Source: an optimization exercise on an open RTL-to-GDS flow (aim: small area). Production flows keep margins and buffers that such runs may drop. Where RTL was checked, it was by simulation tests only, not by an equivalence proof against the original. The series may have gaps, and a smaller design here may also do less where the tests do not look. For runs 10 to 12, only the layout was checked, not whether the RTL still works.

## config.mk

```make
export PLATFORM = sky130hd
export DESIGN_NAME = alu_design
export DESIGN_NICKNAME = alu_design
export VERILOG_FILES = /design/flow/design.v
export SDC_FILE = /design/flow/constraint.sdc
export NUM_CORES = 4
export LEC_CHECK = 0
export CAP_MARGIN = 20
export CORE_MARGIN = 2
export CORE_UTILIZATION = 40
export SLEW_MARGIN = 20
```

## constraint.sdc

```tcl
create_clock -name core_clock -period 7.0 [get_ports {clk}]
set_input_delay 1.4000 -clock core_clock [delete_from_list [all_inputs] [get_ports {clk}]]
set_output_delay 1.4000 -clock core_clock [all_outputs]
set_load 0.01 [all_outputs]
```

## design.v

```verilog
module alu_design #(parameter W = 8)(
    input clk, rst, mode, ce, cin,
    input [1:0] inp_valid,
    input [7:0] opa, opb,
    input [3:0] cmd,
    output reg err, ov, cout, g, l, e,
    output reg [15:0] res
);
parameter INV_INP = 2'b00, OPA_VALID = 2'b01, OPB_VALID = 2'b10, OPA_AND_OPB_VALID = 2'b11;
reg [7:0] opa_p, opb_p;
reg [3:0] cmd_p;
reg [1:0] valid_p;
reg mode_p, cin_p;
reg [15:0] res_p;
reg cout_p, ov_p, g_p, l_p, e_p, err_p;
always @(posedge clk or posedge rst) begin
    if (rst) begin
        opa_p <= 0;
        opb_p <= 0;
        cmd_p <= 0;
        valid_p <= 0;
        cin_p <= 0;
        mode_p <= 0;
    end else if (ce) begin
        opa_p <= opa;
        opb_p <= opb;
        cmd_p <= cmd;
        valid_p <= inp_valid;
        cin_p <= cin;
        mode_p <= mode;
    end
end
always @(*) begin
    res_p = 0;
    err_p = 0;
    cout_p = 0;
    ov_p = 0;
    g_p = 0;
    l_p = 0;
    e_p = 0;
    if (ce) begin
        if (mode_p == 1) begin
            case (valid_p)
                INV_INP: begin
                    res_p = 0;
                    err_p = 1;
                end
                OPA_VALID: begin
                    case (cmd_p)
                        4'b0100: begin
                            res_p = opa_p + 1;
                            cout_p = res_p[8];
                        end
                        4'b0101: begin
                            res_p = opa_p - 1;
                            ov_p = res_p[8];
                        end
                        default: err_p = 1;
                    endcase
                end
                OPB_VALID: begin
                    case (cmd_p)
                        4'b0110: begin
                            res_p = opb_p + 1;
                            cout_p = res_p[8];
                        end
                        4'b0111: begin
                            res_p = opb_p - 1;
                            ov_p = res_p[8];
                        end
                        default: err_p = 1;
                    endcase
                end
                OPA_AND_OPB_VALID: begin
                    case (cmd_p)
                        4'b0000: begin
                            res_p = opa_p + opb_p;
                            cout_p = res_p[8];
                        end
                        4'b0001: begin
                            res_p = opa_p - opb_p;
                            ov_p = res_p[8];
                        end
                        4'b0010: begin
                            res_p = opa_p + opb_p + cin_p;
                            cout_p = res_p[8];
                        end
                        4'b0011: begin
                            res_p = opa_p - opb_p - cin_p;
                            ov_p = res_p[8];
                        end
                        4'b1000: begin
                            g_p = (opa_p > opb_p);
                            l_p = (opa_p < opb_p);
                            e_p = (opa_p == opb_p);
                        end
                        4'b1001: begin
                            res_p = (opa_p + 1) * (opb_p + 1);
                        end
                        4'b1010: begin
                            res_p = (opa_p << 1) * opb_p;
                        end
                        4'b1011: begin
                            res_p = $signed(opa_p) + $signed(opb_p);
                            ov_p = (($signed(opa_p) > 0) && ($signed(opb_p) > 0) && ($signed(res_p[7:0]) < 0)) ||
                                   (($signed(opa_p) < 0) && ($signed(opb_p) < 0) && ($signed(res_p[7:0]) > 0));
                        end
                        4'b1100: begin
                            res_p = $signed(opa_p) - $signed(opb_p);
                            ov_p = (($signed(opa_p) > 0) && ($signed(opb_p) < 0) && ($signed(res_p[7:0]) < 0)) ||
                                   (($signed(opa_p) < 0) && ($signed(opb_p) > 0) && ($signed(res_p[7:0]) > 0));
                        end
                        default: err_p = 1;
                    endcase
                end
                default: err_p = 1;
            endcase
        end else begin
            case (valid_p)
                INV_INP: begin
                    res_p = 0;
                    err_p = 1;
                end
                OPA_VALID: begin
                    case (cmd_p)
                        4'b0110: res_p = ~opa_p;
                        4'b1000: res_p = opa_p >> 1;
                        4'b1001: res_p = opa_p << 1;
                        default: err_p = 1;
                    endcase
                end
                OPB_VALID: begin
                    case (cmd_p)
                        4'b0111: res_p = ~opb_p;
                        4'b1010: res_p = opb_p >> 1;
                        4'b1011: res_p = opb_p << 1;
                        default: err_p = 1;
                    endcase
                end
                OPA_AND_OPB_VALID: begin
                    case (cmd_p)
                        4'b0000: res_p = opa_p & opb_p;
                        4'b0010: res_p = opa_p | opb_p;
                        4'b0001: res_p = ~(opa_p & opb_p);
                        4'b0011: res_p = ~(opa_p | opb_p);
                        4'b0100: res_p = opa_p ^ opb_p;
                        4'b0101: res_p = ~(opa_p ^ opb_p);
                        4'b1100: begin
                            if (|opb_p[7:4]) err_p = 1;
                            else res_p = (opa_p << opb_p[2:0]) | (opa_p >> (8 - opb_p[2:0]));
                        end
                        4'b1101: begin
                            if (|opb_p[7:4]) err_p = 1;
                            else res_p = (opa_p >> opb_p[2:0]) | (opa_p << (8 - opb_p[2:0]));
                        end
                        default: err_p = 1;
                    endcase
                end
                default: err_p = 1;
            endcase
        end
    end
end
always @(posedge clk or posedge rst) begin
    if (rst) begin
        res <= 0;
        cout <= 0;
        ov <= 0;
        g <= 0;
        l <= 0;
        e <= 0;
        err <= 0;
    end else if (ce) begin
        res <= res_p;
        cout <= cout_p;
        ov <= ov_p;
        g <= g_p;
        l <= l_p;
        e <= e_p;
        err <= err_p;
    end
end
endmodule
```

## run.sh

```bash
#!/bin/bash
# synth_recipe.tcl (not shown) runs the flow's synth.tcl, then flattens the netlist and writes it again
# the make line also repeats each setting of config.mk as NAME=value (left out here)
make -C /OpenROAD-flow-scripts/flow DESIGN_CONFIG=/design/flow/config.mk WORK_HOME=/design/flow/orfs CLKGATE_MAP_FILE= SYNTH_SCRIPT=/design/flow/synth_recipe.tcl finish
```

run_1/m1.png
(3 px per um) Supply wires on this layer in gray.
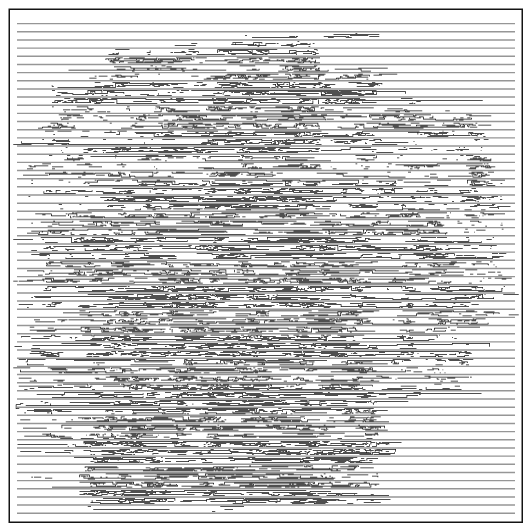
- nets with wire on the layer: 1528
- wire length on this layer: 18100 um
- main direction: horizontal
- share of all routed wire: 40%
final WL: 45100 um
M1 GR Usage: 42.0%
DR vias: 11600

run_1/m2.png
(2 px per um)
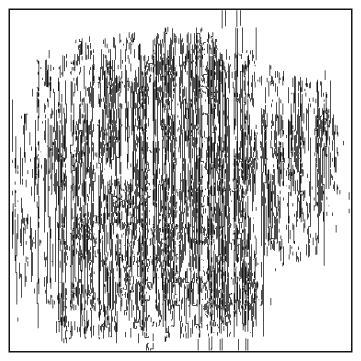
- nets with wire on the layer: 1360
- wire length on this layer: 19800 um
met2 Use GR: 49.2%

run_1/m3.png
(4 px per um) Cells faint in the background.
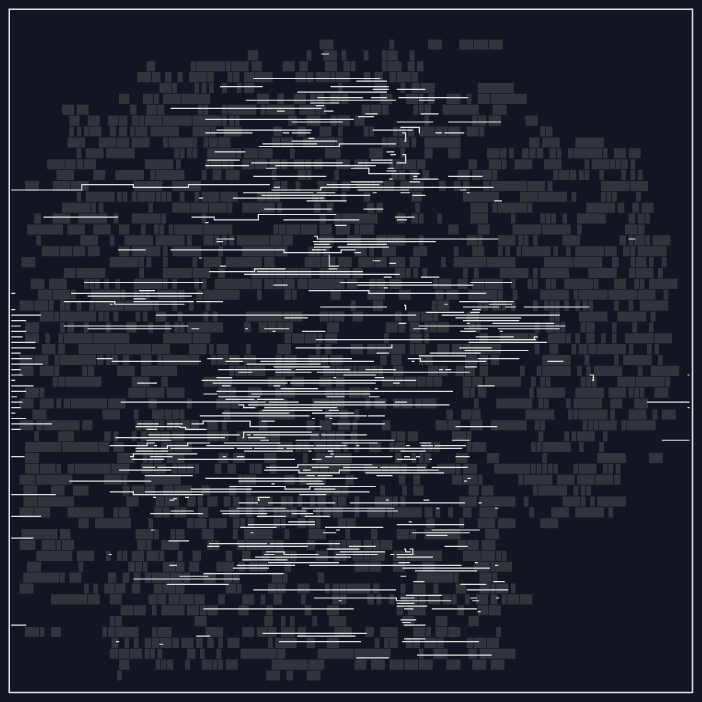
- longest straight run: 64.9 um
- wire length on this layer: 4670 um
- main direction: horizontal
- share of all routed wire: 10%
grt met3 use: 5.86%

==> impl_metrics.py, run 1 <==
metrics = {
    "finish": {
        "multi_input_area_share_pct": 73.8,
        "multi_input_cells": 1160,
        "sh_seq_area_pct": 9.49,
        "num-nonclk-buffers": 90,
        "fillCellCount": 2767,
        "regArea_mm2": 0.00115,
        "inv_count": 166,
        "design.seq.count": 46,
        "post-route-util_pct": 44.7,
        "instances_no_fill": 1842,
        "bufAreaShareNonClock_pct": 6.52,
    },
    "sta": {
        "rsz0062_at_grt": "no",
        "fin_crit_sh_pct": 90.8,
        "fin_tns_setup_ps": 0,
        "fin_worst_skew_ps": 18.3,
        "report.final.setup_viol": 0,
    },
    "yosys": {
        "synth_area_leaders": "fa_1 16%, ha_1 11%, dfrtp_1 10%, nor2_1 6.0%, inv_1 5.4%",
        "yosysTopAreaCell": "fa_1",
        "synth_seq_area_share_pct": 10.4,
        "yosysUniqueCellTypes": 86,
        "yosysWarningCount": 1,
        "syn_nets": 1676,
        "synth.avg_cell_area_um2": 7.58,
        "ys.flop_type": "dfrtp_1",
        "synth_edf_count": 0,
        "synth_cells": 1463,
    },
    "worst_setup_path": {
        "critPathSlowestCell": "xnor2_1",
        "critPathRequiredTime_ps": 7200,
        "cp_max_fo": 12,
        "end_kind": "flop",
        "crit_buf_inv": 4,
        "path_delay_family": "adder cells",
    },
    "die": {
        "die_area_mm2": 0.0291,
        "nWellTaps": 372,
        "fp.dieH_um": 170,
        "dieWidth_um": 170,
        "start_util_pct": 40.9,
        "core-area_mm2": 0.0271,
    },
    "cts": {
        "clock-sinks": 46,
        "postCtsSetupRepairBufs": 0,
        "clk_path_buf_depth": 2,
        "root_buffer": "clkbuf_16",
        "clk_pin_slew_ps": 70,
    },
    "status": {
        "status": "timing/DRC/antenna clean",
    },
    "routing": {
        "ant_nets": 0,
        "drt_iter0_drc": 1641,
        "wire_per_inst_um": 24.5,
    },
    "place": {
        "io_buffer_count": 48,
        "place.gp.congestion": 1.04,
        "place_hpwl_um": 35100,
    },
    "grt": {
        "antenna_found_initial": 1,
    },
    "run": {
        "drv_cap": 0,
    },
}
[run 1: flip-flops by register name, indices dropped and copies added (netlist names)]
name     flops
res         16
opa_p        8
opb_p        8
cmd_p        4
valid_p      2
cin_p        1
cout         1
e            1
err          1
g            1
l            1
mode_p       1
ov           1
[run 1: cells in the final DEF, fill, tap and decap left out, drive strengths merged, types with 16 or more instances in the layout]
cell type / count
o22ai: 27
o21ai: 76
a221oi: 20
inv: 160
fa: 86
dfrtp: 46
ha: 100
nand3: 36
nor3: 29
nor2: 176
xnor2: 54
nand2b: 23
mux2i: 23
nor2b: 16
buf: 43
a21oi: 66
xor2: 22
nand2: 141
clkdlybuf4s50: 47
[run 1: metal layers]
| layer | track usage (%) | vias to the layer above | wire, um |
|---|---|---|---|
| li1 | - | 5111 | - |
| met1 | 42.0 | 5544 | 18100 |
| met2 | 49.2 | 756 | 19800 |
| met3 | 5.86 | 155 | 4670 |
| met4 | 16.0 | 0 | 2600 |
| met5 | 0 | - | 0 |
[run 1: logic make-up after synthesis]
group                      after synthesis  synth area share (%)
AOI/OAI and AO/OA                      357                  22.4
DFF                                     46                  10.4
buffers and inverters                  257                  8.97
muxes                                   41                  4.31
and+or+nand+nor                        499                  20.9
adders and majority gates              186                  26.8
xor gates and xnor gates                77                  6.21
[run 1: path summary, 6_finish.rpt]
kind | start | to | slack (ps) | cells after the start
max in group asynchronous | rst | res[10]$_DFFE_PP0P_ | 4960 | 3
hold reg to reg | res[14]$_DFFE_PP0P_ | res[14]$_DFFE_PP0P_ | 490 | 1
min in group asynchronous | rst | ov$_DFFE_PP0P_ | 1580 | 3
setup reg to reg | opb_p[4]$_DFFE_PP0P_ | res[12]$_DFFE_PP0P_ | 640 | 20
hold / removal | res[14]$_DFFE_PP0P_ | res[14]$_DFFE_PP0P_ | 490 | 1
setup / recovery | opb_p[4]$_DFFE_PP0P_ | res[12]$_DFFE_PP0P_ | 640 | 20
run_1/m4.png
(3 px per um) Supply wires on this layer in gray.
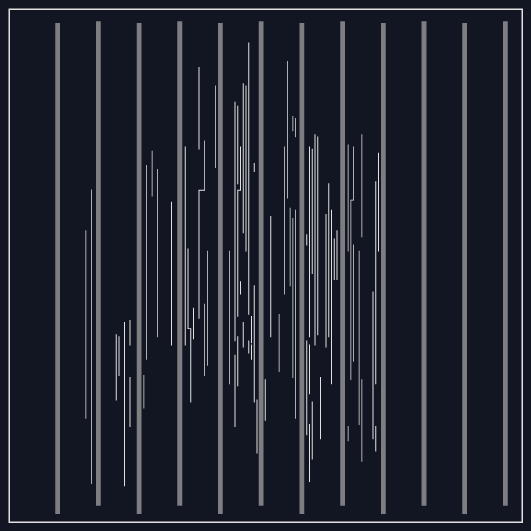

--- run 2 (changed files replaced; the others as in run 1) ---
==> design.v <==
module alu_design #(parameter W = 8)(
    input clk, rst, mode, ce, cin,
    input [1:0] inp_valid,
    input [7:0] opa, opb,
    input [3:0] cmd,
    output err, ov, cout, g, l, e,
    output reg [15:0] res
);
localparam F_NONE = 3'd0, F_COUT = 3'd1, F_OV = 3'd2, F_G = 3'd3,
           F_L = 3'd4, F_E = 3'd5, F_ERR = 3'd6;
wire [7:0] a = opa, b = opb;
wire v01 = ~inp_valid[1] &  inp_valid[0];
wire v10 =  inp_valid[1] & ~inp_valid[0];
wire v11 =  inp_valid[1] &  inp_valid[0];
wire [3:0] k = cmd;
wire kc0 = k == 4'd0,  kc1 = k == 4'd1,  kc2 = k == 4'd2,  kc3 = k == 4'd3;
wire kc4 = k == 4'd4,  kc5 = k == 4'd5,  kc6 = k == 4'd6,  kc7 = k == 4'd7;
wire kc8 = k == 4'd8,  kc9 = k == 4'd9,  kc10 = k == 4'd10, kc11 = k == 4'd11;
wire kc12 = k == 4'd12, kc13 = k == 4'd13;
wire o_inc  = mode & ((v01 & kc4) | (v10 & kc6));
wire o_dec  = mode & ((v01 & kc5) | (v10 & kc7));
wire o_add  = mode & v11 & (kc0 | kc2);
wire o_sub  = mode & v11 & (kc1 | kc3);
wire o_cmp  = mode & v11 & kc8;
wire o_minc = mode & v11 & kc9;
wire o_mshl = mode & v11 & kc10;
wire o_sadd = mode & v11 & kc11;
wire o_ssub = mode & v11 & kc12;
wire rot_ok = ~|b[7:4];
wire o_lnorm = ~mode & v11 & (k <= 4'd5);           
wire o_nota = ~mode & v01 & kc6;
wire o_notb = ~mode & v10 & kc7;
wire o_shr  = ~mode & ((v01 & kc8) | (v10 & kc10));
wire o_shl  = ~mode & ((v01 & kc9) | (v10 & kc11));
wire o_rol  = ~mode & v11 & kc12 & rot_ok;
wire o_ror  = ~mode & v11 & kc13 & rot_ok;
wire o_err  = ~(o_inc | o_dec | o_add | o_sub | o_cmp | o_minc | o_mshl | o_sadd |
                o_ssub | o_lnorm | o_nota | o_notb | o_shr | o_shl | o_rol | o_ror);
wire       q_inv  = (k[0] & ~k[3]) | (k[3] & ~k[1] & ~k[0]);    
wire       q_zero = k[3] & (k[1] ^ k[0]);                         
wire [7:0] p = inp_valid[0] ? a : {8{k[0]}};
wire [7:0] q = inp_valid[1] ? ((b & {8{~q_zero}}) ^ {8{q_inv & inp_valid[0]}}) : {8{k[0]}};
wire       ci = ~(inp_valid[1] & inp_valid[0]) ? ~k[0] :
                k[3] ? ~k[1] : (k[1] ? (cin ^ k[0]) : k[0]);
wire [8:0] c;
wire [7:0] sum;
assign c[0] = ci;
genvar i;
generate
    for (i = 0; i < 8; i = i + 1) begin : add
        alu_fa u_fa (.a(p[i]), .b(q[i]), .c(c[i]), .s(sum[i]), .co(c[i+1]));
    end
endgenerate
wire c8 = c[8];
wire sum_zero = ~|sum;
reg [3:0] tt;
always @(*) begin
    case ({inp_valid, k})
        6'b11_0000: tt = 4'b1000;    
        6'b11_0001: tt = 4'b0111;    
        6'b11_0010: tt = 4'b1110;    
        6'b11_0011: tt = 4'b0001;    
        6'b11_0100: tt = 4'b0110;    
        6'b11_0101: tt = 4'b1001;    
        6'b01_0110: tt = 4'b0011;    
        6'b10_0111: tt = 4'b0101;    
        6'b10_1011: tt = 4'b1010;    
        default:    tt = 4'b1100;    
    endcase
end
wire [7:0] lgc;
generate
    for (i = 0; i < 8; i = i + 1) begin : lg
        assign lgc[i] = tt[{a[i], b[i]}];
    end
endgenerate
wire [7:0] shr = inp_valid[0] ? {1'b0, a[7:1]} : {1'b0, b[7:1]};
wire [8:0] binc = {1'b0, b} + {8'd0, o_minc};
wire [2:0] n_rot = b[2:0] ^ {3{k[0]}};               
wire [7:0] oh = 8'd1 << n_rot;
wire y_b   = o_minc | o_mshl;
wire y_oh  = o_rol | o_ror;
wire y_one = ~(o_err | o_cmp | y_b | y_oh);
wire [7:0] n_y = ({8{y_b}} & (binc[7:0] | {binc[8], 7'd0})) |
                 ({8{y_oh}} & oh) | {7'd0, y_one};
wire [7:0] n_x = (mode ? sum : (o_shr ? shr : lgc)) |
                 {o_minc & c8 & ~binc[8], 7'd0};
wire n_s    = o_mshl | o_shl | o_ror | (o_minc & (c8 | binc[8]));
wire n_fold = o_rol | o_ror;
wire ovs = o_sadd ? ((a[7] & b[7] & ~sum[7] & ~sum_zero) | (~a[7] & ~b[7] & sum[7])) :
                    ((~a[7] & (|a) & b[7] & sum[7]) | (a[7] & ~b[7] & ~sum[7]));
wire n_hiff = (o_dec | o_sub) & ~c8 |
              (o_sadd | o_ssub) & (a[7] ^ b[7] ^ o_ssub ^ c8) |
              (o_lnorm & k[0]) | o_nota | o_notb;
wire [2:0] n_fc = o_err ? F_ERR :
                  o_cmp ? (sum_zero ? F_E : (c8 ? F_G : F_L)) :
                  ((o_inc | o_add) & c8) ? F_COUT :
                  (((o_dec | o_sub) & ~c8) | ((o_sadd | o_ssub) & ovs)) ? F_OV : F_NONE;
reg [7:0] x;
reg [7:0] y;
reg       s, fold, hiff;
reg [2:0] fc;
always @(posedge clk)
    if (ce) x <= n_x;
always @(posedge clk or posedge rst) begin
    if (rst) begin
        y <= 0; s <= 0; fold <= 0; hiff <= 0; fc <= F_ERR;
    end else if (ce) begin
        y <= n_y; s <= n_s; fold <= n_fold; hiff <= n_hiff; fc <= n_fc;
    end
end
wire [15:0] m;
  wire pp0_0 = ~(x[0] & y[0]);
  wire pp0_1 = ~(x[1] & y[0]);
  wire pp0_2 = ~(x[2] & y[0]);
  wire pp0_3 = ~(x[3] & y[0]);
  wire pp0_4 = ~(x[4] & y[0]);
  wire pp0_5 = ~(x[5] & y[0]);
  wire pp0_6 = ~(x[6] & y[0]);
  wire pp0_7 = ~(x[7] & y[0]);
  wire pp1_0 = ~(x[0] & y[1]);
  wire pp1_1 = ~(x[1] & y[1]);
  wire pp1_2 = ~(x[2] & y[1]);
  wire pp1_3 = ~(x[3] & y[1]);
  wire pp1_4 = ~(x[4] & y[1]);
  wire pp1_5 = ~(x[5] & y[1]);
  wire pp1_6 = ~(x[6] & y[1]);
  wire pp1_7 = ~(x[7] & y[1]);
  wire pp2_0 = ~(x[0] & y[2]);
  wire pp2_1 = ~(x[1] & y[2]);
  wire pp2_2 = ~(x[2] & y[2]);
  wire pp2_3 = ~(x[3] & y[2]);
  wire pp2_4 = ~(x[4] & y[2]);
  wire pp2_5 = ~(x[5] & y[2]);
  wire pp2_6 = ~(x[6] & y[2]);
  wire pp2_7 = ~(x[7] & y[2]);
  wire pp3_0 = ~(x[0] & y[3]);
  wire pp3_1 = ~(x[1] & y[3]);
  wire pp3_2 = ~(x[2] & y[3]);
  wire pp3_3 = ~(x[3] & y[3]);
  wire pp3_4 = ~(x[4] & y[3]);
  wire pp3_5 = ~(x[5] & y[3]);
  wire pp3_6 = ~(x[6] & y[3]);
  wire pp3_7 = ~(x[7] & y[3]);
  wire pp4_0 = ~(x[0] & y[4]);
  wire pp4_1 = ~(x[1] & y[4]);
  wire pp4_2 = ~(x[2] & y[4]);
  wire pp4_3 = ~(x[3] & y[4]);
  wire pp4_4 = ~(x[4] & y[4]);
  wire pp4_5 = ~(x[5] & y[4]);
  wire pp4_6 = ~(x[6] & y[4]);
  wire pp4_7 = ~(x[7] & y[4]);
  wire pp5_0 = ~(x[0] & y[5]);
  wire pp5_1 = ~(x[1] & y[5]);
  wire pp5_2 = ~(x[2] & y[5]);
  wire pp5_3 = ~(x[3] & y[5]);
  wire pp5_4 = ~(x[4] & y[5]);
  wire pp5_5 = ~(x[5] & y[5]);
  wire pp5_6 = ~(x[6] & y[5]);
  wire pp5_7 = ~(x[7] & y[5]);
  wire pp6_0 = ~(x[0] & y[6]);
  wire pp6_1 = ~(x[1] & y[6]);
  wire pp6_2 = ~(x[2] & y[6]);
  wire pp6_3 = ~(x[3] & y[6]);
  wire pp6_4 = ~(x[4] & y[6]);
  wire pp6_5 = ~(x[5] & y[6]);
  wire pp6_6 = ~(x[6] & y[6]);
  wire pp6_7 = ~(x[7] & y[6]);
  wire pp7_0 = ~(x[0] & y[7]);
  wire pp7_1 = ~(x[1] & y[7]);
  wire pp7_2 = ~(x[2] & y[7]);
  wire pp7_3 = ~(x[3] & y[7]);
  wire pp7_4 = ~(x[4] & y[7]);
  wire pp7_5 = ~(x[5] & y[7]);
  wire pp7_6 = ~(x[6] & y[7]);
  wire pp7_7 = ~(x[7] & y[7]);
  wire hs0 = ~(pp0_6 ^ pp1_5);
  wire hc0 = pp0_6 | pp1_5;
  wire fs1, fc1;
  alu_fa u_fs1 (.a(pp0_7), .b(pp1_6), .c(pp2_5), .s(fs1), .co(fc1));
  wire hs2 = ~(pp3_4 ^ pp4_3);
  wire hc2 = pp3_4 | pp4_3;
  wire fs3, fc3;
  alu_fa u_fs3 (.a(pp1_7), .b(pp2_6), .c(pp3_5), .s(fs3), .co(fc3));
  wire hs4 = ~(pp4_4 ^ pp5_3);
  wire hc4 = pp4_4 | pp5_3;
  wire fs5, fc5;
  alu_fa u_fs5 (.a(pp2_7), .b(pp3_6), .c(pp4_5), .s(fs5), .co(fc5));
  wire hs6 = ~(pp0_4 ^ pp1_3);
  wire hc6 = pp0_4 | pp1_3;
  wire fs7, fc7;
  alu_fa u_fs7 (.a(pp0_5), .b(pp1_4), .c(pp2_3), .s(fs7), .co(fc7));
  wire hs8 = ~(pp3_2 ^ pp4_1);
  wire hc8 = pp3_2 | pp4_1;
  wire fs9, fc9;
  alu_fa u_fs9 (.a(hs0), .b(pp2_4), .c(pp3_3), .s(fs9), .co(fc9));
  wire fs10, fc10;
  alu_fa u_fs10 (.a(pp4_2), .b(pp5_1), .c(pp6_0), .s(fs10), .co(fc10));
  wire fs11, fc11;
  alu_fa u_fs11 (.a(hc0), .b(fs1), .c(hs2), .s(fs11), .co(fc11));
  wire fs12, fc12;
  alu_fa u_fs12 (.a(pp5_2), .b(pp6_1), .c(pp7_0), .s(fs12), .co(fc12));
  wire fs13, fc13;
  alu_fa u_fs13 (.a(fc1), .b(hc2), .c(fs3), .s(fs13), .co(fc13));
  wire fs14, fc14;
  alu_fa u_fs14 (.a(hs4), .b(pp6_2), .c(pp7_1), .s(fs14), .co(fc14));
  wire fs15, fc15;
  alu_fa u_fs15 (.a(fc3), .b(hc4), .c(fs5), .s(fs15), .co(fc15));
  wire fs16, fc16;
  alu_fa u_fs16 (.a(pp5_4), .b(pp6_3), .c(pp7_2), .s(fs16), .co(fc16));
  wire fs17, fc17;
  alu_fa u_fs17 (.a(fc5), .b(pp3_7), .c(pp4_6), .s(fs17), .co(fc17));
  wire fs18, fc18;
  alu_fa u_fs18 (.a(pp5_5), .b(pp6_4), .c(pp7_3), .s(fs18), .co(fc18));
  wire fs19, fc19;
  alu_fa u_fs19 (.a(pp4_7), .b(pp5_6), .c(pp6_5), .s(fs19), .co(fc19));
  wire hs20 = ~(pp0_3 ^ pp1_2);
  wire hc20 = pp0_3 | pp1_2;
  wire fs21, fc21;
  alu_fa u_fs21 (.a(hs6), .b(pp2_2), .c(pp3_1), .s(fs21), .co(fc21));
  wire fs22, fc22;
  alu_fa u_fs22 (.a(hc6), .b(fs7), .c(hs8), .s(fs22), .co(fc22));
  wire fs23, fc23;
  alu_fa u_fs23 (.a(fc7), .b(hc8), .c(fs9), .s(fs23), .co(fc23));
  wire fs24, fc24;
  alu_fa u_fs24 (.a(fc9), .b(fc10), .c(fs11), .s(fs24), .co(fc24));
  wire fs25, fc25;
  alu_fa u_fs25 (.a(fc11), .b(fc12), .c(fs13), .s(fs25), .co(fc25));
  wire fs26, fc26;
  alu_fa u_fs26 (.a(fc13), .b(fc14), .c(fs15), .s(fs26), .co(fc26));
  wire fs27, fc27;
  alu_fa u_fs27 (.a(fc15), .b(fc16), .c(fs17), .s(fs27), .co(fc27));
  wire fs28, fc28;
  alu_fa u_fs28 (.a(fc17), .b(fc18), .c(fs19), .s(fs28), .co(fc28));
  wire fs29, fc29;
  alu_fa u_fs29 (.a(fc19), .b(pp5_7), .c(pp6_6), .s(fs29), .co(fc29));
  wire hs30 = ~(pp0_2 ^ pp1_1);
  wire hc30 = pp0_2 | pp1_1;
  wire fs31, fc31;
  alu_fa u_fs31 (.a(hs20), .b(pp2_1), .c(pp3_0), .s(fs31), .co(fc31));
  wire fs32, fc32;
  alu_fa u_fs32 (.a(hc20), .b(fs21), .c(pp4_0), .s(fs32), .co(fc32));
  wire fs33, fc33;
  alu_fa u_fs33 (.a(fc21), .b(fs22), .c(pp5_0), .s(fs33), .co(fc33));
  wire fs34, fc34;
  alu_fa u_fs34 (.a(fc22), .b(fs23), .c(fs10), .s(fs34), .co(fc34));
  wire fs35, fc35;
  alu_fa u_fs35 (.a(fc23), .b(fs24), .c(fs12), .s(fs35), .co(fc35));
  wire fs36, fc36;
  alu_fa u_fs36 (.a(fc24), .b(fs25), .c(fs14), .s(fs36), .co(fc36));
  wire fs37, fc37;
  alu_fa u_fs37 (.a(fc25), .b(fs26), .c(fs16), .s(fs37), .co(fc37));
  wire fs38, fc38;
  alu_fa u_fs38 (.a(fc26), .b(fs27), .c(fs18), .s(fs38), .co(fc38));
  wire fs39, fc39;
  alu_fa u_fs39 (.a(fc27), .b(fs28), .c(pp7_4), .s(fs39), .co(fc39));
  wire fs40, fc40;
  alu_fa u_fs40 (.a(fc28), .b(fs29), .c(pp7_5), .s(fs40), .co(fc40));
  wire fs41, fc41;
  alu_fa u_fs41 (.a(fc29), .b(pp6_7), .c(pp7_6), .s(fs41), .co(fc41));
  wire hs42 = ~(pp0_1 ^ pp1_0);
  wire hc42 = pp0_1 | pp1_0;
  wire fs43, fc43;
  alu_fa u_fs43 (.a(hs30), .b(pp2_0), .c(hc42), .s(fs43), .co(fc43));
  wire fs44, fc44;
  alu_fa u_fs44 (.a(hc30), .b(fs31), .c(fc43), .s(fs44), .co(fc44));
  wire fs45, fc45;
  alu_fa u_fs45 (.a(fc31), .b(fs32), .c(fc44), .s(fs45), .co(fc45));
  wire fs46, fc46;
  alu_fa u_fs46 (.a(fc32), .b(fs33), .c(fc45), .s(fs46), .co(fc46));
  wire fs47, fc47;
  alu_fa u_fs47 (.a(fc33), .b(fs34), .c(fc46), .s(fs47), .co(fc47));
  wire fs48, fc48;
  alu_fa u_fs48 (.a(fc34), .b(fs35), .c(fc47), .s(fs48), .co(fc48));
  wire fs49, fc49;
  alu_fa u_fs49 (.a(fc35), .b(fs36), .c(fc48), .s(fs49), .co(fc49));
  wire fs50, fc50;
  alu_fa u_fs50 (.a(fc36), .b(fs37), .c(fc49), .s(fs50), .co(fc50));
  wire fs51, fc51;
  alu_fa u_fs51 (.a(fc37), .b(fs38), .c(fc50), .s(fs51), .co(fc51));
  wire fs52, fc52;
  alu_fa u_fs52 (.a(fc38), .b(fs39), .c(fc51), .s(fs52), .co(fc52));
  wire fs53, fc53;
  alu_fa u_fs53 (.a(fc39), .b(fs40), .c(fc52), .s(fs53), .co(fc53));
  wire fs54, fc54;
  alu_fa u_fs54 (.a(fc40), .b(fs41), .c(fc53), .s(fs54), .co(fc54));
  wire fs55, fc55;
  alu_fa u_fs55 (.a(fc41), .b(pp7_7), .c(fc54), .s(fs55), .co(fc55));
  assign m = ~{fc55, fs55, fs54, fs53, fs52, fs51, fs50, fs49, fs48, fs47, fs46, fs45, fs44, fs43, hs42, pp0_0};
wire [15:0] ms = s ? {m[14:0], 1'b0} : m;
wire [7:0]  hi = (hiff ? 8'hFF : ms[15:8]) | {7'd0, fc == F_COUT};
wire [7:0]  lo = fold ? (ms[7:0] | ms[15:8]) : ms[7:0];
reg [2:0] fc2;
always @(posedge clk or posedge rst) begin
    if (rst) begin
        res <= 0; fc2 <= F_NONE;
    end else if (ce) begin
        res <= {hi, lo}; fc2 <= fc;
    end
end
assign cout = fc2 == F_COUT;
assign ov   = fc2 == F_OV;
assign g    = fc2 == F_G;
assign l    = fc2 == F_L;
assign e    = fc2 == F_E;
assign err  = fc2 == F_ERR;
endmodule
module alu_fa (input a, b, c, output s, co);
    assign s = a ^ b ^ c;
    assign co = (a & b) | (c & (a ^ b));
endmodule
run_2/m4.png
(4 px per um) Supply wires on this layer in gray.
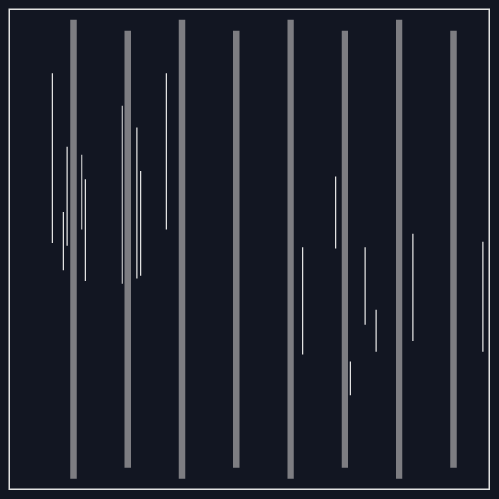
- share of all routed wire: 2.8%
- longest straight run: 44.2 um
final WL: 14300 um
DR vias: 4575

run_2/m2.png
(3 px per um)
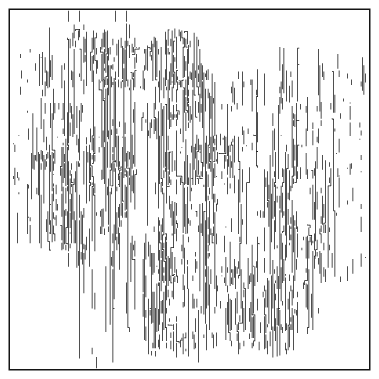
- wire length on this layer: 7040 um
- longest straight run: 52.0 um

run_2/m1.png
(4 px per um) Supply wires on this layer in gray.
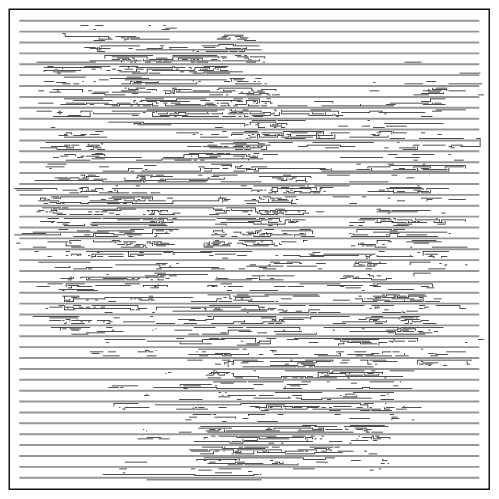
- wire length on this layer: 6220 um
- longest straight run: 41.9 um
- share of all routed wire: 43%
- main direction: horizontal
M1 GR Usage: 27.3%

==> run 2 against run 1 <==
Against the previous run: critical endpoint is now res[6]$_DFFE_PP0P_; first-iteration DRC count decreased by 81%; synthesized cell count decreased by 58%; still clean on timing, DRC and antenna; clock skew decreased by 12 ps.
==> impl_metrics.py, run 2 <==
metrics = {
    "finish": {
        "instances_no_fill": 833,
        "post-route-util_pct": 47.6,
        "largest_register_ffs": 16,
        "most-common-layout-cells": "80 x nand2_1, 56 x fa_1, 53 x inv_1, 46 x clkdlybuf4s50_1, 43 x nor2_1",
        "reg_top3": "res x16, x x8, y x8",
        "top_register": "res",
        "final_common_cell": "nand2_1",
    },
    "place": {
        "place_hpwl_um": 11600,
        "io_buffer_count": 48,
        "dpl.cell_count": 825,
        "place.gp.congestion": 0.948,
    },
    "worst_setup_path": {
        "r2r_cells": 19,
        "end_kind": "flop",
        "cp_max_fo": 4,
        "critPathRequiredTime_ps": 7170,
    },
    "yosys": {
        "synth_seq_area_share_pct": 20.0,
        "synth_cells": 611,
        "yosysWarningCount": 1,
        "synth_edf_count": 8,
        "yosysTopAreaCell": "fa_1",
        "yosysUniqueCellTypes": 66,
        "ys.flop_type": "dfrtp_1",
        "syn_nets": 712,
        "synth.avg_cell_area_um2": 8.76,
        "synth_area_leaders": "fa_1 21%, dfrtp_1 14%, nand2_1 5.6%, mux2i_1 4.7%, edfxtp_1 4.5%",
    },
    "cts": {
        "cts_tree": "built",
        "clk_pin_slew_ps": 60,
        "postCtsSetupRepairBufs": 0,
        "clk_path_buf_depth": 2,
        "root_buffer": "clkbuf_16",
        "clock-sinks": 41,
    },
    "die": {
        "dieWidth_um": 120,
        "die_area_mm2": 0.0143,
        "start_util_pct": 40.7,
    },
    "sta": {
        "fin_worst_skew_ps": 6.04,
        "fin_crit_sh_pct": 96.0,
        "report.final.setup_viol": 0,
        "fin_tns_setup_ps": 0,
        "slew_headroom_pct": 43.1,
        "period_needed_ps": 6720,
    },
    "grt": {
        "antenna_found_initial": 0,
        "grt_overflow": 0,
    },
    "routing": {
        "drt_iter0_drc": 315,
        "wire_per_inst_um": 17.2,
        "drc": 0,
        "ant_nets": 0,
    },
    "run": {
        "drv_cap": 0,
    },
    "status": {
        "status": "timing/DRC/antenna clean",
    },
    "min_path": {
        "hold_path_depth": 1,
    },
}
-- run 2: changes by cell type after synthesis, sizes merged, moves of 30 or more --
cell / change
o21ai: -58
nor2: -133
nand2: -60
fa: -30
ha: -82
clkbuf: -42
inv: -106
xnor2: -43
-- run 2: cells by family (layout without fill, tap and decap cells) --
group / after synthesis / after routing / synth area share (%)
multiplexers: 37 / 37 / 8.26
AND/OR/NAND/NOR: 239 / 239 / 23.1
flip-flops: 41 / 41 / 20.0
AO/OA/AOI/OAI: 116 / 116 / 14.2
XOR/XNOR: 15 / 15 / 2.46
adder cells (fa/ha/maj): 74 / 74 / 25.2
buffers and inverters: 89 / 135 / 6.88
-- run 2: layout make-up --
cell class	count	area [um2]
timing repair buffer	74	673
fill	1277	6880
inverter	53	199
tap	176	220
multi-input combinational	481	3920
sequential	41	1070
clock inverter	3	45.0
clock buffer	5	125
-- run 2: final timing paths --
kind,start,endpoint,slack [ps]
worst max-delay path,x[6]$_DFFE_PP_,res[6]$_DFFE_PP0P_,280
worst min-delay path,res[0]$_DFFE_PP0P_,res[0]$_DFFE_PP0P_,490
worst max register to register,x[6]$_DFFE_PP_,res[6]$_DFFE_PP0P_,280
worst min register to register,res[0]$_DFFE_PP0P_,res[0]$_DFFE_PP0P_,490
max in group asynchronous,rst,fc[1]$_DFFE_PP1P_,5150
min in group asynchronous,rst,res[10]$_DFFE_PP0P_,1510
-- run 2: per-layer routing --
metal / part of all wire (%) / wire, um / track usage [%]
met1: 43 / 6220 / 27.3
met5: 0 / 0 / 0
met3: 4.5 / 645 / 2.76
met2: 49 / 7040 / 35.0
met4: 2.8 / 405 / 7.43
-- run 2: worst max-delay path, cell delays in order, from the launching register on --
cell      delay [ps]
edfxtp_1         450
and2_1           180
ha_1             330
fa_1             520
fa_1             520
fa_1             600
fa_1             190
inv_1             50
fa_1             380
fa_1             390
fa_1             390
fa_1             400
fa_1             400
fa_1             390
fa_1             370
inv_1             80
fa_1             460
a21oi_2          160
mux2i_1           70
mux2_2           290
==> run 3: changes to the inputs <==
--- a/config.mk
+++ b/config.mk
@@ -9,3 +9,4 @@
 export CORE_MARGIN = 2
 export CORE_UTILIZATION = 40
 export SLEW_MARGIN = 20
+export SYNTH_HIERARCHICAL = 1
run_3/m1.png
(4 px per um) Supply wires on this layer in gray.
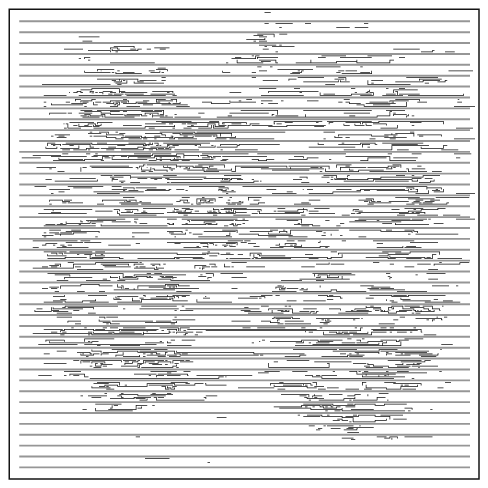
- share of all routed wire: 43%
- nets with wire on the layer: 666
- wire length on this layer: 6100 um
- longest straight run: 46.0 um
- main direction: horizontal
M1 GR Usage: 28.4%
DR vias: 4559
final WL: 14100 um

run_3/m4.png
(4 px per um) Supply wires on this layer in gray.
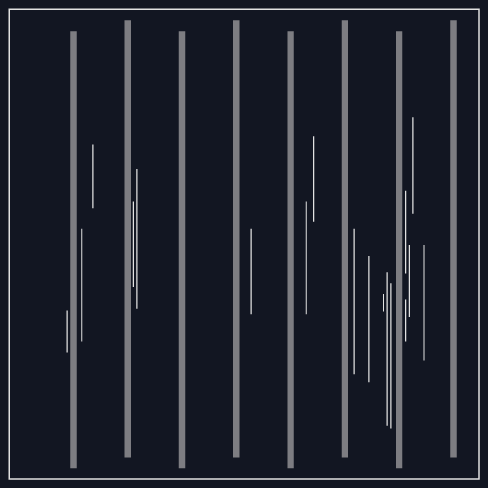
- main direction: vertical
- nets with wire on the layer: 18

run_3/m2.png
(3 px per um)
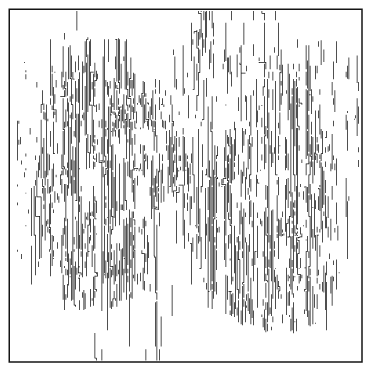
- nets with wire on the layer: 629
- share of all routed wire: 49%
- longest straight run: 53.0 um
- main direction: vertical
- wire length on this layer: 6900 um

==> run 3 against run 2 <==
Against the previous run: fmax fell by 1.5%; core utilization up 0.94 points; via count decreased by 0.35%; count of clock-buffer cells in the layout unchanged; critical endpoint unchanged; wire length decreased by 1.3%; setup slack worse by 100 ps; synthesized cell count decreased by 2.5%; final area is 2.4% lower.
==> impl_metrics.py, run 3 <==
metrics = {
    "routing": {
        "route.met3.wl_um": 705,
        "drc": 0,
        "wire_per_inst_um": 17.2,
        "top_layer": "met4",
    },
    "run": {
        "drv_cap": 0,
    },
    "die": {
        "die_area_mm2": 0.0137,
        "start_util_pct": 40.7,
        "core-area_mm2": 0.0126,
        "dieWidth_um": 117,
    },
    "sta": {
        "slew_headroom_pct": 42.2,
        "fin_crit_sh_pct": 97.4,
        "fin_worst_skew_ps": 8.26,
        "report.final.setup_viol": 0,
    },
    "cts": {
        "cts_tree": "built",
        "clk_path_buf_depth": 2,
        "root_buffer": "clkbuf_16",
        "clk_pin_slew_ps": 70,
    },
    "finish": {
        "multi_input_area_mm2": 0.00376,
        "largest_class": "multi-input gates",
        "design.seq.count": 41,
        "most-common-layout-cells": "104 x nand2_1, 52 x fa_1, 47 x clkdlybuf4s50_1, 42 x nor2_1, 38 x o21ai_0",
        "multi_input_area_share_pct": 61.6,
        "clock_buffers": 5,
        "multi_input_cells": 479,
        "inv_count": 36,
        "sh_seq_area_pct": 17.5,
        "num-nonclk-buffers": 85,
        "post-route-util_pct": 48.5,
    },
    "worst_setup_path": {
        "cp_max_fo": 5,
        "endpoint": "res[6]$_DFFE_PP0P_",
        "r2r_cells": 20,
        "r2r_end": "res[6]$_DFFE_PP0P_",
        "reg2reg_from": "y[0]$_DFFE_PP0P_",
        "critPathRequiredTime_ps": 7170,
    },
    "place": {
        "io_buffer_count": 48,
    },
    "yosys": {
        "syn_nets": 697,
        "yosysTopAreaCell": "fa_1",
        "synth_edf_count": 8,
    },
    "status": {
        "status": "timing/DRC/antenna clean",
    },
}
==> run 3: cell count changes after synthesis, moves of 4 or more <==
cell,before,now
a21o_1,6,2
or2_2,4,0
or3_1,1,6
o221ai_1,7,3
inv_1,53,34
a31oi_1,6,11
and3_1,8,4
o21ai_0,15,39
clkbuf_1,21,33
mux4_2,5,0
nand3_1,15,9
nand2_1,80,104
and2_1,32,20
mux2i_1,25,19
==> run 3: repair_timing <==
action,4_1_cts,5_1_grt
pin swaps,1,3
hold buffers,0,0
gates resized for setup,1,5
hold endpoints to repair,0,0
buffers inserted,1,0
setup endpoints to repair,1,5
cloned,0,0
==> run 3: worst min path at each step <==
stage                       start                 end  slack [ps]  depth (start not counted)
6_report       res[0]$_DFFE_PP0P_  res[0]$_DFFE_PP0P_         480                          1
2_1_floorplan   fc[0]$_DFFE_PP0P_  fc2[0]$_DFFE_PP0P_         500                          1
3_3_place_gp   res[0]$_DFFE_PP0P_  res[0]$_DFFE_PP0P_         470                          1
5_1_grt        res[0]$_DFFE_PP0P_  res[0]$_DFFE_PP0P_         490                          1
3_5_place_dp   res[0]$_DFFE_PP0P_  res[0]$_DFFE_PP0P_         470                          1
4_1_cts        res[0]$_DFFE_PP0P_  res[0]$_DFFE_PP0P_         480                          1
==> run 3: kinds of logic after synthesis <==
| family | after synthesis | synth area share [%] |
|---|---|---|
| buffers and inverters | 76 | 5.90 |
| adders and majority gates | 74 | 26.3 |
| muxes | 29 | 5.92 |
| DFF | 41 | 20.9 |
| xor gates and xnor gates | 16 | 2.89 |
| and+or+nand+nor | 225 | 20.7 |
| AOI/OAI and AO/OA | 135 | 17.3 |
==> run 3: critical path, stage by stage, from the launching register on <==
cell and delay [ps]:
dfrtp_1 410, and2_1 160, ha_1 290, inv_1 80, fa_1 450, fa_1 530
fa_2 380, fa_2 350, fa_2 350, fa_1 380, fa_1 390, fa_1 390
fa_1 380, fa_1 390, fa_2 350, fa_1 390, fa_1 520, o21ai_1 80
nor2_1 100, a21oi_1 60, mux2_2 300
==> run 3: through the flow <==
stage / std cells / setup TNS [ps]
floorplan: 596 / 0
global placement: 812 / 0
detailed placement: 812 / -88.9
CTS: 821 / 0
global route: 821 / 0
finish: 821 / 0
==> run 3: modules after synthesis, one instance, submodules excluded <==
module	cell area, um2	times used
alu_fa	20.0	56
alu_design	3990	1
run_3/clock_nets.png
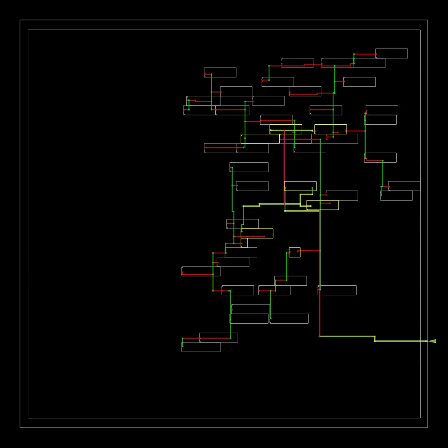

==> run 4: changes to the inputs <==
--- a/config.mk
+++ b/config.mk
@@ -8,5 +8,7 @@
 export CAP_MARGIN = 20
 export CORE_MARGIN = 2
 export CORE_UTILIZATION = 40
+export CTS_BUF_LIST = sky130_fd_sc_hd__clkbuf_8
+export GPL_TIMING_DRIVEN = 0
 export SLEW_MARGIN = 20
 export SYNTH_HIERARCHICAL = 1
run_4/clock_nets.png
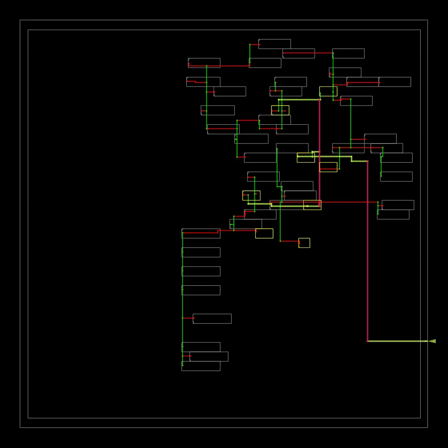
Clock Buffer Count: 7
num sequential: 41
clk latency of the worst-skew pair: 300 ps

run_4/m3.png
(6 px per um) Cells faint in the background.
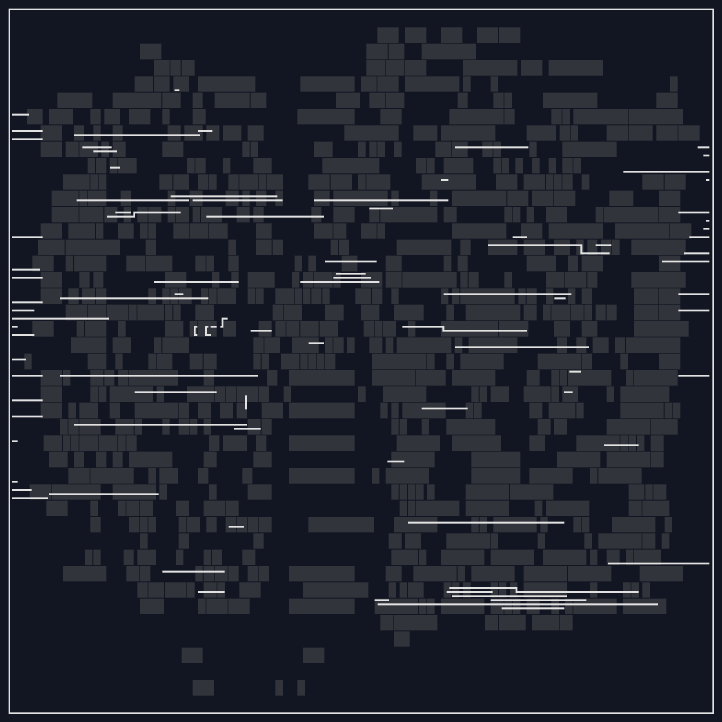
- wire length on this layer: 772 um
- nets with wire on the layer: 78
- longest straight run: 46.5 um
DR vias: 4555
final WL: 14300 um
grt met3 use: 1.91%

run_4/m2.png
(3 px per um)
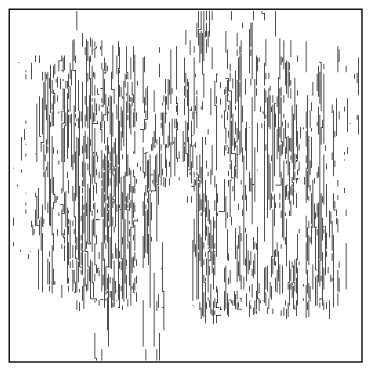
- longest straight run: 59.5 um
- wire length on this layer: 7050 um

==> run 4 against run 3 <==
Against the previous run: critical endpoint is now fc[1]$_DFFE_PP1P_; synthesized area unchanged; fmax decreased by 0.46%; global-route usage increased by 0.37 points; core utilization decreased by 0.78 points; worst hold slack improved by 25 ps; via count about the same; setup slack got worse by 32 ps; register-to-register slack improved by 80 ps; clock skew decreased by 2.9 ps.
==> impl_metrics.py, run 4 <==
metrics = {
    "status": {
        "status": "timing/DRC/antenna clean",
    },
    "sta": {
        "report.final.setup_viol": 0,
        "slew_headroom_pct": 38.1,
        "fin_crit_sh_pct": 97.9,
    },
    "place": {
        "io_buffer_count": 44,
        "place.gp.congestion": 0.920,
        "dpl.cell_count": 812,
        "place_hpwl_um": 11100,
    },
    "die": {
        "die_area_mm2": 0.0137,
        "core-area_mm2": 0.0126,
        "start_util_pct": 40.7,
    },
    "worst_setup_path": {
        "reg2reg_from": "x[3]$_DFFE_PP_",
        "cpPeakStageDelay_ps": 610,
        "cp_max_fo": 10,
        "crit_chain": "clkdlybuf4s50_1 -> buf_2 -> clkbuf_1 -> nor2_1 -> a21oi_1 -> fa_1 -> fa_1 -> fa_1 -> fa_1 -> fa_1 -> fa_1 -> fa_2 -> fa_2 -> mux2i_1 -> o32ai_1 -> o2bb2ai_1 -> o32a_1",
        "crit_start": "inp_valid[1]",
        "path_delay_family": "adder cells",
    },
    "routing": {
        "ant_nets": 0,
    },
    "min_path": {
        "hold_start": "res[0]$_DFFE_PP0P_",
    },
    "yosys": {
        "synth_seq_area_share_pct": 20.9,
        "synth_top_family_by_area": "adder cells",
        "synthAdderAreaFrac_pct": 26.3,
        "synth_xor_area_share_pct": 2.89,
        "synth_edf_count": 8,
        "yosysUniqueCellTypes": 67,
        "yosysTopAreaCell": "fa_1",
        "synth_cells": 596,
        "synth.area.mux_share_pct": 5.92,
    },
    "grt": {
        "grt_overflow": 0,
        "antenna_found_initial": 0,
    },
    "cts": {
        "clk_path_buf_depth": 2,
        "clk_pin_slew_ps": 80,
    },
    "finish": {
        "regArea_mm2": 0.00107,
        "instances_no_fill": 824,
        "largest_register_ffs": 16,
        "fillCellCount": 1226,
        "top_register": "res",
    },
}
## run 4: Yosys stat by module (local to each module, per instance)
module | flip-flops and latches | cell area [um2] | cells inside
alu_fa | 0 | 20.0 | 1
alu_design | 41 | 3990 | 540
## run 4: layout make-up
| type | count | area share (%) |
|---|---|---|
| Buffer | 36 | 2.77 |
| Clock buffer | 7 | 1.60 |
| Clock inverter | 1 | 0.146 |
| Inverter | 36 | 2.33 |
| Multi-Input combinational cell | 479 | 63.3 |
| Sequential cell | 41 | 17.8 |
| Tap cell | 172 | 3.58 |
| Timing Repair Buffer | 52 | 8.38 |
## run 4: stage by stage
| step | utilization (%) | hold slack [ps] | TNS [ps] | cell area (um2) |
|---|---|---|---|---|
| 2_1_floorplan | - | 503 | 0 | 5110 |
| 3_3_place_gp | 45.9 | 476 | -6350 | 5770 |
| 3_5_place_dp | 45.9 | 485 | -7050 | 5770 |
| 4_1_cts | 47.5 | 504 | 0 | 5970 |
| 5_1_grt | 47.8 | 517 | -2.69 | 6000 |
| 6_report | 47.8 | 504 | 0 | 6000 |
## run 4: worst paths after layout
| kind | end | cells after the start |
|---|---|---|
| hold reg to reg | res[0]$_DFFE_PP0P_ | 1 |
| hold / removal | res[0]$_DFFE_PP0P_ | 1 |
| setup reg to reg | res[6]$_DFFE_PP0P_ | 20 |
| min in group asynchronous | res[8]$_DFFE_PP0P_ | 2 |
| setup / recovery | fc[1]$_DFFE_PP1P_ | 17 |
| max in group asynchronous | y[1]$_DFFE_PP0P_ | 2 |
## run 4: repair_timing
item	4_1_cts	5_1_grt
gates cloned	0	0
resized for setup	17	9
hold buffers	0	0
pin swaps	5	7
buffers inserted	6	2
setup endpoints to repair	9	8
## run 4: layer usage
metal  track usage (%)  part of all wire (%)  up-vias
li1                  -                     -     2149
met1              30.6                    44     2239
met2              38.0                    49      152
met3              1.91                   5.4       15
met4              5.02                   1.4        0
met5                 0                     0        -
## run 4: kinds of logic after synthesis
group	Yosys count
compound gates	135
xor+xnor	16
fa+ha+maj	74
buf+inv	76
flops	41
mux	29
simple gates	225
==> run 5: changes to the inputs <==
==> flow/run.sh (new file) <==
#!/bin/bash
# Standard ORFS layout with two changes:
#  - synthesis maps logic with an area-oriented ABC script (flow/synth.tcl)
#  - port buffers use the smallest buffer cell
set -euo pipefail
F="$PWD/flow"
bash standard.sh SYNTH_SCRIPT="$F/synth.tcl" \
  "BUFFER_PORTS_ARGS=-buffer_cell sky130_fd_sc_hd__buf_1" finish > standard.log 2>&1
==> flow/area.abc (new file) <==
strash
dch -f
amap
topo
stime -c
dnsize -c
==> flow/synth.tcl (new file) <==
# synth_recipe.tcl with one change: the final technology mapping uses the
# area-oriented ABC script beside this file instead of ORFS's speed script.
proc synth {args} { yosys synth -nofsm -noshare {*}$args }
set ::area_abc_script [file join [file dirname [file normalize [info script]]] area.abc]
proc abc {args} {
  set i [lsearch $args -script]
  if {$i >= 0} { lset args [expr {$i + 1}] $::area_abc_script }
  yosys abc {*}$args
}
source $::env(SCRIPTS_DIR)/synth.tcl
# left out here: clear keep_hierarchy, flatten, clean up, hide names made inside functions, write 1_2_yosys.v
==> standard.sh (new file) <==
#!/bin/bash
# synth_recipe.tcl (not shown) runs the flow's synth.tcl, then flattens the netlist and writes it again
# the make line also repeats each setting of config.mk as NAME=value (left out here)
make -C /OpenROAD-flow-scripts/flow DESIGN_CONFIG=/design/flow/config.mk WORK_HOME=/design/flow/orfs CLKGATE_MAP_FILE= SYNTH_SCRIPT=/design/flow/synth_recipe.tcl "${@:-finish}"
removed: run.sh
run_5/m2.png
(3 px per um)
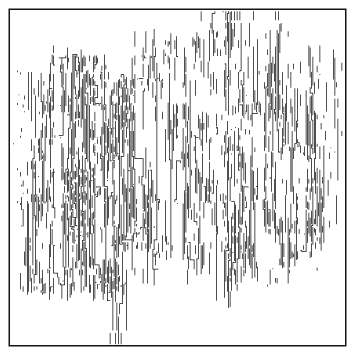
- main direction: vertical
- nets with wire on the layer: 626
- longest straight run: 59.0 um
- share of all routed wire: 49%
DR vias: 4485
final WL: 13200 um
met2 Use GR: 36.2%

run_5/m3.png
(6 px per um) Cells faint in the background.
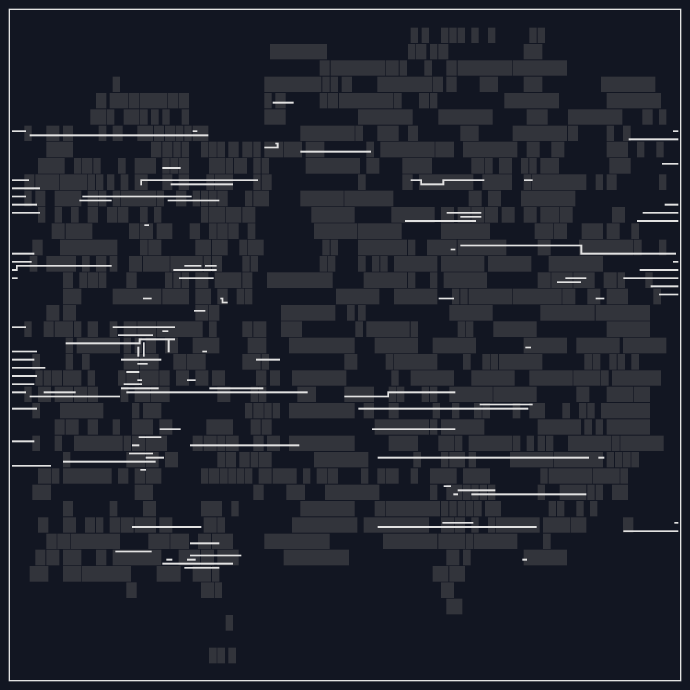
- longest straight run: 35.0 um
- nets with wire on the layer: 89
grt met3 use: 2.18%

run_5/m4.png
(4 px per um) Supply wires on this layer in gray.
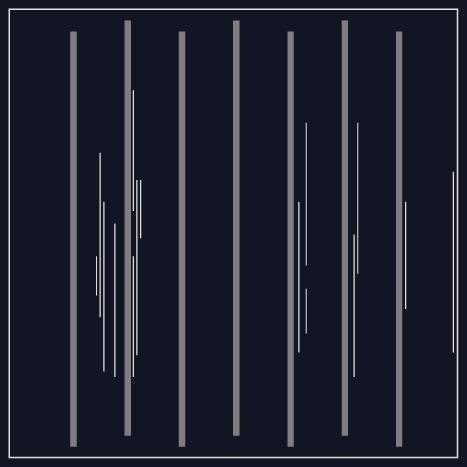
- longest straight run: 44.9 um
- share of all routed wire: 3.6%
- nets with wire on the layer: 15
- wire length on this layer: 476 um
- main direction: vertical

==> run 5 against run 4 <==
Against the previous run: via count down 1.5%; flip-flop and latch count unchanged; count of clock-buffer cells in the layout decreased by 2; critical path depth increased by 3; synthesized cell count shrank 10%.
==> impl_metrics.py, run 5 <==
metrics = {
    "run": {
        "drv_cap": 0,
    },
    "finish": {
        "top_register": "res",
    },
    "sta": {
        "slew_headroom_pct": 25.3,
        "report.final.setup_viol": 0,
    },
    "die": {
        "core-area_mm2": 0.0114,
        "start_util_pct": 40.8,
    },
    "worst_setup_path": {
        "critPathRequiredTime_ps": 7220,
        "crit_buf_inv": 2,
        "path_delay_family": "adder cells",
        "crit_cells": 20,
        "cp_max_fo": 16,
        "crit_top_cell": "fa_2",
    },
    "yosys": {
        "synth_area_leaders": "fa_1 24%, dfrtp_1 17%, clkinv_1 5.8%, nand2_1 5.7%, o22ai_1 5.5%",
        "synth_edf_count": 8,
        "yosysWarningCount": 7,
        "syn_nets": 637,
        "synth_top_family_by_area": "adder cells",
        "ys.flop_type": "dfrtp_1",
        "synth_cells": 536,
        "yosysUniqueCellTypes": 37,
        "synth_compound_area_share_pct": 23.8,
        "synth_xor_area_share_pct": 0,
    },
    "grt": {
        "antenna_found_initial": 0,
    },
    "cts": {
        "root_buffer": "clkbuf_8",
        "cts_tree": "built",
        "clock_latency_ps": 290,
    },
    "routing": {
        "ant_nets": 0,
        "wire_per_inst_um": 17.6,
        "drt_iter0_drc": 269,
        "drc": 0,
    },
    "min_path": {
        "hold_path_depth": 2,
    },
    "status": {
        "status": "timing/DRC/antenna clean",
    },
    "place": {
        "io_buffer_count": 48,
    },
}
[run 5: cell types whose count changed in the layout (fill, tap and decap cells not counted), moves of 21 or more]
cell | before | now
clkinv_1 | 0 | 64
clkdlybuf4s50_1 | 43 | 0
buf_1 | 1 | 43
o22ai_1 | 1 | 41
nand2_1 | 103 | 69
inv_1 | 33 | 0
clkbuf_1 | 27 | 0
a21oi_1 | 36 | 15
nor3_1 | 5 | 26
[run 5: Yosys stat by module, one instance, submodules excluded]
module | copies in the design | cells | cell area, um2
alu_fa | 56 | 1 | 20.0
alu_design | 1 | 480 | 3520
[run 5: timing repair]
action / in CTS / in global routing
pin swaps: 4 / 7
buffers inserted: 6 / 8
setup endpoints to repair: 9 / 5
resized for setup: 21 / 17
[run 5: tightest hold or removal path, delay by kind of cell, from the launching register on]
family,cells,cell delay (ps)
AOI/OAI and AO/OA,1,60
DFF,1,350
and+or+nand+nor,1,50
[run 5: metrics by stage]
step / instances / TNS, ps / instance area, um2 / hold slack, ps
2_1_floorplan: 536 / 0 / 4650 / 464
3_3_place_gp: 727 / -3080 / 5010 / 474
3_5_place_dp: 727 / -3620 / 5010 / 472
4_1_cts: 741 / 0 / 5210 / 493
5_1_grt: 749 / 0 / 5320 / 510
6_report: 749 / 0 / 5320 / 490
[run 5: final cells by class]
class	count	area, um2
sequential	41	1070
tap	143	179
multi-input combinational	423	3390
timing repair buffer	62	298
clock buffer	5	68.8
clock inverter	3	16.3
inverter	72	293
fill	1134	6050
[run 5: kinds of logic (layout without fill, tap and decap cells)]
kind of cell,after synthesis,in the layout
adder cells (fa/ha/maj),74,74
AO/OA/AOI/OAI,156,156
flip-flops,41,41
AND/OR/NAND/NOR,193,193
buffers and inverters,72,142
[run 5: per-layer routing]
layer  part of all wire (%)  GRT usage [%]
met4                    3.6           9.88
met2                     49           36.2
met5                      0              0
met3                    5.6           2.18
met1                     42           29.6
==> run 6: changes to the inputs <==
--- a/design.v
+++ b/design.v
@@ -13,39 +13,75 @@
 wire v10 =  inp_valid[1] & ~inp_valid[0];
 wire v11 =  inp_valid[1] &  inp_valid[0];
 wire [3:0] k = cmd;
-wire kc0 = k == 4'd0,  kc1 = k == 4'd1,  kc2 = k == 4'd2,  kc3 = k == 4'd3;
-wire kc4 = k == 4'd4,  kc5 = k == 4'd5,  kc6 = k == 4'd6,  kc7 = k == 4'd7;
-wire kc8 = k == 4'd8,  kc9 = k == 4'd9,  kc10 = k == 4'd10, kc11 = k == 4'd11;
-wire kc12 = k == 4'd12, kc13 = k == 4'd13;
-wire o_inc  = mode & ((v01 & kc4) | (v10 & kc6));
-wire o_dec  = mode & ((v01 & kc5) | (v10 & kc7));
-wire o_add  = mode & v11 & (kc0 | kc2);
-wire o_sub  = mode & v11 & (kc1 | kc3);
-wire o_cmp  = mode & v11 & kc8;
-wire o_minc = mode & v11 & kc9;
-wire o_mshl = mode & v11 & kc10;
-wire o_sadd = mode & v11 & kc11;
-wire o_ssub = mode & v11 & kc12;
+wire o_inc  = mode & ((v01 & k == 4'd4) | (v10 & k == 4'd6));
+wire o_dec  = mode & ((v01 & k == 4'd5) | (v10 & k == 4'd7));
+wire o_add  = mode & v11 & (k == 4'd0 | k == 4'd2);
+wire o_sub  = mode & v11 & (k == 4'd1 | k == 4'd3);
+wire o_cmp  = mode & v11 & k == 4'd8;
+wire o_minc = mode & v11 & k == 4'd9;
+wire o_mshl = mode & v11 & k == 4'd10;
+wire o_sadd = mode & v11 & k == 4'd11;
+wire o_ssub = mode & v11 & k == 4'd12;
 wire rot_ok = ~|b[7:4];
 wire o_lnorm = ~mode & v11 & (k <= 4'd5);           
-wire o_nota = ~mode & v01 & kc6;
-wire o_notb = ~mode & v10 & kc7;
-wire o_shr  = ~mode & ((v01 & kc8) | (v10 & kc10));
-wire o_shl  = ~mode & ((v01 & kc9) | (v10 & kc11));
-wire o_rol  = ~mode & v11 & kc12 & rot_ok;
-wire o_ror  = ~mode & v11 & kc13 & rot_ok;
+wire o_nota = ~mode & v01 & k == 4'd6;
+wire o_notb = ~mode & v10 & k == 4'd7;
+wire o_shr  = ~mode & ((v01 & k == 4'd8) | (v10 & k == 4'd10));
+wire o_shl  = ~mode & ((v01 & k == 4'd9) | (v10 & k == 4'd11));
+wire o_rol  = ~mode & v11 & k == 4'd12 & rot_ok;
+wire o_ror  = ~mode & v11 & k == 4'd13 & rot_ok;
 wire o_err  = ~(o_inc | o_dec | o_add | o_sub | o_cmp | o_minc | o_mshl | o_sadd |
                 o_ssub | o_lnorm | o_nota | o_notb | o_shr | o_shl | o_rol | o_ror);
-wire       q_inv  = (k[0] & ~k[3]) | (k[3] & ~k[1] & ~k[0]);    
-wire       q_zero = k[3] & (k[1] ^ k[0]);                         
-wire [7:0] p = inp_valid[0] ? a : {8{k[0]}};
-wire [7:0] q = inp_valid[1] ? ((b & {8{~q_zero}}) ^ {8{q_inv & inp_valid[0]}}) : {8{k[0]}};
-wire       ci = ~(inp_valid[1] & inp_valid[0]) ? ~k[0] :
+reg [3:0] tt;
+always @(*) begin
+    if (mode) begin
+        case ({inp_valid, k})
+            6'b01_0100: tt = 4'b0000;    
+            6'b01_0101: tt = 4'b1111;    
+            6'b10_0110: tt = 4'b1010;    
+            6'b10_0111: tt = 4'b1010;    
+            6'b11_0001, 6'b11_0011, 6'b11_1000, 6'b11_1100:
+                        tt = 4'b0101;    
+            6'b11_1001, 6'b11_1010:
+                        tt = 4'b0000;    
+            default:    tt = 4'b1010;    
+        endcase
+    end else begin
+        case ({inp_valid, k})
+            6'b11_0000: tt = 4'b1000;    
+            6'b11_0001: tt = 4'b0111;    
+            6'b11_0010: tt = 4'b1110;    
+            6'b11_0011: tt = 4'b0001;    
+            6'b11_0100: tt = 4'b0110;    
+            6'b11_0101: tt = 4'b1001;    
+            6'b01_0110: tt = 4'b0011;    
+            6'b10_0111: tt = 4'b0101;    
+            6'b10_1010, 6'b10_1011:
+                        tt = 4'b1010;    
+            default:    tt = 4'b1100;    
+        endcase
+    end
+end
+wire [7:0] q;
+genvar i;
+generate
+    for (i = 0; i < 8; i = i + 1) begin : lg
+        if (i == 0) begin : b0
+            assign q[i] = tt[{a[i], b[i]}] & ~o_shr;
+        end else begin : bn
+            assign q[i] = tt[{a[i], b[i]}];
+        end
+    end
+endgenerate
+wire       p_a  = mode & inp_valid[0];
+wire       p_ff = mode & ~inp_valid[0] & k[0];          
+wire [7:0] p = ({8{p_a}} & a) | {8{p_ff}};
+wire       ci = ~mode ? 1'b0 :
+                ~(inp_valid[1] & inp_valid[0]) ? ~k[0] :
                 k[3] ? ~k[1] : (k[1] ? (cin ^ k[0]) : k[0]);
 wire [8:0] c;
 wire [7:0] sum;
 assign c[0] = ci;
-genvar i;
 generate
     for (i = 0; i < 8; i = i + 1) begin : add
         alu_fa u_fa (.a(p[i]), .b(q[i]), .c(c[i]), .s(sum[i]), .co(c[i+1]));
@@ -53,45 +89,22 @@
 endgenerate
 wire c8 = c[8];
 wire sum_zero = ~|sum;
-reg [3:0] tt;
-always @(*) begin
-    case ({inp_valid, k})
-        6'b11_0000: tt = 4'b1000;    
-        6'b11_0001: tt = 4'b0111;    
-        6'b11_0010: tt = 4'b1110;    
-        6'b11_0011: tt = 4'b0001;    
-        6'b11_0100: tt = 4'b0110;    
-        6'b11_0101: tt = 4'b1001;    
-        6'b01_0110: tt = 4'b0011;    
-        6'b10_0111: tt = 4'b0101;    
-        6'b10_1011: tt = 4'b1010;    
-        default:    tt = 4'b1100;    
-    endcase
-end
-wire [7:0] lgc;
-generate
-    for (i = 0; i < 8; i = i + 1) begin : lg
-        assign lgc[i] = tt[{a[i], b[i]}];
-    end
-endgenerate
-wire [7:0] shr = inp_valid[0] ? {1'b0, a[7:1]} : {1'b0, b[7:1]};
 wire [8:0] binc = {1'b0, b} + {8'd0, o_minc};
 wire [2:0] n_rot = b[2:0] ^ {3{k[0]}};               
 wire [7:0] oh = 8'd1 << n_rot;
 wire y_b   = o_minc | o_mshl;
 wire y_oh  = o_rol | o_ror;
-wire y_one = ~(o_err | o_cmp | y_b | y_oh);
+wire y_one = ~(o_err | o_cmp | y_b | y_oh | o_shr);
 wire [7:0] n_y = ({8{y_b}} & (binc[7:0] | {binc[8], 7'd0})) |
-                 ({8{y_oh}} & oh) | {7'd0, y_one};
-wire [7:0] n_x = (mode ? sum : (o_shr ? shr : lgc)) |
-                 {o_minc & c8 & ~binc[8], 7'd0};
+                 ({8{y_oh}} & oh) | {o_shr, 6'd0, y_one};
+wire [7:0] n_x = sum | {o_minc & c8 & ~binc[8], 7'd0};
 wire n_s    = o_mshl | o_shl | o_ror | (o_minc & (c8 | binc[8]));
-wire n_fold = o_rol | o_ror;
+wire n_fold = o_rol | o_ror | o_shr;
 wire ovs = o_sadd ? ((a[7] & b[7] & ~sum[7] & ~sum_zero) | (~a[7] & ~b[7] & sum[7])) :
                     ((~a[7] & (|a) & b[7] & sum[7]) | (a[7] & ~b[7] & ~sum[7]));
 wire n_hiff = (o_dec | o_sub) & ~c8 |
               (o_sadd | o_ssub) & (a[7] ^ b[7] ^ o_ssub ^ c8) |
-              (o_lnorm & k[0]) | o_nota | o_notb;
+              (o_lnorm & k[0]) | o_nota | o_notb | o_shr;
 wire [2:0] n_fc = o_err ? F_ERR :
                   o_cmp ? (sum_zero ? F_E : (c8 ? F_G : F_L)) :
                   ((o_inc | o_add) & c8) ? F_COUT :
@@ -288,7 +301,7 @@
   alu_fa u_fs55 (.a(fc41), .b(pp7_7), .c(fc54), .s(fs55), .co(fc55));
   assign m = ~{fc55, fs55, fs54, fs53, fs52, fs51, fs50, fs49, fs48, fs47, fs46, fs45, fs44, fs43, hs42, pp0_0};
 wire [15:0] ms = s ? {m[14:0], 1'b0} : m;
-wire [7:0]  hi = (hiff ? 8'hFF : ms[15:8]) | {7'd0, fc == F_COUT};
+wire [7:0]  hi = (hiff ? {8{~fold}} : ms[15:8]) | {7'd0, fc == F_COUT};
 wire [7:0]  lo = fold ? (ms[7:0] | ms[15:8]) : ms[7:0];
 reg [2:0] fc2;
 always @(posedge clk or posedge rst) begin
==> flow/area.abc (replaced) <==
strash
dc2
dch -f
amap
topo
stime -c
dnsize -c
run_6/m1.png
(4 px per um) Supply wires on this layer in gray.
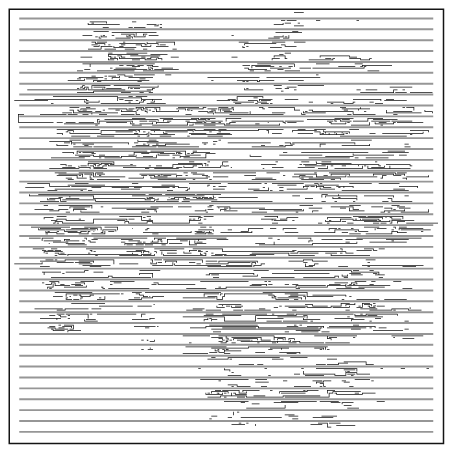
- main direction: horizontal
- longest straight run: 27.1 um
- nets with wire on the layer: 611
- wire length on this layer: 5300 um
DR vias: 4143
M1 GR Usage: 29.2%
final WL: 12200 um

run_6/m3.png
(6 px per um) Cells faint in the background.
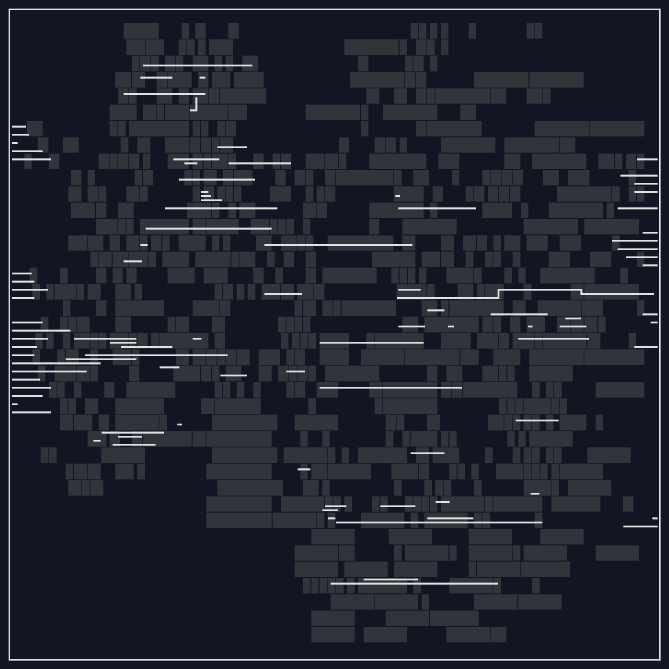
- longest straight run: 34.0 um
- nets with wire on the layer: 84
- main direction: horizontal
- share of all routed wire: 5.4%
- wire length on this layer: 655 um

==> run 6 against run 5 <==
Against the previous run: fmax up 0.70%; clock skew is 3.4 ps higher; die area fell by 6.1%; first-iteration DRC count rose by 4.1%; flip-flop and latch count unchanged; global-route usage is 0.56 points lower; count of clock-buffer cells in the layout increased by 1; cell count fell by 2.0%.
==> impl_metrics.py, run 6 <==
metrics = {
    "status": {
        "status": "timing/DRC/antenna clean",
    },
    "routing": {
        "wire_per_inst_um": 16.6,
        "drt_iter0_drc": 280,
        "drc": 0,
    },
    "finish": {
        "instances_no_fill": 734,
        "final_area_mm2": 0.00522,
        "final_common_cell": "nor2_1",
        "post-route-util_pct": 48.8,
    },
    "cts": {
        "hold_buffers": 0,
        "clk_path_buf_depth": 2,
        "clock-sinks": 41,
        "clk_pin_slew_ps": 80,
    },
    "die": {
        "dieWidth_um": 108,
        "core-area_mm2": 0.0107,
        "fp.dieH_um": 108,
    },
    "yosys": {
        "synth_cells": 518,
        "synth_edf_count": 8,
        "synth.avg_cell_area_um2": 8.38,
        "syn_nets": 614,
        "synth_seq_area_share_pct": 24.6,
        "yosysWarningCount": 7,
    },
    "worst_setup_path": {
        "critPathRequiredTime_ps": 7170,
        "cp_max_fo": 4,
    },
    "place": {
        "io_buffer_count": 48,
        "dpl.cell_count": 707,
    },
    "sta": {
        "slew_headroom_pct": 49.5,
        "period_needed_ps": 6810,
        "hold_ws_ps": 482,
        "fin_crit_sh_pct": 97.4,
    },
    "grt": {
        "grt_overflow": 0,
        "antenna_found_initial": 0,
    },
}
run_6/m2.png
(3 px per um)
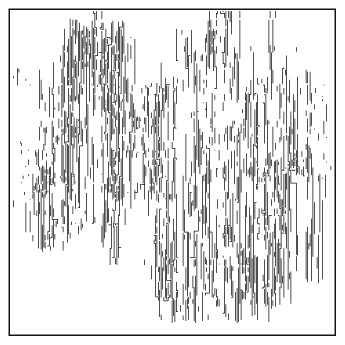
- main direction: vertical
- nets with wire on the layer: 616
- share of all routed wire: 50%
- longest straight run: 57.1 um

## run 6: timing repair
item                                   4_1_cts  5_1_grt
setup buffers                                8       11
pin swaps                                   10       12
resized for setup                           44       41
setup endpoints to repair                   11        9
endpoints found under the hold margin        0        0
## run 6: worst paths after layout
kind / from / to / slack (ps) / cells past startpoint
max in group asynchronous: rst / res[0]$_DFFE_PP0P_ / 5510 / 2
max reg2reg: x[3]$_DFFE_PP_ / res[6]$_DFFE_PP0P_ / 190 / 21
min reg2reg: fc[2]$_DFFE_PP1P_ / fc[2]$_DFFE_PP1P_ / 480 / 2
min: fc[2]$_DFFE_PP1P_ / fc[2]$_DFFE_PP1P_ / 480 / 2
min in group asynchronous: rst / hiff$_DFFE_PP0P_ / 1120 / 2
max: x[3]$_DFFE_PP_ / res[6]$_DFFE_PP0P_ / 190 / 21
## run 6: cells by family (layout without fill, tap and decap cells)
kind of cell,Yosys count,in the layout,share of synthesized area (%)
AOI/OAI and AO/OA,129,129,19.7
adders and majority gates,69,69,29.6
buffers and inverters,82,158,7.09
DFF,41,41,24.6
and+or+nand+nor,197,197,19.0
## run 6: worst max-delay path: stages, from the launching register on
cell	delay [ps]
edfxtp_1	440
clkinv_2	110
nor2_1	50
ha_1	270
clkinv_1	80
fa_1	500
fa_1	520
fa_2	380
fa_1	390
fa_2	350
fa_2	350
fa_2	360
fa_2	350
fa_1	390
fa_2	360
fa_2	370
fa_2	350
fa_1	490
clkinv_1	100
o22ai_2	130
nor2_1	90
o32a_1	280
## run 6: layer usage
layer / track usage (%) / vias up / wire length, um / part of all wire, %
li1: - / 1955 / - / -
met1: 29.2 / 2025 / 5300 / 43
met2: 36.6 / 147 / 6040 / 50
met3: 1.99 / 16 / 655 / 5.4
met4: 6.04 / 0 / 193 / 1.6
met5: 0 / - / 0 / 0
## run 6: area by class of cell
cell class / instances / area share, %
tap: 140 / 3.35
timing repair buffer: 68 / 6.95
multi-input combinational: 395 / 61.0
clock inverter: 2 / 0.216
sequential: 41 / 20.5
inverter: 82 / 6.44
clock buffer: 6 / 1.58
==> run 7: changes to the inputs <==
--- a/config.mk
+++ b/config.mk
@@ -7,7 +7,7 @@
 export LEC_CHECK = 0
 export CAP_MARGIN = 20
 export CORE_MARGIN = 2
-export CORE_UTILIZATION = 40
+export CORE_UTILIZATION = 60
 export CTS_BUF_LIST = sky130_fd_sc_hd__clkbuf_8
 export GPL_TIMING_DRIVEN = 0
 export SLEW_MARGIN = 20
run_7/m4.png
(6 px per um) Supply wires on this layer in gray.
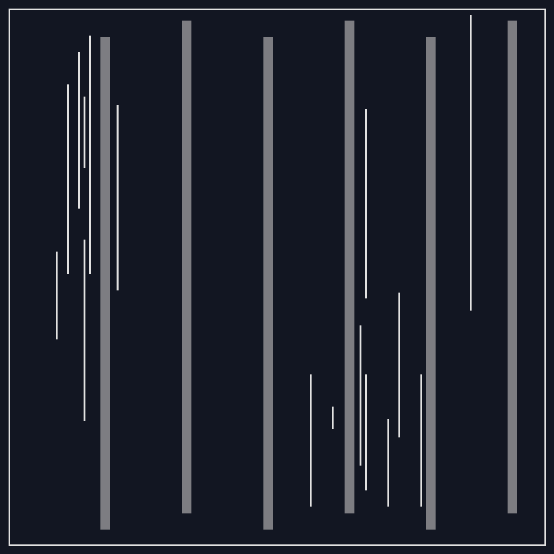
- wire length on this layer: 390 um
- nets with wire on the layer: 16
- longest straight run: 49.0 um
- main direction: vertical
DR vias: 4121
final WL: 11400 um

run_7/m1.png
(6 px per um) Supply wires on this layer in gray.
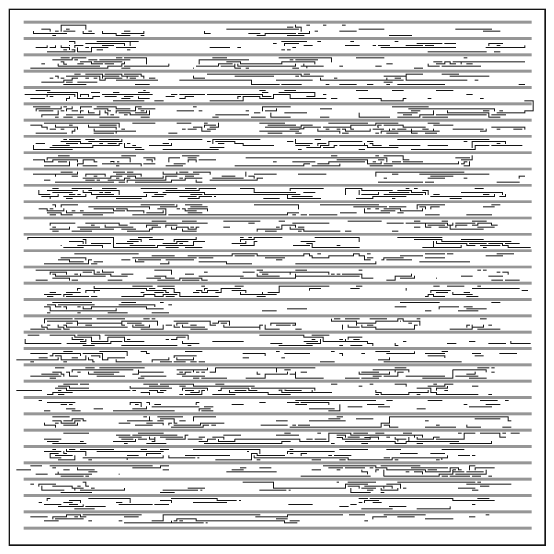
- longest straight run: 23.5 um
- share of all routed wire: 40%
M1 GR Usage: 37.3%

run_7/m3.png
(8 px per um) Cells faint in the background.
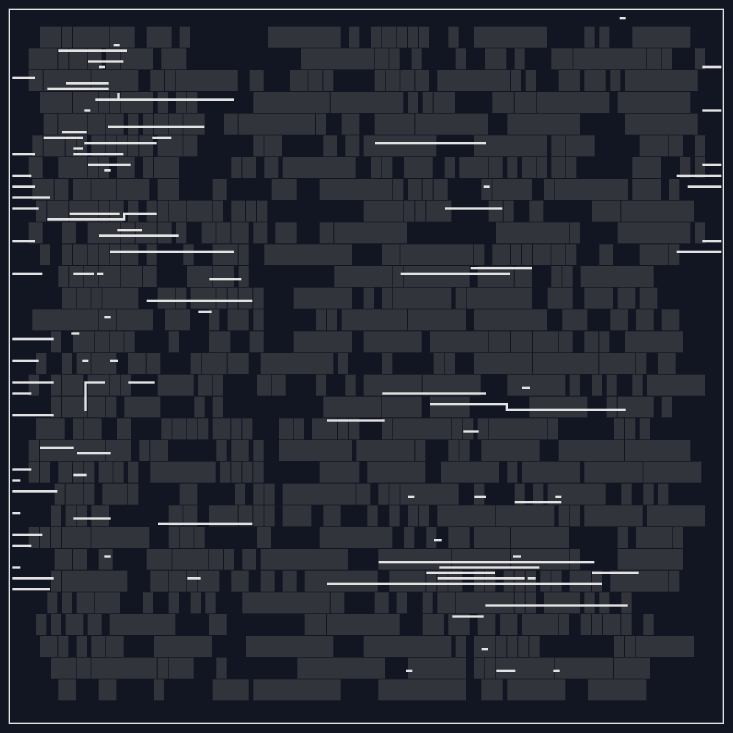
- main direction: horizontal
- wire length on this layer: 498 um
- nets with wire on the layer: 71
- share of all routed wire: 4.4%
- longest straight run: 34.0 um
grt met3 use: 3.88%

==> run 7 against run 6 <==
Against the previous run: still clean; flip-flop and latch count unchanged; count of clock-buffer cells in the layout unchanged; final area decreased by 2.5%; critical path type is now in2reg; critical endpoint is now fc[1]$_DFFE_PP1P_.
==> impl_metrics.py, run 7 <==
metrics = {
    "place": {
        "io_buffer_count": 48,
    },
    "finish": {
        "reg_top3": "res x16, x x8, y x8",
        "fillCellCount": 606,
        "instances_no_fill": 689,
        "largest_register_ffs": 16,
        "final_common_cell": "nor2_1",
    },
    "sta": {
        "fin_worst_skew_ps": 7.38,
        "rsz0062_at_grt": "yes",
        "period_needed_ps": 6800,
        "fin_crit_sh_pct": 97.2,
    },
    "cts": {
        "clk_pin_slew_ps": 80,
        "clock-sinks": 41,
        "clk_path_buf_depth": 2,
    },
    "yosys": {
        "syn_nets": 614,
        "yosysTopAreaCell": "fa_1",
        "synth.avg_cell_area_um2": 8.38,
        "yosysUniqueCellTypes": 36,
    },
    "routing": {
        "wire_per_inst_um": 16.6,
    },
    "worst_setup_path": {
        "r2r_end": "res[6]$_DFFE_PP0P_",
        "r2r_cells": 21,
        "crit_top_cell": "fa_2",
        "critPathSlowestCell": "fa_2",
        "cp_max_fo": 6,
        "crit_start": "inp_valid[1]",
    },
    "die": {
        "core-area_mm2": 0.00714,
        "die_area_mm2": 0.00793,
    },
    "status": {
        "status": "timing/DRC/antenna clean",
    },
    "grt": {
        "grt_overflow": 0,
    },
}
-- run 7: cell types whose count changed in the layout (fill, tap and decap cells not counted), sizes merged --
| cell | delta |
|---|---|
| buf | -3 |
| clkbuf | -1 |
| clkinv | +1 |
| clkinvlp | -1 |
-- run 7: through the flow --
stage,worst slack (ps),util (%),area (um2),hold slack (ps)
after floorplan,105,-,4340,451
after global placement,-1220,65.1,4650,462
after detailed placement,-1340,65.4,4670,465
after CTS,28.4,70.1,5000,481
after global routing,-4.93,71.3,5090,487
final,198,71.3,5090,479
-- run 7: area by class of cell --
cell class	count	area [um2]	share of cell area, %
Tap cell	99	124	2.43
Clock inverter	2	13.8	0.270
Multi-Input combinational cell	395	3140	61.7
Clock buffer	6	82.6	1.62
Sequential cell	41	1070	21.0
Timing Repair Buffer	64	325	6.39
Inverter	82	338	6.64
-- run 7: cell families after synthesis --
family          count (synthesis)  share of synthesized area, %
flops                          41                          24.6
fa+ha+maj                      69                          29.6
compound gates                129                          19.7
simple gates                  197                          19.0
buf+inv                        82                          7.09
-- run 7: Yosys stat by module (local to each module, per instance) --
module,area [um2],cells inside,flops+latches,times used
alu_design,3220,462,41,1
alu_fa,20.0,1,0,56
-- run 7: repair_timing --
action / CTS / global route
resized for setup: 56 / 22
hold buffers: 0 / 0
setup buffers: 10 / 5
endpoints found under the setup margin: 10 / 9
gates cloned: 0 / 0
pin swaps: 8 / 12
-- run 7: worst max path at each step --
stage / depth (start not counted) / to / slack, ps
2_1_floorplan: 25 / fc[1]$_DFFE_PP1P_ / 100
3_3_place_gp: 26 / fc[1]$_DFFE_PP1P_ / -1220
3_5_place_dp: 26 / fc[1]$_DFFE_PP1P_ / -1340
4_1_cts: 28 / fc[1]$_DFFE_PP1P_ / 30
5_1_grt: 25 / fc[1]$_DFFE_PP1P_ / -5
6_report: 26 / fc[1]$_DFFE_PP1P_ / 200
-- run 7: per-layer routing --
metal	vias to the layer above	share of wire, %	track usage [%]
met4	0	3.4	11.8
met3	36	4.4	3.88
met1	1995	40	37.3
met2	145	52	57.2
met5	-	0	0
li1	1945	-	-
run_7/clock_nets.png
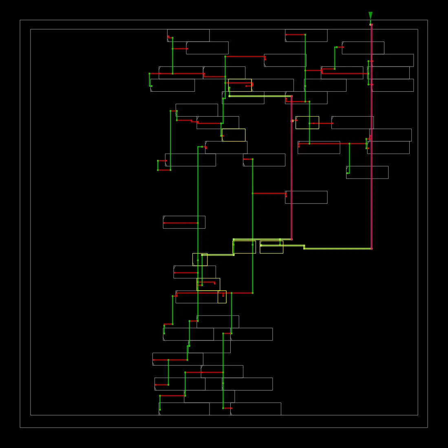

==> run 8: changes to the inputs <==
--- a/config.mk
+++ b/config.mk
@@ -7,7 +7,7 @@
 export LEC_CHECK = 0
 export CAP_MARGIN = 20
 export CORE_MARGIN = 2
-export CORE_UTILIZATION = 60
+export CORE_UTILIZATION = 75
 export CTS_BUF_LIST = sky130_fd_sc_hd__clkbuf_8
 export GPL_TIMING_DRIVEN = 0
 export SLEW_MARGIN = 20
run_8/clock_nets.png
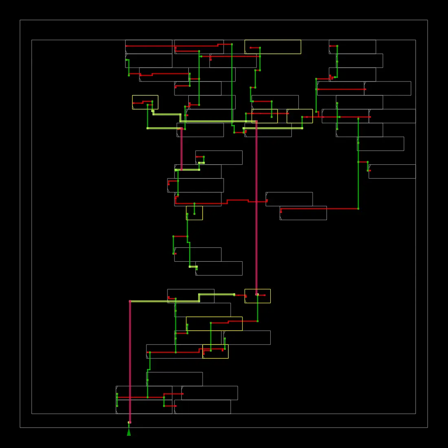
total CTS buffers: 5
clock tree sinks: 41
clk_skew: 18.8 ps
clk latency of the worst-skew pair: 310 ps
Clock Buffer Count: 5

run_8/m4.png
(6 px per um) Supply wires on this layer in gray.
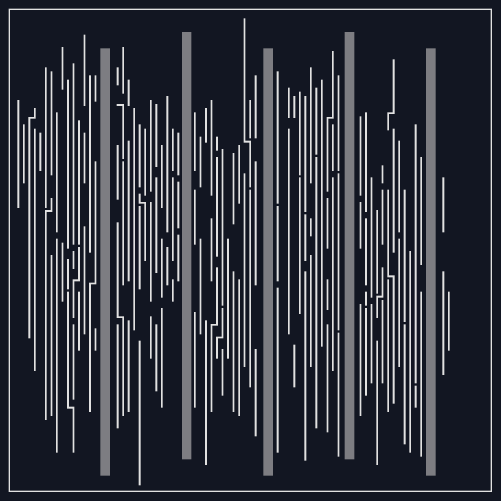
- share of all routed wire: 14%
- wire length on this layer: 2430 um
- nets with wire on the layer: 134
- main direction: vertical

==> run 8 against run 7 <==
Against the previous run: the layout now fails its checks (setup timing); synthesized cell count unchanged; fmax decreased by 6.6%; clock skew increased by 11 ps; critical path type unchanged; largest cell class unchanged.
==> impl_metrics.py, run 8 <==
metrics = {
    "worst_setup_path": {
        "crit_chain": "buf_1 -> clkinv_2 -> nand2_1 -> o21ai_0 -> nor2b_2 -> a21oi_1 -> clkinv_1 -> a221oi_1 -> nor2_1 -> nor2_1 -> fa_2 -> fa_1 -> fa_2 -> fa_1 -> fa_1 -> fa_2 -> fa_2 -> fa_2 -> nor4_2 -> nand2_1 -> a32oi_2 -> a221oi_2 -> nor3_2 -> o21ai_1",
        "end_kind": "flop",
        "crit_buf_inv": 3,
        "cpPeakStageDelay_ps": 600,
        "r2r_end": "res[14]$_DFFE_PP0P_",
        "crit_top_cell": "fa_2",
        "path_delay_family": "adder cells",
    },
    "finish": {
        "fillCellCount": 172,
        "most-common-layout-cells": "69 x nor2_1, 67 x nand2_1, 64 x clkinv_1, 42 x fa_1, 41 x buf_1",
        "sh_seq_area_pct": 20.5,
        "num-nonclk-buffers": 68,
        "largest_class": "multi-input gates",
        "final_area_mm2": 0.00520,
        "inv_count": 82,
        "multi_input_area_mm2": 0.00320,
        "reg_top3": "res x16, x x8, y x8",
        "regArea_mm2": 0.00107,
        "multi_input_cells": 395,
        "top_register": "res",
    },
    "die": {
        "nWellTaps": 72,
        "core-area_mm2": 0.00554,
        "dieWidth_um": 80.1,
        "die_area_mm2": 0.00641,
        "start_util_pct": 78.4,
    },
    "place": {
        "dpl_cell_area_mm2": 0.00464,
        "pre_cts_ws_ps": -1230,
        "place.gp.congestion": 0.975,
    },
    "grt": {
        "top_usage_layer": "met2",
        "antenna_found_initial": 1,
        "met2_usage_pct": 75.8,
    },
    "yosys": {
        "synth_edf_count": 8,
        "yosysTopAreaCell": "fa_1",
        "synth.avg_cell_area_um2": 8.38,
        "synth_seq_area_share_pct": 24.6,
        "yosys.area_share.simple_pct": 19.0,
        "synth_xor_area_share_pct": 0,
        "synth_compound_area_share_pct": 19.7,
        "synth_top_family_by_area": "adder cells",
        "yosysUniqueCellTypes": 36,
        "syn_nets": 614,
    },
    "min_path": {
        "hold_path_end": "res[9]$_DFFE_PP0P_",
        "hold_path_depth": 1,
    },
    "status": {
        "violatedChecks": "setup timing",
        "status": "finished with violations",
    },
    "sta": {
        "fin_crit_sh_pct": 104,
        "report.final.setup_viol": 5,
        "finalWorstSetupSlack_ps": -280,
    },
    "cts": {
        "clk_path_buf_depth": 2,
        "clk_pin_slew_ps": 100,
        "root_buffer": "clkbuf_8",
    },
    "routing": {
        "ant_nets": 0,
        "wl_met1_um": 5130,
        "wl_um": 17800,
    },
}
run_8/m1.png
(6 px per um) Supply wires on this layer in gray.
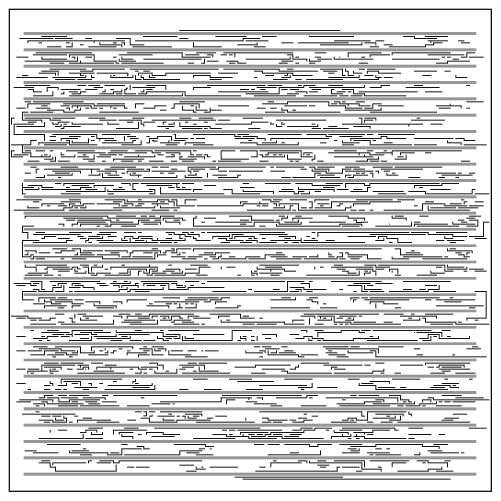
- longest straight run: 34.5 um
- main direction: horizontal
- wire length on this layer: 5130 um
- nets with wire on the layer: 642
- share of all routed wire: 29%

## run 8: cell count changes in the layout (fill, tap and decap cells not counted), sizes merged
| cell | previous run | this run |
|---|---|---|
| bufinv | 0 | 2 |
| clkinv | 80 | 77 |
| buf | 62 | 65 |
| inv | 4 | 6 |
## run 8: how the worst max path moves through the flow
stage	cells past startpoint	slack (ps)	end	from
4_1_cts	21	20	res[7]$_DFFE_PP0P_	x[3]$_DFFE_PP_
6_report	24	-280	fc[1]$_DFFE_PP1P_	inp_valid[1]
5_1_grt	21	-440	res[7]$_DFFE_PP0P_	x[3]$_DFFE_PP_
2_1_floorplan	25	100	fc[1]$_DFFE_PP1P_	inp_valid[1]
3_3_place_gp	26	-1070	fc[1]$_DFFE_PP1P_	cmd[0]
3_5_place_dp	26	-1230	fc[1]$_DFFE_PP1P_	cmd[0]
## run 8: worst reg2reg max path, cell delays in order, from the launching register on
cell and delay (ps):
dfrtp_1 390, clkinv_2 170, nor2_1 260, ha_1 200, clkinv_1 90, fa_1 510, fa_1 440, fa_2 380
fa_2 360, fa_2 350, fa_2 340, fa_2 340, fa_2 350, fa_2 360, fa_1 390, fa_2 350
fa_2 360, fa_1 460, clkinv_2 110, o22ai_4 90, buf_4 170, o21ai_0 230, o21a_1 240
## run 8: stage by stage
step / setup TNS [ps] / util [%] / std cells / hold WS [ps]
3_3_place_gp: -5510 / 83.2 / 638 / 461
6_report: -702 / 93.9 / 666 / 495
3_5_place_dp: -7110 / 83.8 / 639 / 467
5_1_grt: -2840 / 93.9 / 666 / 512
4_1_cts: 0 / 90.4 / 659 / 480
2_1_floorplan: 0 / - / 518 / 451
## run 8: timing repair
| item | 4_1_cts | 5_1_grt |
|---|---|---|
| setup endpoints to repair | 10 | 10 |
| buffers inserted | 12 | 7 |
| resized for setup | 51 | 43 |
| pin swaps | 14 | 14 |
## run 8: cell families after synthesis
family	Yosys count
buf+inv	82
simple gates	197
compound gates	129
flops	41
fa+ha+maj	69
==> run 9: changes to the inputs <==
==> flow/area.abc (replaced) <==
strash
&get -n
&deepsyn -I 10 -J 50
&put
dch -f
amap
topo
stime -c
dnsize -c
--- a/config.mk
+++ b/config.mk
@@ -7,7 +7,7 @@
 export LEC_CHECK = 0
 export CAP_MARGIN = 20
 export CORE_MARGIN = 2
-export CORE_UTILIZATION = 75
+export CORE_UTILIZATION = 40
 export CTS_BUF_LIST = sky130_fd_sc_hd__clkbuf_8
 export GPL_TIMING_DRIVEN = 0
 export SLEW_MARGIN = 20
run_9/m1.png
(4 px per um) Supply wires on this layer in gray.
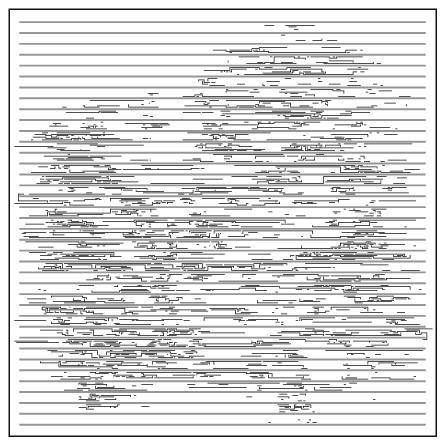
- main direction: horizontal
- share of all routed wire: 44%
- wire length on this layer: 5240 um
- nets with wire on the layer: 570

run_9/m4.png
(4 px per um) Supply wires on this layer in gray.
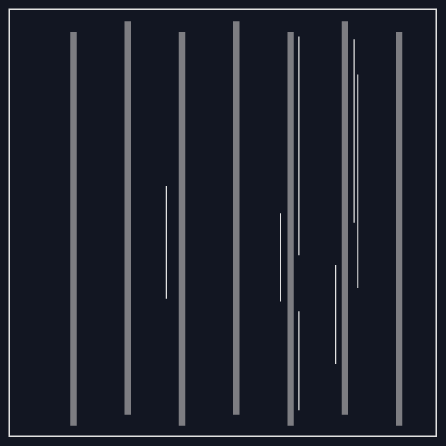
- main direction: vertical
- nets with wire on the layer: 7
- wire length on this layer: 252 um

run_9/m3.png
(6 px per um) Cells faint in the background.
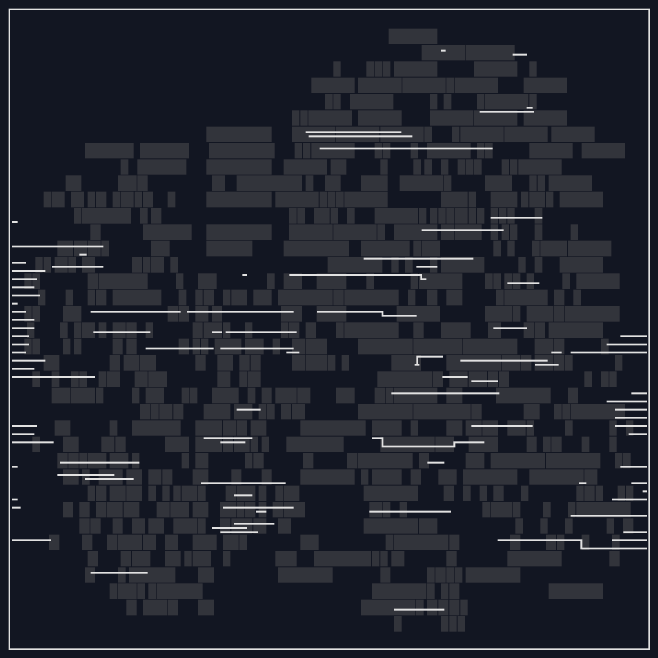
- wire length on this layer: 668 um
- nets with wire on the layer: 84
- main direction: horizontal
grt met3 use: 2.94%
final WL: 11900 um
DR vias: 3949

==> run 9 against run 8 <==
Against the previous run: now clean on timing, DRC and antenna; global-route usage fell by 24 points; first-iteration DRC count fell by 82%; sequential share of layout area rose by 1.1 points; synthesized area fell by 3.4%; flip-flop and latch count did not move; count of clock-buffer cells in the layout rose by 2; register-to-register slack improved by 320 ps; final area fell by 4.8%; worst hold slack improved by 33 ps; via count fell by 26%; core utilization fell by 45 points.
==> impl_metrics.py, run 9 <==
metrics = {
    "routing": {
        "drt_iter0_drc": 274,
        "ant_nets": 0,
        "top_layer": "met4",
    },
    "finish": {
        "most-common-layout-cells": "62 x clkinv_1, 58 x nand2_1, 57 x nor2_1, 44 x fa_1, 40 x buf_1",
        "post-route-util_pct": 48.4,
        "final_area_mm2": 0.00495,
        "multi_input_area_mm2": 0.00297,
        "instances_no_fill": 690,
        "fillCellCount": 1015,
    },
    "cts": {
        "cts_resized": 46,
        "root_buffer": "clkbuf_8",
        "clk_pin_slew_ps": 90,
    },
    "sta": {
        "fin_worst_skew_ps": 12.0,
        "period_needed_ps": 6790,
    },
    "run": {
        "drv_cap": 0,
    },
    "place": {
        "place_hpwl_um": 9420,
        "io_buffer_count": 48,
        "place.gp.congestion": 0.915,
    },
    "yosys": {
        "yosysUniqueCellTypes": 42,
        "synth_area_leaders": "fa_1 27%, dfrtp_1 18%, clkinv_1 6.9%, nor2_1 5.9%, edfxtp_1 5.7%",
    },
    "grt": {
        "antenna_found_initial": 0,
    },
    "status": {
        "status": "timing/DRC/antenna clean",
    },
    "die": {
        "fp.dieH_um": 106,
        "die_area_mm2": 0.0113,
    },
    "worst_setup_path": {
        "crit_top_cell": "fa_2",
    },
}
==> run 9: per-layer routing <==
metal  vias to the layer above  global-route usage [%]
met3                        15                    2.94
met4                         0                    5.36
met1                      1956                    29.9
met2                       141                    36.8
li1                       1837                       -
met5                         -                       0
==> run 9: critical path, delay by kind of cell <==
family | cells | cell delay (ps)
fa+ha+maj | 8 | 3110
buf+inv | 6 | 700
compound gates | 5 | 920
simple gates | 8 | 860
==> run 9: final timing paths <==
check                      slack [ps]  cells after the start            endpoint          startpoint
max                               210                     27   fc[1]$_DFFE_PP1P_        inp_valid[0]
min                               530                      2  res[7]$_DFFE_PP0P_  res[7]$_DFFE_PP0P_
max reg2reg                       290                     19  res[7]$_DFFE_PP0P_      x[3]$_DFFE_PP_
min reg2reg                       530                      2  res[7]$_DFFE_PP0P_  res[7]$_DFFE_PP0P_
max in group asynchronous        5500                      2    y[1]$_DFFE_PP0P_                 rst
min in group asynchronous        1110                      2  res[2]$_DFFE_PP0P_                 rst
==> run 9: through the flow <==
| step | setup TNS (ps) | worst slack, ps |
|---|---|---|
| floorplan | 0 | 16.1 |
| global placement | -7760 | -1530 |
| detailed placement | -7590 | -1470 |
| CTS | 0 | 4.02 |
| global route | -4.16 | -2.26 |
| finish | 0 | 212 |
==> run 9: per-module statistics from Yosys (local to each module, per instance) <==
module,times used,flip-flops and latches,cells
alu_design,1,41,425
alu_fa,56,0,1
==> run 9: layout make-up <==
class	count	area share [%]
Clock buffer	7	1.95
Sequential cell	41	21.6
Timing Repair Buffer	65	6.62
Inverter	77	6.27
Tap cell	136	3.44
Clock inverter	1	0.177
Multi-Input combinational cell	363	60.0
==> run 9: cells by family (layout without fill, tap and decap cells) <==
group | count (synthesis) | after routing | synth area share [%]
simple gates | 174 | 174 | 17.5
compound gates | 120 | 120 | 19.5
buf+inv | 77 | 150 | 6.89
fa+ha+maj | 69 | 69 | 30.6
flops | 41 | 41 | 25.5
run_9/m2.png
(4 px per um)
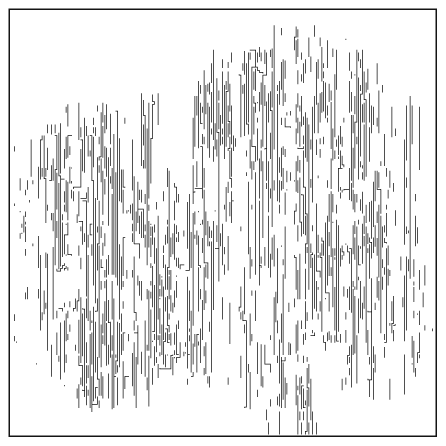

==> run 10: changes to the inputs <==
--- a/design.v
+++ b/design.v
@@ -6,8 +6,8 @@
     output err, ov, cout, g, l, e,
     output reg [15:0] res
 );
-localparam F_NONE = 3'd0, F_COUT = 3'd1, F_OV = 3'd2, F_G = 3'd3,
-           F_L = 3'd4, F_E = 3'd5, F_ERR = 3'd6;
+localparam F_NONE = 3'd0, F_COUT = 3'd1, F_OV = 3'd2, F_ERR = 3'd3,
+           F_L = 3'd4, F_G = 3'd5, F_E = 3'd6;
 wire [7:0] a = opa, b = opb;
 wire v01 = ~inp_valid[1] &  inp_valid[0];
 wire v10 =  inp_valid[1] & ~inp_valid[0];
@@ -100,15 +100,15 @@
 wire [7:0] n_x = sum | {o_minc & c8 & ~binc[8], 7'd0};
 wire n_s    = o_mshl | o_shl | o_ror | (o_minc & (c8 | binc[8]));
 wire n_fold = o_rol | o_ror | o_shr;
-wire ovs = o_sadd ? ((a[7] & b[7] & ~sum[7] & ~sum_zero) | (~a[7] & ~b[7] & sum[7])) :
+wire ovs = o_sadd ? ((a[7] & b[7] & ~sum[7] & |{a[6:0], b[6:0]}) | (~a[7] & ~b[7] & sum[7])) :
                     ((~a[7] & (|a) & b[7] & sum[7]) | (a[7] & ~b[7] & ~sum[7]));
 wire n_hiff = (o_dec | o_sub) & ~c8 |
               (o_sadd | o_ssub) & (a[7] ^ b[7] ^ o_ssub ^ c8) |
               (o_lnorm & k[0]) | o_nota | o_notb | o_shr;
-wire [2:0] n_fc = o_err ? F_ERR :
-                  o_cmp ? (sum_zero ? F_E : (c8 ? F_G : F_L)) :
-                  ((o_inc | o_add) & c8) ? F_COUT :
-                  (((o_dec | o_sub) & ~c8) | ((o_sadd | o_ssub) & ovs)) ? F_OV : F_NONE;
+wire [2:0] n_fc = {o_cmp,
+                   o_cmp ? sum_zero :
+                       (o_err | ((o_dec | o_sub) & ~c8) | ((o_sadd | o_ssub) & ovs)),
+                   o_cmp ? c8 & ~sum_zero : (o_err | ((o_inc | o_add) & c8))};
 reg [7:0] x;
 reg [7:0] y;
 reg       s, fold, hiff;
@@ -302,7 +302,7 @@
   assign m = ~{fc55, fs55, fs54, fs53, fs52, fs51, fs50, fs49, fs48, fs47, fs46, fs45, fs44, fs43, hs42, pp0_0};
 wire [15:0] ms = s ? {m[14:0], 1'b0} : m;
 wire [7:0]  hi = (hiff ? {8{~fold}} : ms[15:8]) | {7'd0, fc == F_COUT};
-wire [7:0]  lo = fold ? (ms[7:0] | ms[15:8]) : ms[7:0];
+wire [7:0]  lo = ms[7:0] | ({8{fold}} & {s & m[14], ms[14:8]});
 reg [2:0] fc2;
 always @(posedge clk or posedge rst) begin
     if (rst) begin
==> flow/run.sh (replaced) <==
#!/bin/bash
# Standard ORFS layout with these changes:
#  - synthesis maps logic with an area-oriented ABC script (flow/synth.tcl)
#  - port buffers use the smallest buffer cell
#  - clock tree: large sink clusters and no dummy loads
set -euo pipefail
F="$PWD/flow"
bash standard.sh SYNTH_SCRIPT="$F/synth.tcl" \
  "BUFFER_PORTS_ARGS=-buffer_cell sky130_fd_sc_hd__buf_1" \
  "CTS_ARGS=-sink_clustering_enable -repair_clock_nets -dont_use_dummy_load -buf_list sky130_fd_sc_hd__clkbuf_8 -sink_clustering_size 50 -sink_clustering_max_diameter 300" \
  finish > standard.log 2>&1
--- a/config.mk
+++ b/config.mk
@@ -7,7 +7,7 @@
 export LEC_CHECK = 0
 export CAP_MARGIN = 20
 export CORE_MARGIN = 2
-export CORE_UTILIZATION = 40
+export CORE_UTILIZATION = 60
 export CTS_BUF_LIST = sky130_fd_sc_hd__clkbuf_8
 export GPL_TIMING_DRIVEN = 0
 export SLEW_MARGIN = 20
run_10/m2.png
(4 px per um)
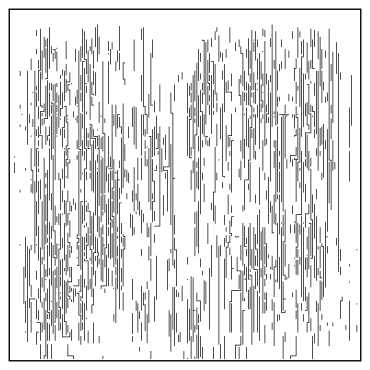
- main direction: vertical
- longest straight run: 54.6 um
- wire length on this layer: 5320 um
met2 Use GR: 49.9%
DR vias: 3961
final WL: 10900 um

run_10/m4.png
(6 px per um) Supply wires on this layer in gray.
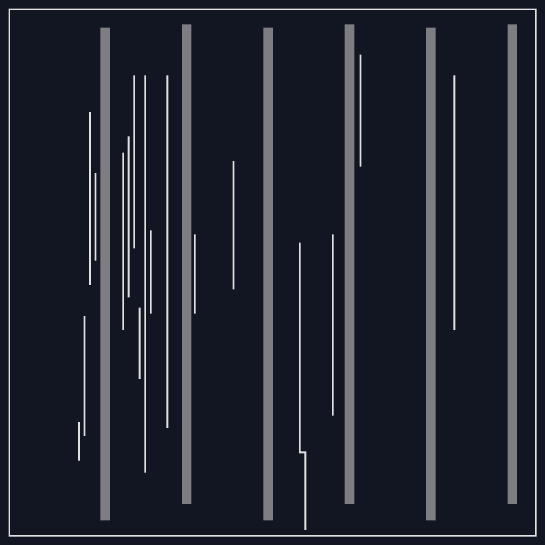
- nets with wire on the layer: 16
- main direction: vertical
- longest straight run: 66.0 um
- wire length on this layer: 476 um

run_10/m3.png
(8 px per um) Cells faint in the background.
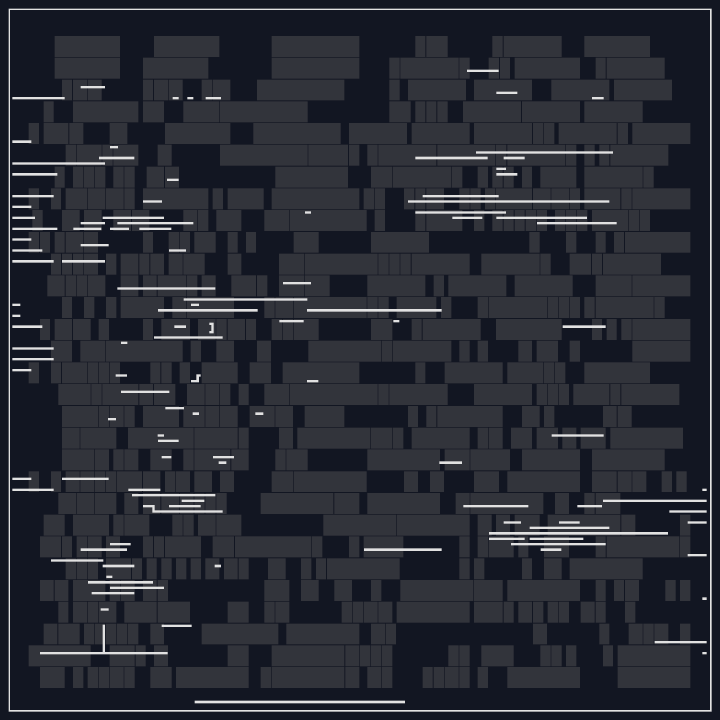
- longest straight run: 26.0 um
- wire length on this layer: 570 um

==> run 10 against run 9 <==
Against the previous run: clock skew up 19 ps; highest routed layer unchanged; fmax shrank 0.36%; largest cell class unchanged; register-to-register slack got worse by 70 ps; first-iteration DRC count is 18% lower; critical path type unchanged; critical path depth shrank 5; wire length fell by 9.0%; critical endpoint unchanged.
==> impl_metrics.py, run 10 <==
metrics = {
    "status": {
        "status": "timing/DRC/antenna clean",
    },
    "yosys": {
        "syn_nets": 579,
        "synth_seq_area_share_pct": 25.5,
        "yosysTopAreaCell": "fa_1",
        "synth_cells": 483,
        "yosysWarningCount": 7,
        "synth_area_leaders": "fa_1 27%, dfrtp_1 19%, clkinv_1 7.3%, nand2_1 6.0%, nor2_1 5.9%",
    },
    "place": {
        "dpl.cell_count": 611,
        "place.gp.congestion": 0.998,
        "io_buffer_count": 48,
        "dpl_cell_area_mm2": 0.00447,
    },
    "finish": {
        "final_common_cell": "clkinv_1",
        "top_register": "res",
        "instances_no_fill": 626,
        "largest_register_ffs": 16,
    },
    "sta": {
        "slew_headroom_pct": 53.9,
        "hold_ws_ps": 484,
        "report.final.setup_viol": 0,
        "fin_worst_skew_ps": 30.7,
    },
    "cts": {
        "clock_latency_ps": 300,
        "clk_pin_slew_ps": 80,
        "hold_buffers": 0,
    },
    "worst_setup_path": {
        "reg2reg_from": "y[1]$_DFFE_PP0P_",
        "end_kind": "flop",
        "endpoint": "fc[1]$_DFFE_PP1P_",
        "r2r_cells": 19,
        "critPathRequiredTime_ps": 7220,
        "crit_start": "cmd[0]",
        "r2r_end": "res[6]$_DFFE_PP0P_",
    },
    "grt": {
        "use_met1_pct": 37.9,
        "antenna_found_initial": 0,
        "grt_overflow": 0,
    },
    "routing": {
        "ant_nets": 0,
    },
}
==> run 10: cell families after synthesis <==
kind of cell,count (synthesis),synth area share [%]
fa+ha+maj,69,30.7
flops,41,25.5
buf+inv,81,7.26
compound gates,112,18.5
simple gates,180,18.1
==> run 10: per-stage QoR <==
| step | TNS, ps |
|---|---|
| 2_1_floorplan | 0 |
| 3_3_place_gp | -5740 |
| 3_5_place_dp | -6060 |
| 4_1_cts | -26.0 |
| 5_1_grt | -34.9 |
| 6_report | 0 |
==> run 10: worst min path at each step <==
stage                            start            endpoint  slack, ps  cells past startpoint
floorplan            fc[1]$_DFFE_PP1P_   fc[1]$_DFFE_PP1P_        480                      2
global placement    res[8]$_DFFE_PP0P_  res[8]$_DFFE_PP0P_        460                      1
detailed placement  res[8]$_DFFE_PP0P_  res[8]$_DFFE_PP0P_        470                      1
CTS                 res[8]$_DFFE_PP0P_  res[8]$_DFFE_PP0P_        490                      1
global route        res[8]$_DFFE_PP0P_  res[8]$_DFFE_PP0P_        490                      1
finish              res[8]$_DFFE_PP0P_  res[8]$_DFFE_PP0P_        480                      1
==> run 10: timing repair <==
item	CTS	global route
setup buffers	3	7
resized for setup	39	30
setup endpoints to repair	7	7
hold endpoints to repair	0	0
pin swaps	9	9
==> run 10: worst max-delay path, cell delays in order <==
cell,delay [ps]
buf_4,180
nor2_1,230
clkinv_1,160
nor2_1,260
a221oi_1,110
o21ai_1,270
nor2_2,150
a221oi_2,320
nor3_2,100
fa_2,370
fa_2,350
fa_2,350
fa_2,350
fa_2,350
fa_2,360
fa_2,390
fa_2,490
nor4_2,260
nand2_1,160
o22ai_2,180
a221oi_2,50
a22oi_1,160
==> run 10: final cells by class <==
class                   count  area [um2]
inverters                  81         323
repair buffers             58         262
multi-input cells         361        2990
well taps                  80         100
clock buffers               5        68.8
flip-flops and latches     41        1070
fillers                   558        1940
==> run 10: Yosys stat by module (local to each module, per instance) <==
| module | cells | flip-flops and latches |
|---|---|---|
| alu_fa | 1 | 0 |
| alu_design | 427 | 41 |
==> run 11: too many edits to list; what changed since run 10 <==
design.v: 324 -> 331 lines; modules unchanged: 1
  alu_design: edited, 320 -> 327 lines
run_11/clock_nets.png
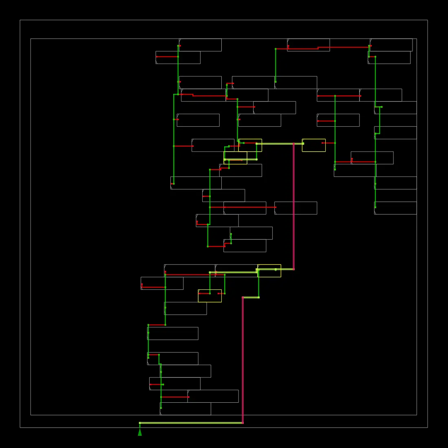
clk latency of the worst-skew pair: 300 ps
clk_skew: 25.7 ps

run_11/m3.png
(8 px per um) Cells faint in the background.
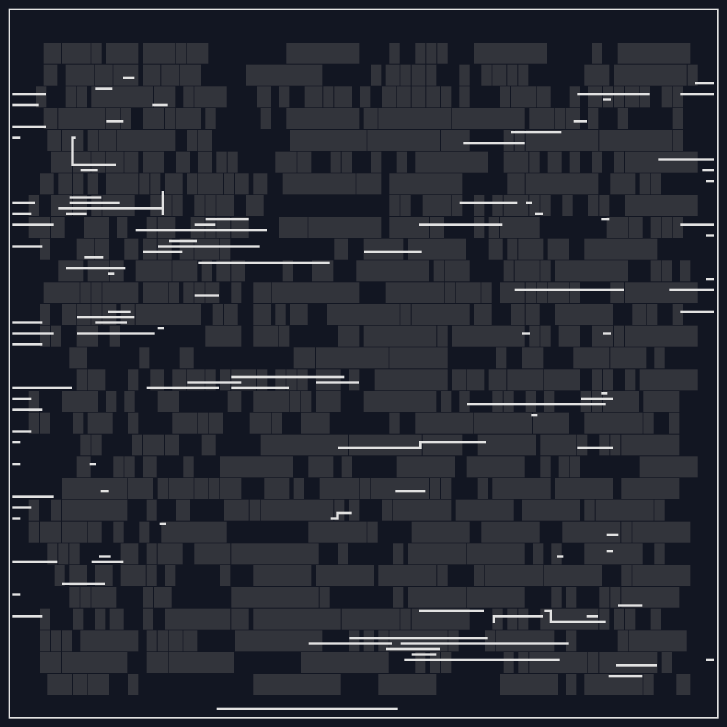
- share of all routed wire: 4.8%
- longest straight run: 22.3 um
- nets with wire on the layer: 85
- wire length on this layer: 541 um
- main direction: horizontal

run_11/m1.png
(6 px per um) Supply wires on this layer in gray.
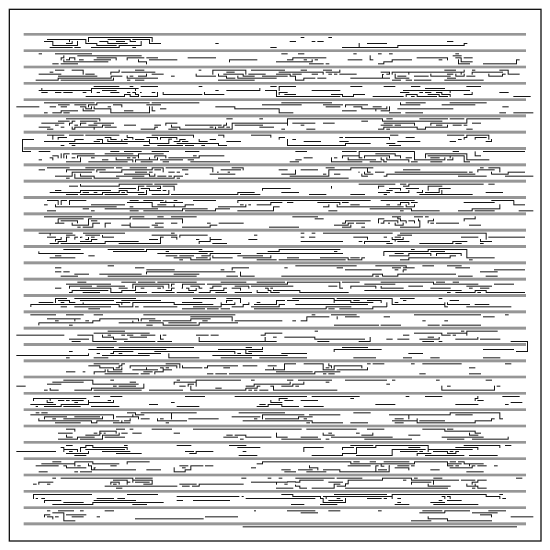
- longest straight run: 45.5 um
- share of all routed wire: 41%
- wire length on this layer: 4680 um
- nets with wire on the layer: 578
M1 GR Usage: 39.1%
final WL: 11300 um
DR vias: 3971

==> run 11 against run 10 <==
Against the previous run: critical endpoint is now fc[0]$_DFFE_PP1P_; critical path depth grew 1; core utilization fell by 0.56 points; synthesized area increased by 2.1%; still clean; flip-flop and latch count unchanged.
==> impl_metrics.py, run 11 <==
metrics = {
    "sta": {
        "finalWorstSetupSlack_ps": 176,
        "fin_tns_setup_ps": 0,
        "hold_ws_ps": 479,
        "slew_headroom_pct": 38.6,
        "report.final.setup_viol": 0,
        "period_needed_ps": 6820,
        "fin_crit_sh_pct": 97.5,
        "fmax_ghz": 0.147,
    },
    "routing": {
        "wire_per_inst_um": 17.5,
        "drt_iter0_drc": 220,
        "drc": 0,
        "ant_nets": 0,
    },
    "yosys": {
        "syn_nets": 593,
        "ys.flop_type": "dfrtp_1",
        "synth_cells": 495,
        "synth_area_leaders": "fa_1 27%, dfrtp_1 18%, nand2_1 8.1%, clkinv_1 6.1%, nor2_1 5.7%",
        "yosysTopAreaCell": "fa_1",
    },
    "die": {
        "fp.dieH_um": 88.4,
        "start_util_pct": 62.5,
        "die_area_mm2": 0.00781,
        "core-area_mm2": 0.00683,
        "dieWidth_um": 88.4,
    },
    "place": {
        "place_hpwl_um": 8770,
        "pre_cts_ws_ps": -958,
        "io_buffer_count": 48,
        "dpl_cell_area_mm2": 0.00457,
    },
    "cts": {
        "cts_buffers": 5,
        "clk_pin_slew_ps": 70,
        "root_buffer": "clkbuf_8",
        "clk_path_buf_depth": 2,
        "clock-sinks": 41,
        "hold_buffers": 0,
    },
    "finish": {
        "instances_no_fill": 649,
        "most-common-layout-cells": "90 x nand2_1, 59 x clkinv_1, 57 x nor2_1, 51 x fa_1, 42 x buf_1",
        "reg_top3": "res x16, x x8, y x8",
        "final_common_cell": "nand2_1",
        "largest_register_ffs": 16,
        "top_register": "res",
        "final_area_mm2": 0.00483,
    },
    "status": {
        "status": "timing/DRC/antenna clean",
    },
    "worst_setup_path": {
        "endpoint": "fc[0]$_DFFE_PP1P_",
        "r2r_cells": 20,
        "end_kind": "flop",
        "reg2reg_from": "x[3]$_DFFE_PP_",
        "r2r_slack_ps": 560,
        "r2r_end": "res[6]$_DFFE_PP0P_",
        "cp_max_fo": 8,
        "crit_start": "mode",
    },
    "grt": {
        "met2_usage_pct": 54.7,
        "use_met3_pct": 4.20,
        "grt_overflow": 0,
        "antenna_found_initial": 0,
    },
    "run": {
        "drv_cap": 0,
    },
    "min_path": {
        "hold_start": "fc[1]$_DFFE_PP1P_",
        "hold_path_depth": 2,
    },
}
==> run 11: changes by cell type after synthesis, moves of 4 or more <==
cell / before / now
clkinv_1: 81 / 69
nand2_1: 67 / 92
o211ai_1: 2 / 7
a221oi_1: 14 / 2
nand3_1: 9 / 13
a21oi_1: 7 / 14
o22ai_1: 17 / 8
o21a_1: 9 / 1
o31ai_1: 1 / 6
o21ai_0: 30 / 19
o221ai_1: 11 / 16
==> run 11: per-module statistics from Yosys, one instance, submodules excluded <==
module | area [um2] | copies in the design
alu_design | 3110 | 1
alu_fa | 20.0 | 58
==> run 11: layer usage <==
metal  part of all wire [%]  up-vias
li1                       -     1839
met1                     41     1927
met2                     51      172
met3                    4.8       33
met4                    3.3        0
met5                      0        -
==> run 11: critical path, stage by stage <==
cell,delay [ps]
buf_1,290
clkinv_1,250
a21oi_1,260
o21ai_1,150
o211ai_1,190
buf_4,170
a31oi_4,70
a22oi_2,220
o22a_1,140
nor2_1,50
fa_2,370
fa_2,360
fa_1,390
fa_2,360
fa_2,350
fa_2,350
fa_2,370
fa_2,500
nor4_2,220
nand2_1,150
a31o_1,250
nand3_1,80
a21oi_1,70
==> run 11: what timing repair did <==
item                       4_1_cts  5_1_grt
gates resized for setup         37       16
setup buffers                    4        1
pin swaps                        5        7
setup endpoints to repair        5        4
==> run 11: final cells by class <==
class | instances | area, um2 | area share (%)
Clock buffer | 5 | 68.8 | 1.42
Inverter | 69 | 278 | 5.75
Multi-Input combinational cell | 385 | 3070 | 63.5
Sequential cell | 41 | 1070 | 22.1
Tap cell | 96 | 120 | 2.49
Timing Repair Buffer | 53 | 228 | 4.71
==> run 11: kinds of logic (layout without fill, tap and decap cells) <==
group / Yosys count / in the layout / synth area share [%]
other: 2 / 2 / 0.176
buffers and inverters: 69 / 127 / 6.06
AO/OA/AOI/OAI: 107 / 107 / 17.9
adder cells (fa/ha/maj): 71 / 71 / 31.0
flip-flops: 41 / 41 / 25.0
AND/OR/NAND/NOR: 205 / 205 / 19.9
==> run 12: changes to the inputs <==
--- a/design.v
+++ b/design.v
@@ -79,15 +79,29 @@
 wire       ci = ~mode ? 1'b0 :
                 ~(inp_valid[1] & inp_valid[0]) ? ~k[0] :
                 k[3] ? ~k[1] : (k[1] ? (cin ^ k[0]) : k[0]);
-wire [8:0] c;
+localparam SPLIT = 5;
+wire [SPLIT:0] c;
 wire [7:0] sum;
 assign c[0] = ci;
 generate
-    for (i = 0; i < 8; i = i + 1) begin : add
+    for (i = 0; i < SPLIT; i = i + 1) begin : add
         alu_fa u_fa (.a(p[i]), .b(q[i]), .c(c[i]), .s(sum[i]), .co(c[i+1]));
     end
 endgenerate
-wire c8 = c[8];
+wire [8:SPLIT+1] z0, z1;
+wire [7:SPLIT]   s0, s1;
+assign s0[SPLIT] = p[SPLIT] ^ q[SPLIT];
+assign z0[SPLIT+1] = p[SPLIT] & q[SPLIT];
+assign s1[SPLIT] = ~(p[SPLIT] ^ q[SPLIT]);
+assign z1[SPLIT+1] = p[SPLIT] | q[SPLIT];
+generate
+    for (i = SPLIT + 1; i < 8; i = i + 1) begin : addh
+        alu_fa u_fa0 (.a(p[i]), .b(q[i]), .c(z0[i]), .s(s0[i]), .co(z0[i+1]));
+        alu_fa u_fa1 (.a(p[i]), .b(q[i]), .c(z1[i]), .s(s1[i]), .co(z1[i+1]));
+    end
+endgenerate
+assign sum[7:SPLIT] = c[SPLIT] ? s1 : s0;
+wire c8 = c[SPLIT] ? z1[8] : z0[8];
 wire sum_zero = ~|sum;
 wire [8:0] binc = {1'b0, b} + {8'd0, o_minc};
 wire [2:0] n_rot = b[2:0] ^ {3{k[0]}};               
==> run 12 against run 11 <==
Against the previous run: still clean on timing, DRC and antenna; fmax up 0.52%; setup slack better by 35 ps; core utilization rose by 1.6 points; count of clock-buffer cells in the layout unchanged; flip-flop and latch count unchanged; cell count shrank 0.31%; worst hold slack better by 12 ps; critical path type unchanged.
==> impl_metrics.py, run 12 <==
metrics = {
    "status": {
        "status": "timing/DRC/antenna clean",
    },
    "finish": {
        "most-common-layout-cells": "77 x nand2_1, 57 x clkinv_1, 57 x fa_1, 41 x nor2_1, 41 x buf_1",
        "final_area_mm2": 0.00497,
        "fillCellCount": 549,
        "instances_no_fill": 647,
        "final_common_cell": "nand2_1",
    },
    "die": {
        "dieWidth_um": 88.6,
        "start_util_pct": 62.6,
        "die_area_mm2": 0.00785,
        "fp.dieH_um": 88.6,
    },
    "routing": {
        "drc": 0,
        "wire_per_inst_um": 17.4,
        "wl_met2_um": 5600,
        "num_vias": 4044,
        "top_layer": "met4",
        "wl_um": 11300,
    },
    "cts": {
        "clock-sinks": 41,
        "cts_buffers": 5,
    },
    "yosys": {
        "syn_nets": 586,
        "ys.flop_type": "dfrtp_1",
        "yosysTopAreaCell": "fa_1",
    },
    "sta": {
        "fmax_ghz": 0.147,
        "fin_tns_setup_ps": 0,
        "period_needed_ps": 6790,
        "fin_crit_sh_pct": 97.0,
    },
    "worst_setup_path": {
        "critPathRequiredTime_ps": 7200,
        "cp_max_fo": 6,
        "end_kind": "flop",
        "crit_top_cell": "fa_1",
    },
    "grt": {
        "grt_overflow": 0,
    },
}
## run 12: timing repair
item	in CTS	in global routing
gates resized for setup	23	33
buffers inserted	6	7
endpoints found under the setup margin	8	5
pin swaps	5	12
## run 12: routing by layer
layer	vias up	global-route usage (%)
met2	204	51.0
met1	1941	38.8
li1	1865	-
met5	-	0
met3	34	2.89
met4	0	14.9
## run 12: final cells by class
cell class / instances / area, um2 / share of cell area [%]
multi-input cells: 377 / 3160 / 63.6
flip-flops and latches: 41 / 1070 / 21.5
repair buffers: 61 / 287 / 5.77
inverters: 67 / 267 / 5.36
well taps: 96 / 120 / 2.42
clock buffers: 5 / 68.8 / 1.38
## run 12: cell families after synthesis
| kind of cell | Yosys count | synth area share [%] |
|---|---|---|
| adders and majority gates | 74 | 31.9 |
| buffers and inverters | 67 | 5.85 |
| and+or+nand+nor | 179 | 17.6 |
| other | 2 | 0.175 |
| DFF | 41 | 24.9 |
| AOI/OAI and AO/OA | 122 | 19.6 |
## run 12: modules after synthesis, one instance, submodules excluded
module | cell area [um2] | flip-flops and latches | times used
alu_design | 3120 | 41 | 1
alu_fa | 20.0 | 0 | 59
## run 12: worst max-delay path, delay by kind of cell
family	cells	cell delay [ps]
simple gates	7	770
compound gates	12	1950
fa+ha+maj	5	2030
buf+inv	7	830
## run 12: through the flow
stage          util [%]  worst slack, ps
2_1_floorplan         -             13.6
3_3_place_gp       67.0            -1550
3_5_place_dp       67.0            -1530
4_1_cts            69.8             2.78
5_1_grt            72.3            -69.2
6_report           72.3              211
## run 12: worst paths after layout
kind / slack [ps] / start / end / cells past startpoint
max in group asynchronous: 5520 / rst / y[3]$_DFFE_PP0P_ / 2
min: 490 / hiff$_DFFE_PP0P_ / hiff$_DFFE_PP0P_ / 1
max: 210 / inp_valid[0] / fc[1]$_DFFE_PP1P_ / 31
min reg2reg: 490 / hiff$_DFFE_PP0P_ / hiff$_DFFE_PP0P_ / 1
max reg2reg: 660 / y[1]$_DFFE_PP0P_ / res[6]$_DFFE_PP0P_ / 20
min in group asynchronous: 1090 / rst / res[6]$_DFFE_PP0P_ / 2
run_12/m3.png
(8 px per um) Cells faint in the background.
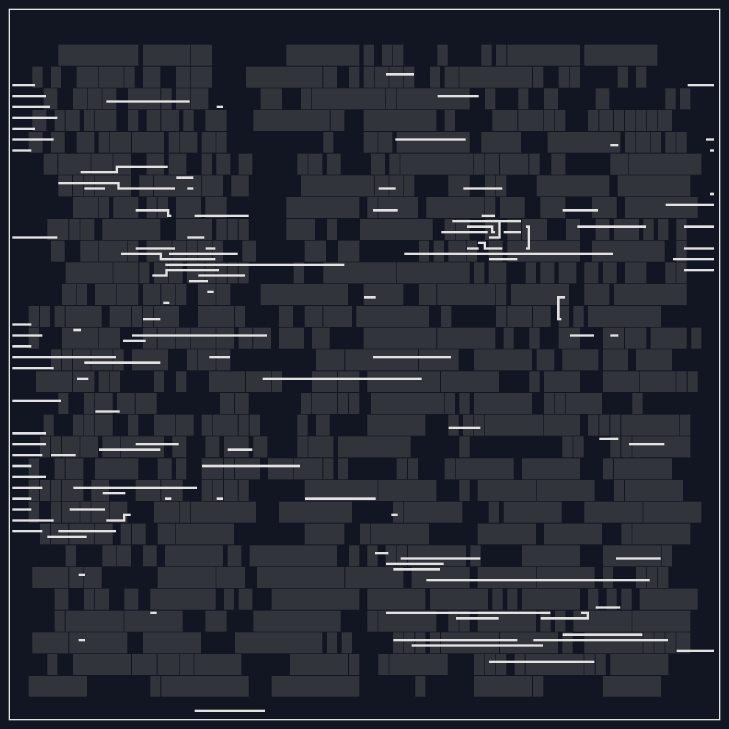
- nets with wire on the layer: 98
- main direction: horizontal
- longest straight run: 27.6 um

run_12/clock_nets.png
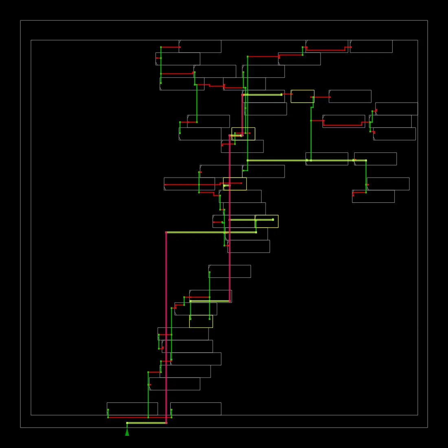
clk_skew: 36.8 ps
clk latency of the worst-skew pair: 310 ps

run_12/m1.png
(6 px per um) Supply wires on this layer in gray.
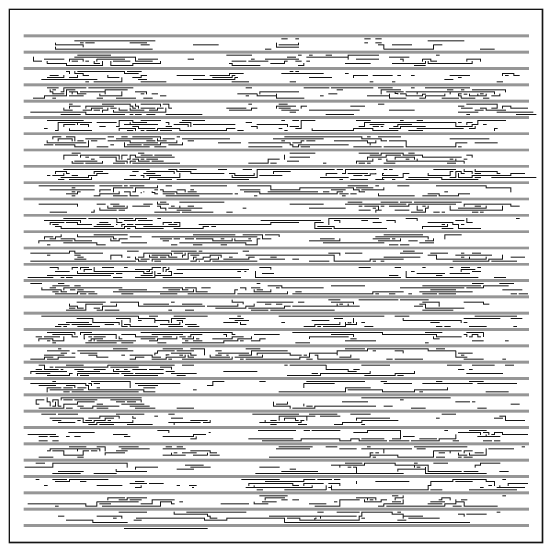
- share of all routed wire: 41%
- longest straight run: 30.8 um
- wire length on this layer: 4620 um
- nets with wire on the layer: 566
- main direction: horizontal

## afterwards: timing with drivers on the ports
Ports are ideal in the flow. The routed layouts listed here were re-timed in OpenROAD. Step 1 sets driving cells, clkbuf_16 on the clock port and buf_2 on the other inputs (assumed; they add their load-dependent delay and slew). Step 2 moves the port delays by t, midway between the first and last clock arrival at a register: inputs arrive t later, outputs are due t later. That takes back most of the time a late clock gives input paths. a / b / c = ideal ports / drivers / drivers and shift; a / b = the first two.
run | shift t [ns] | slack for setup (ns) | clock arrival spread, ns | worst data-port slew with drivers (ns) | pins driven straight from the clock port
run 1 | 0.364 | 0.645 / 0.645 / 0.645 | 0.019 / 0.019 | 0.04 | 1
run 2 | 0.318 | 0.280 / 0.280 / 0.133 | 0.007 / 0.006 | 0.04 | 1
run 3 | 0.317 | 0.179 / 0.179 / -0.084 | 0.008 / 0.009 | 0.04 | 1
run 4 | 0.329 | 0.147 / 0.161 / -0.168 | 0.006 / 0.006 | 0.03 | 1
run 5 | 0.320 | 0.138 / 0.129 / -0.191 | 0.008 / 0.008 | 0.04 | 1
run 6 | 0.317 | 0.185 / 0.185 / -0.096 | 0.012 / 0.011 | 0.04 | 1
run 7 | 0.323 | 0.198 / 0.207 / -0.115 | 0.009 / 0.009 | 0.03 | 1
run 8 | 0.332 | -0.280 / -0.276 / -0.608 | 0.019 / 0.018 | 0.05 | 1
run 9 | 0.321 | 0.212 / 0.221 / -0.100 | 0.012 / 0.012 | 0.03 | 1
run 10 | 0.318 | 0.187 / 0.195 / -0.123 | 0.031 / 0.031 | 0.03 | 1
run 11 | 0.309 | 0.176 / 0.180 / -0.130 | 0.026 / 0.025 | 0.03 | 1
run 12 | 0.318 | 0.211 / 0.220 / -0.097 | 0.037 / 0.037 | 0.03 | 1
With both steps, setup timing fails in 9 of these runs, where it was met with ideal ports. For run 5, which loses most, drivers alone change the setup slack by -0.009 ns; drivers and shift together by -0.329 ns.
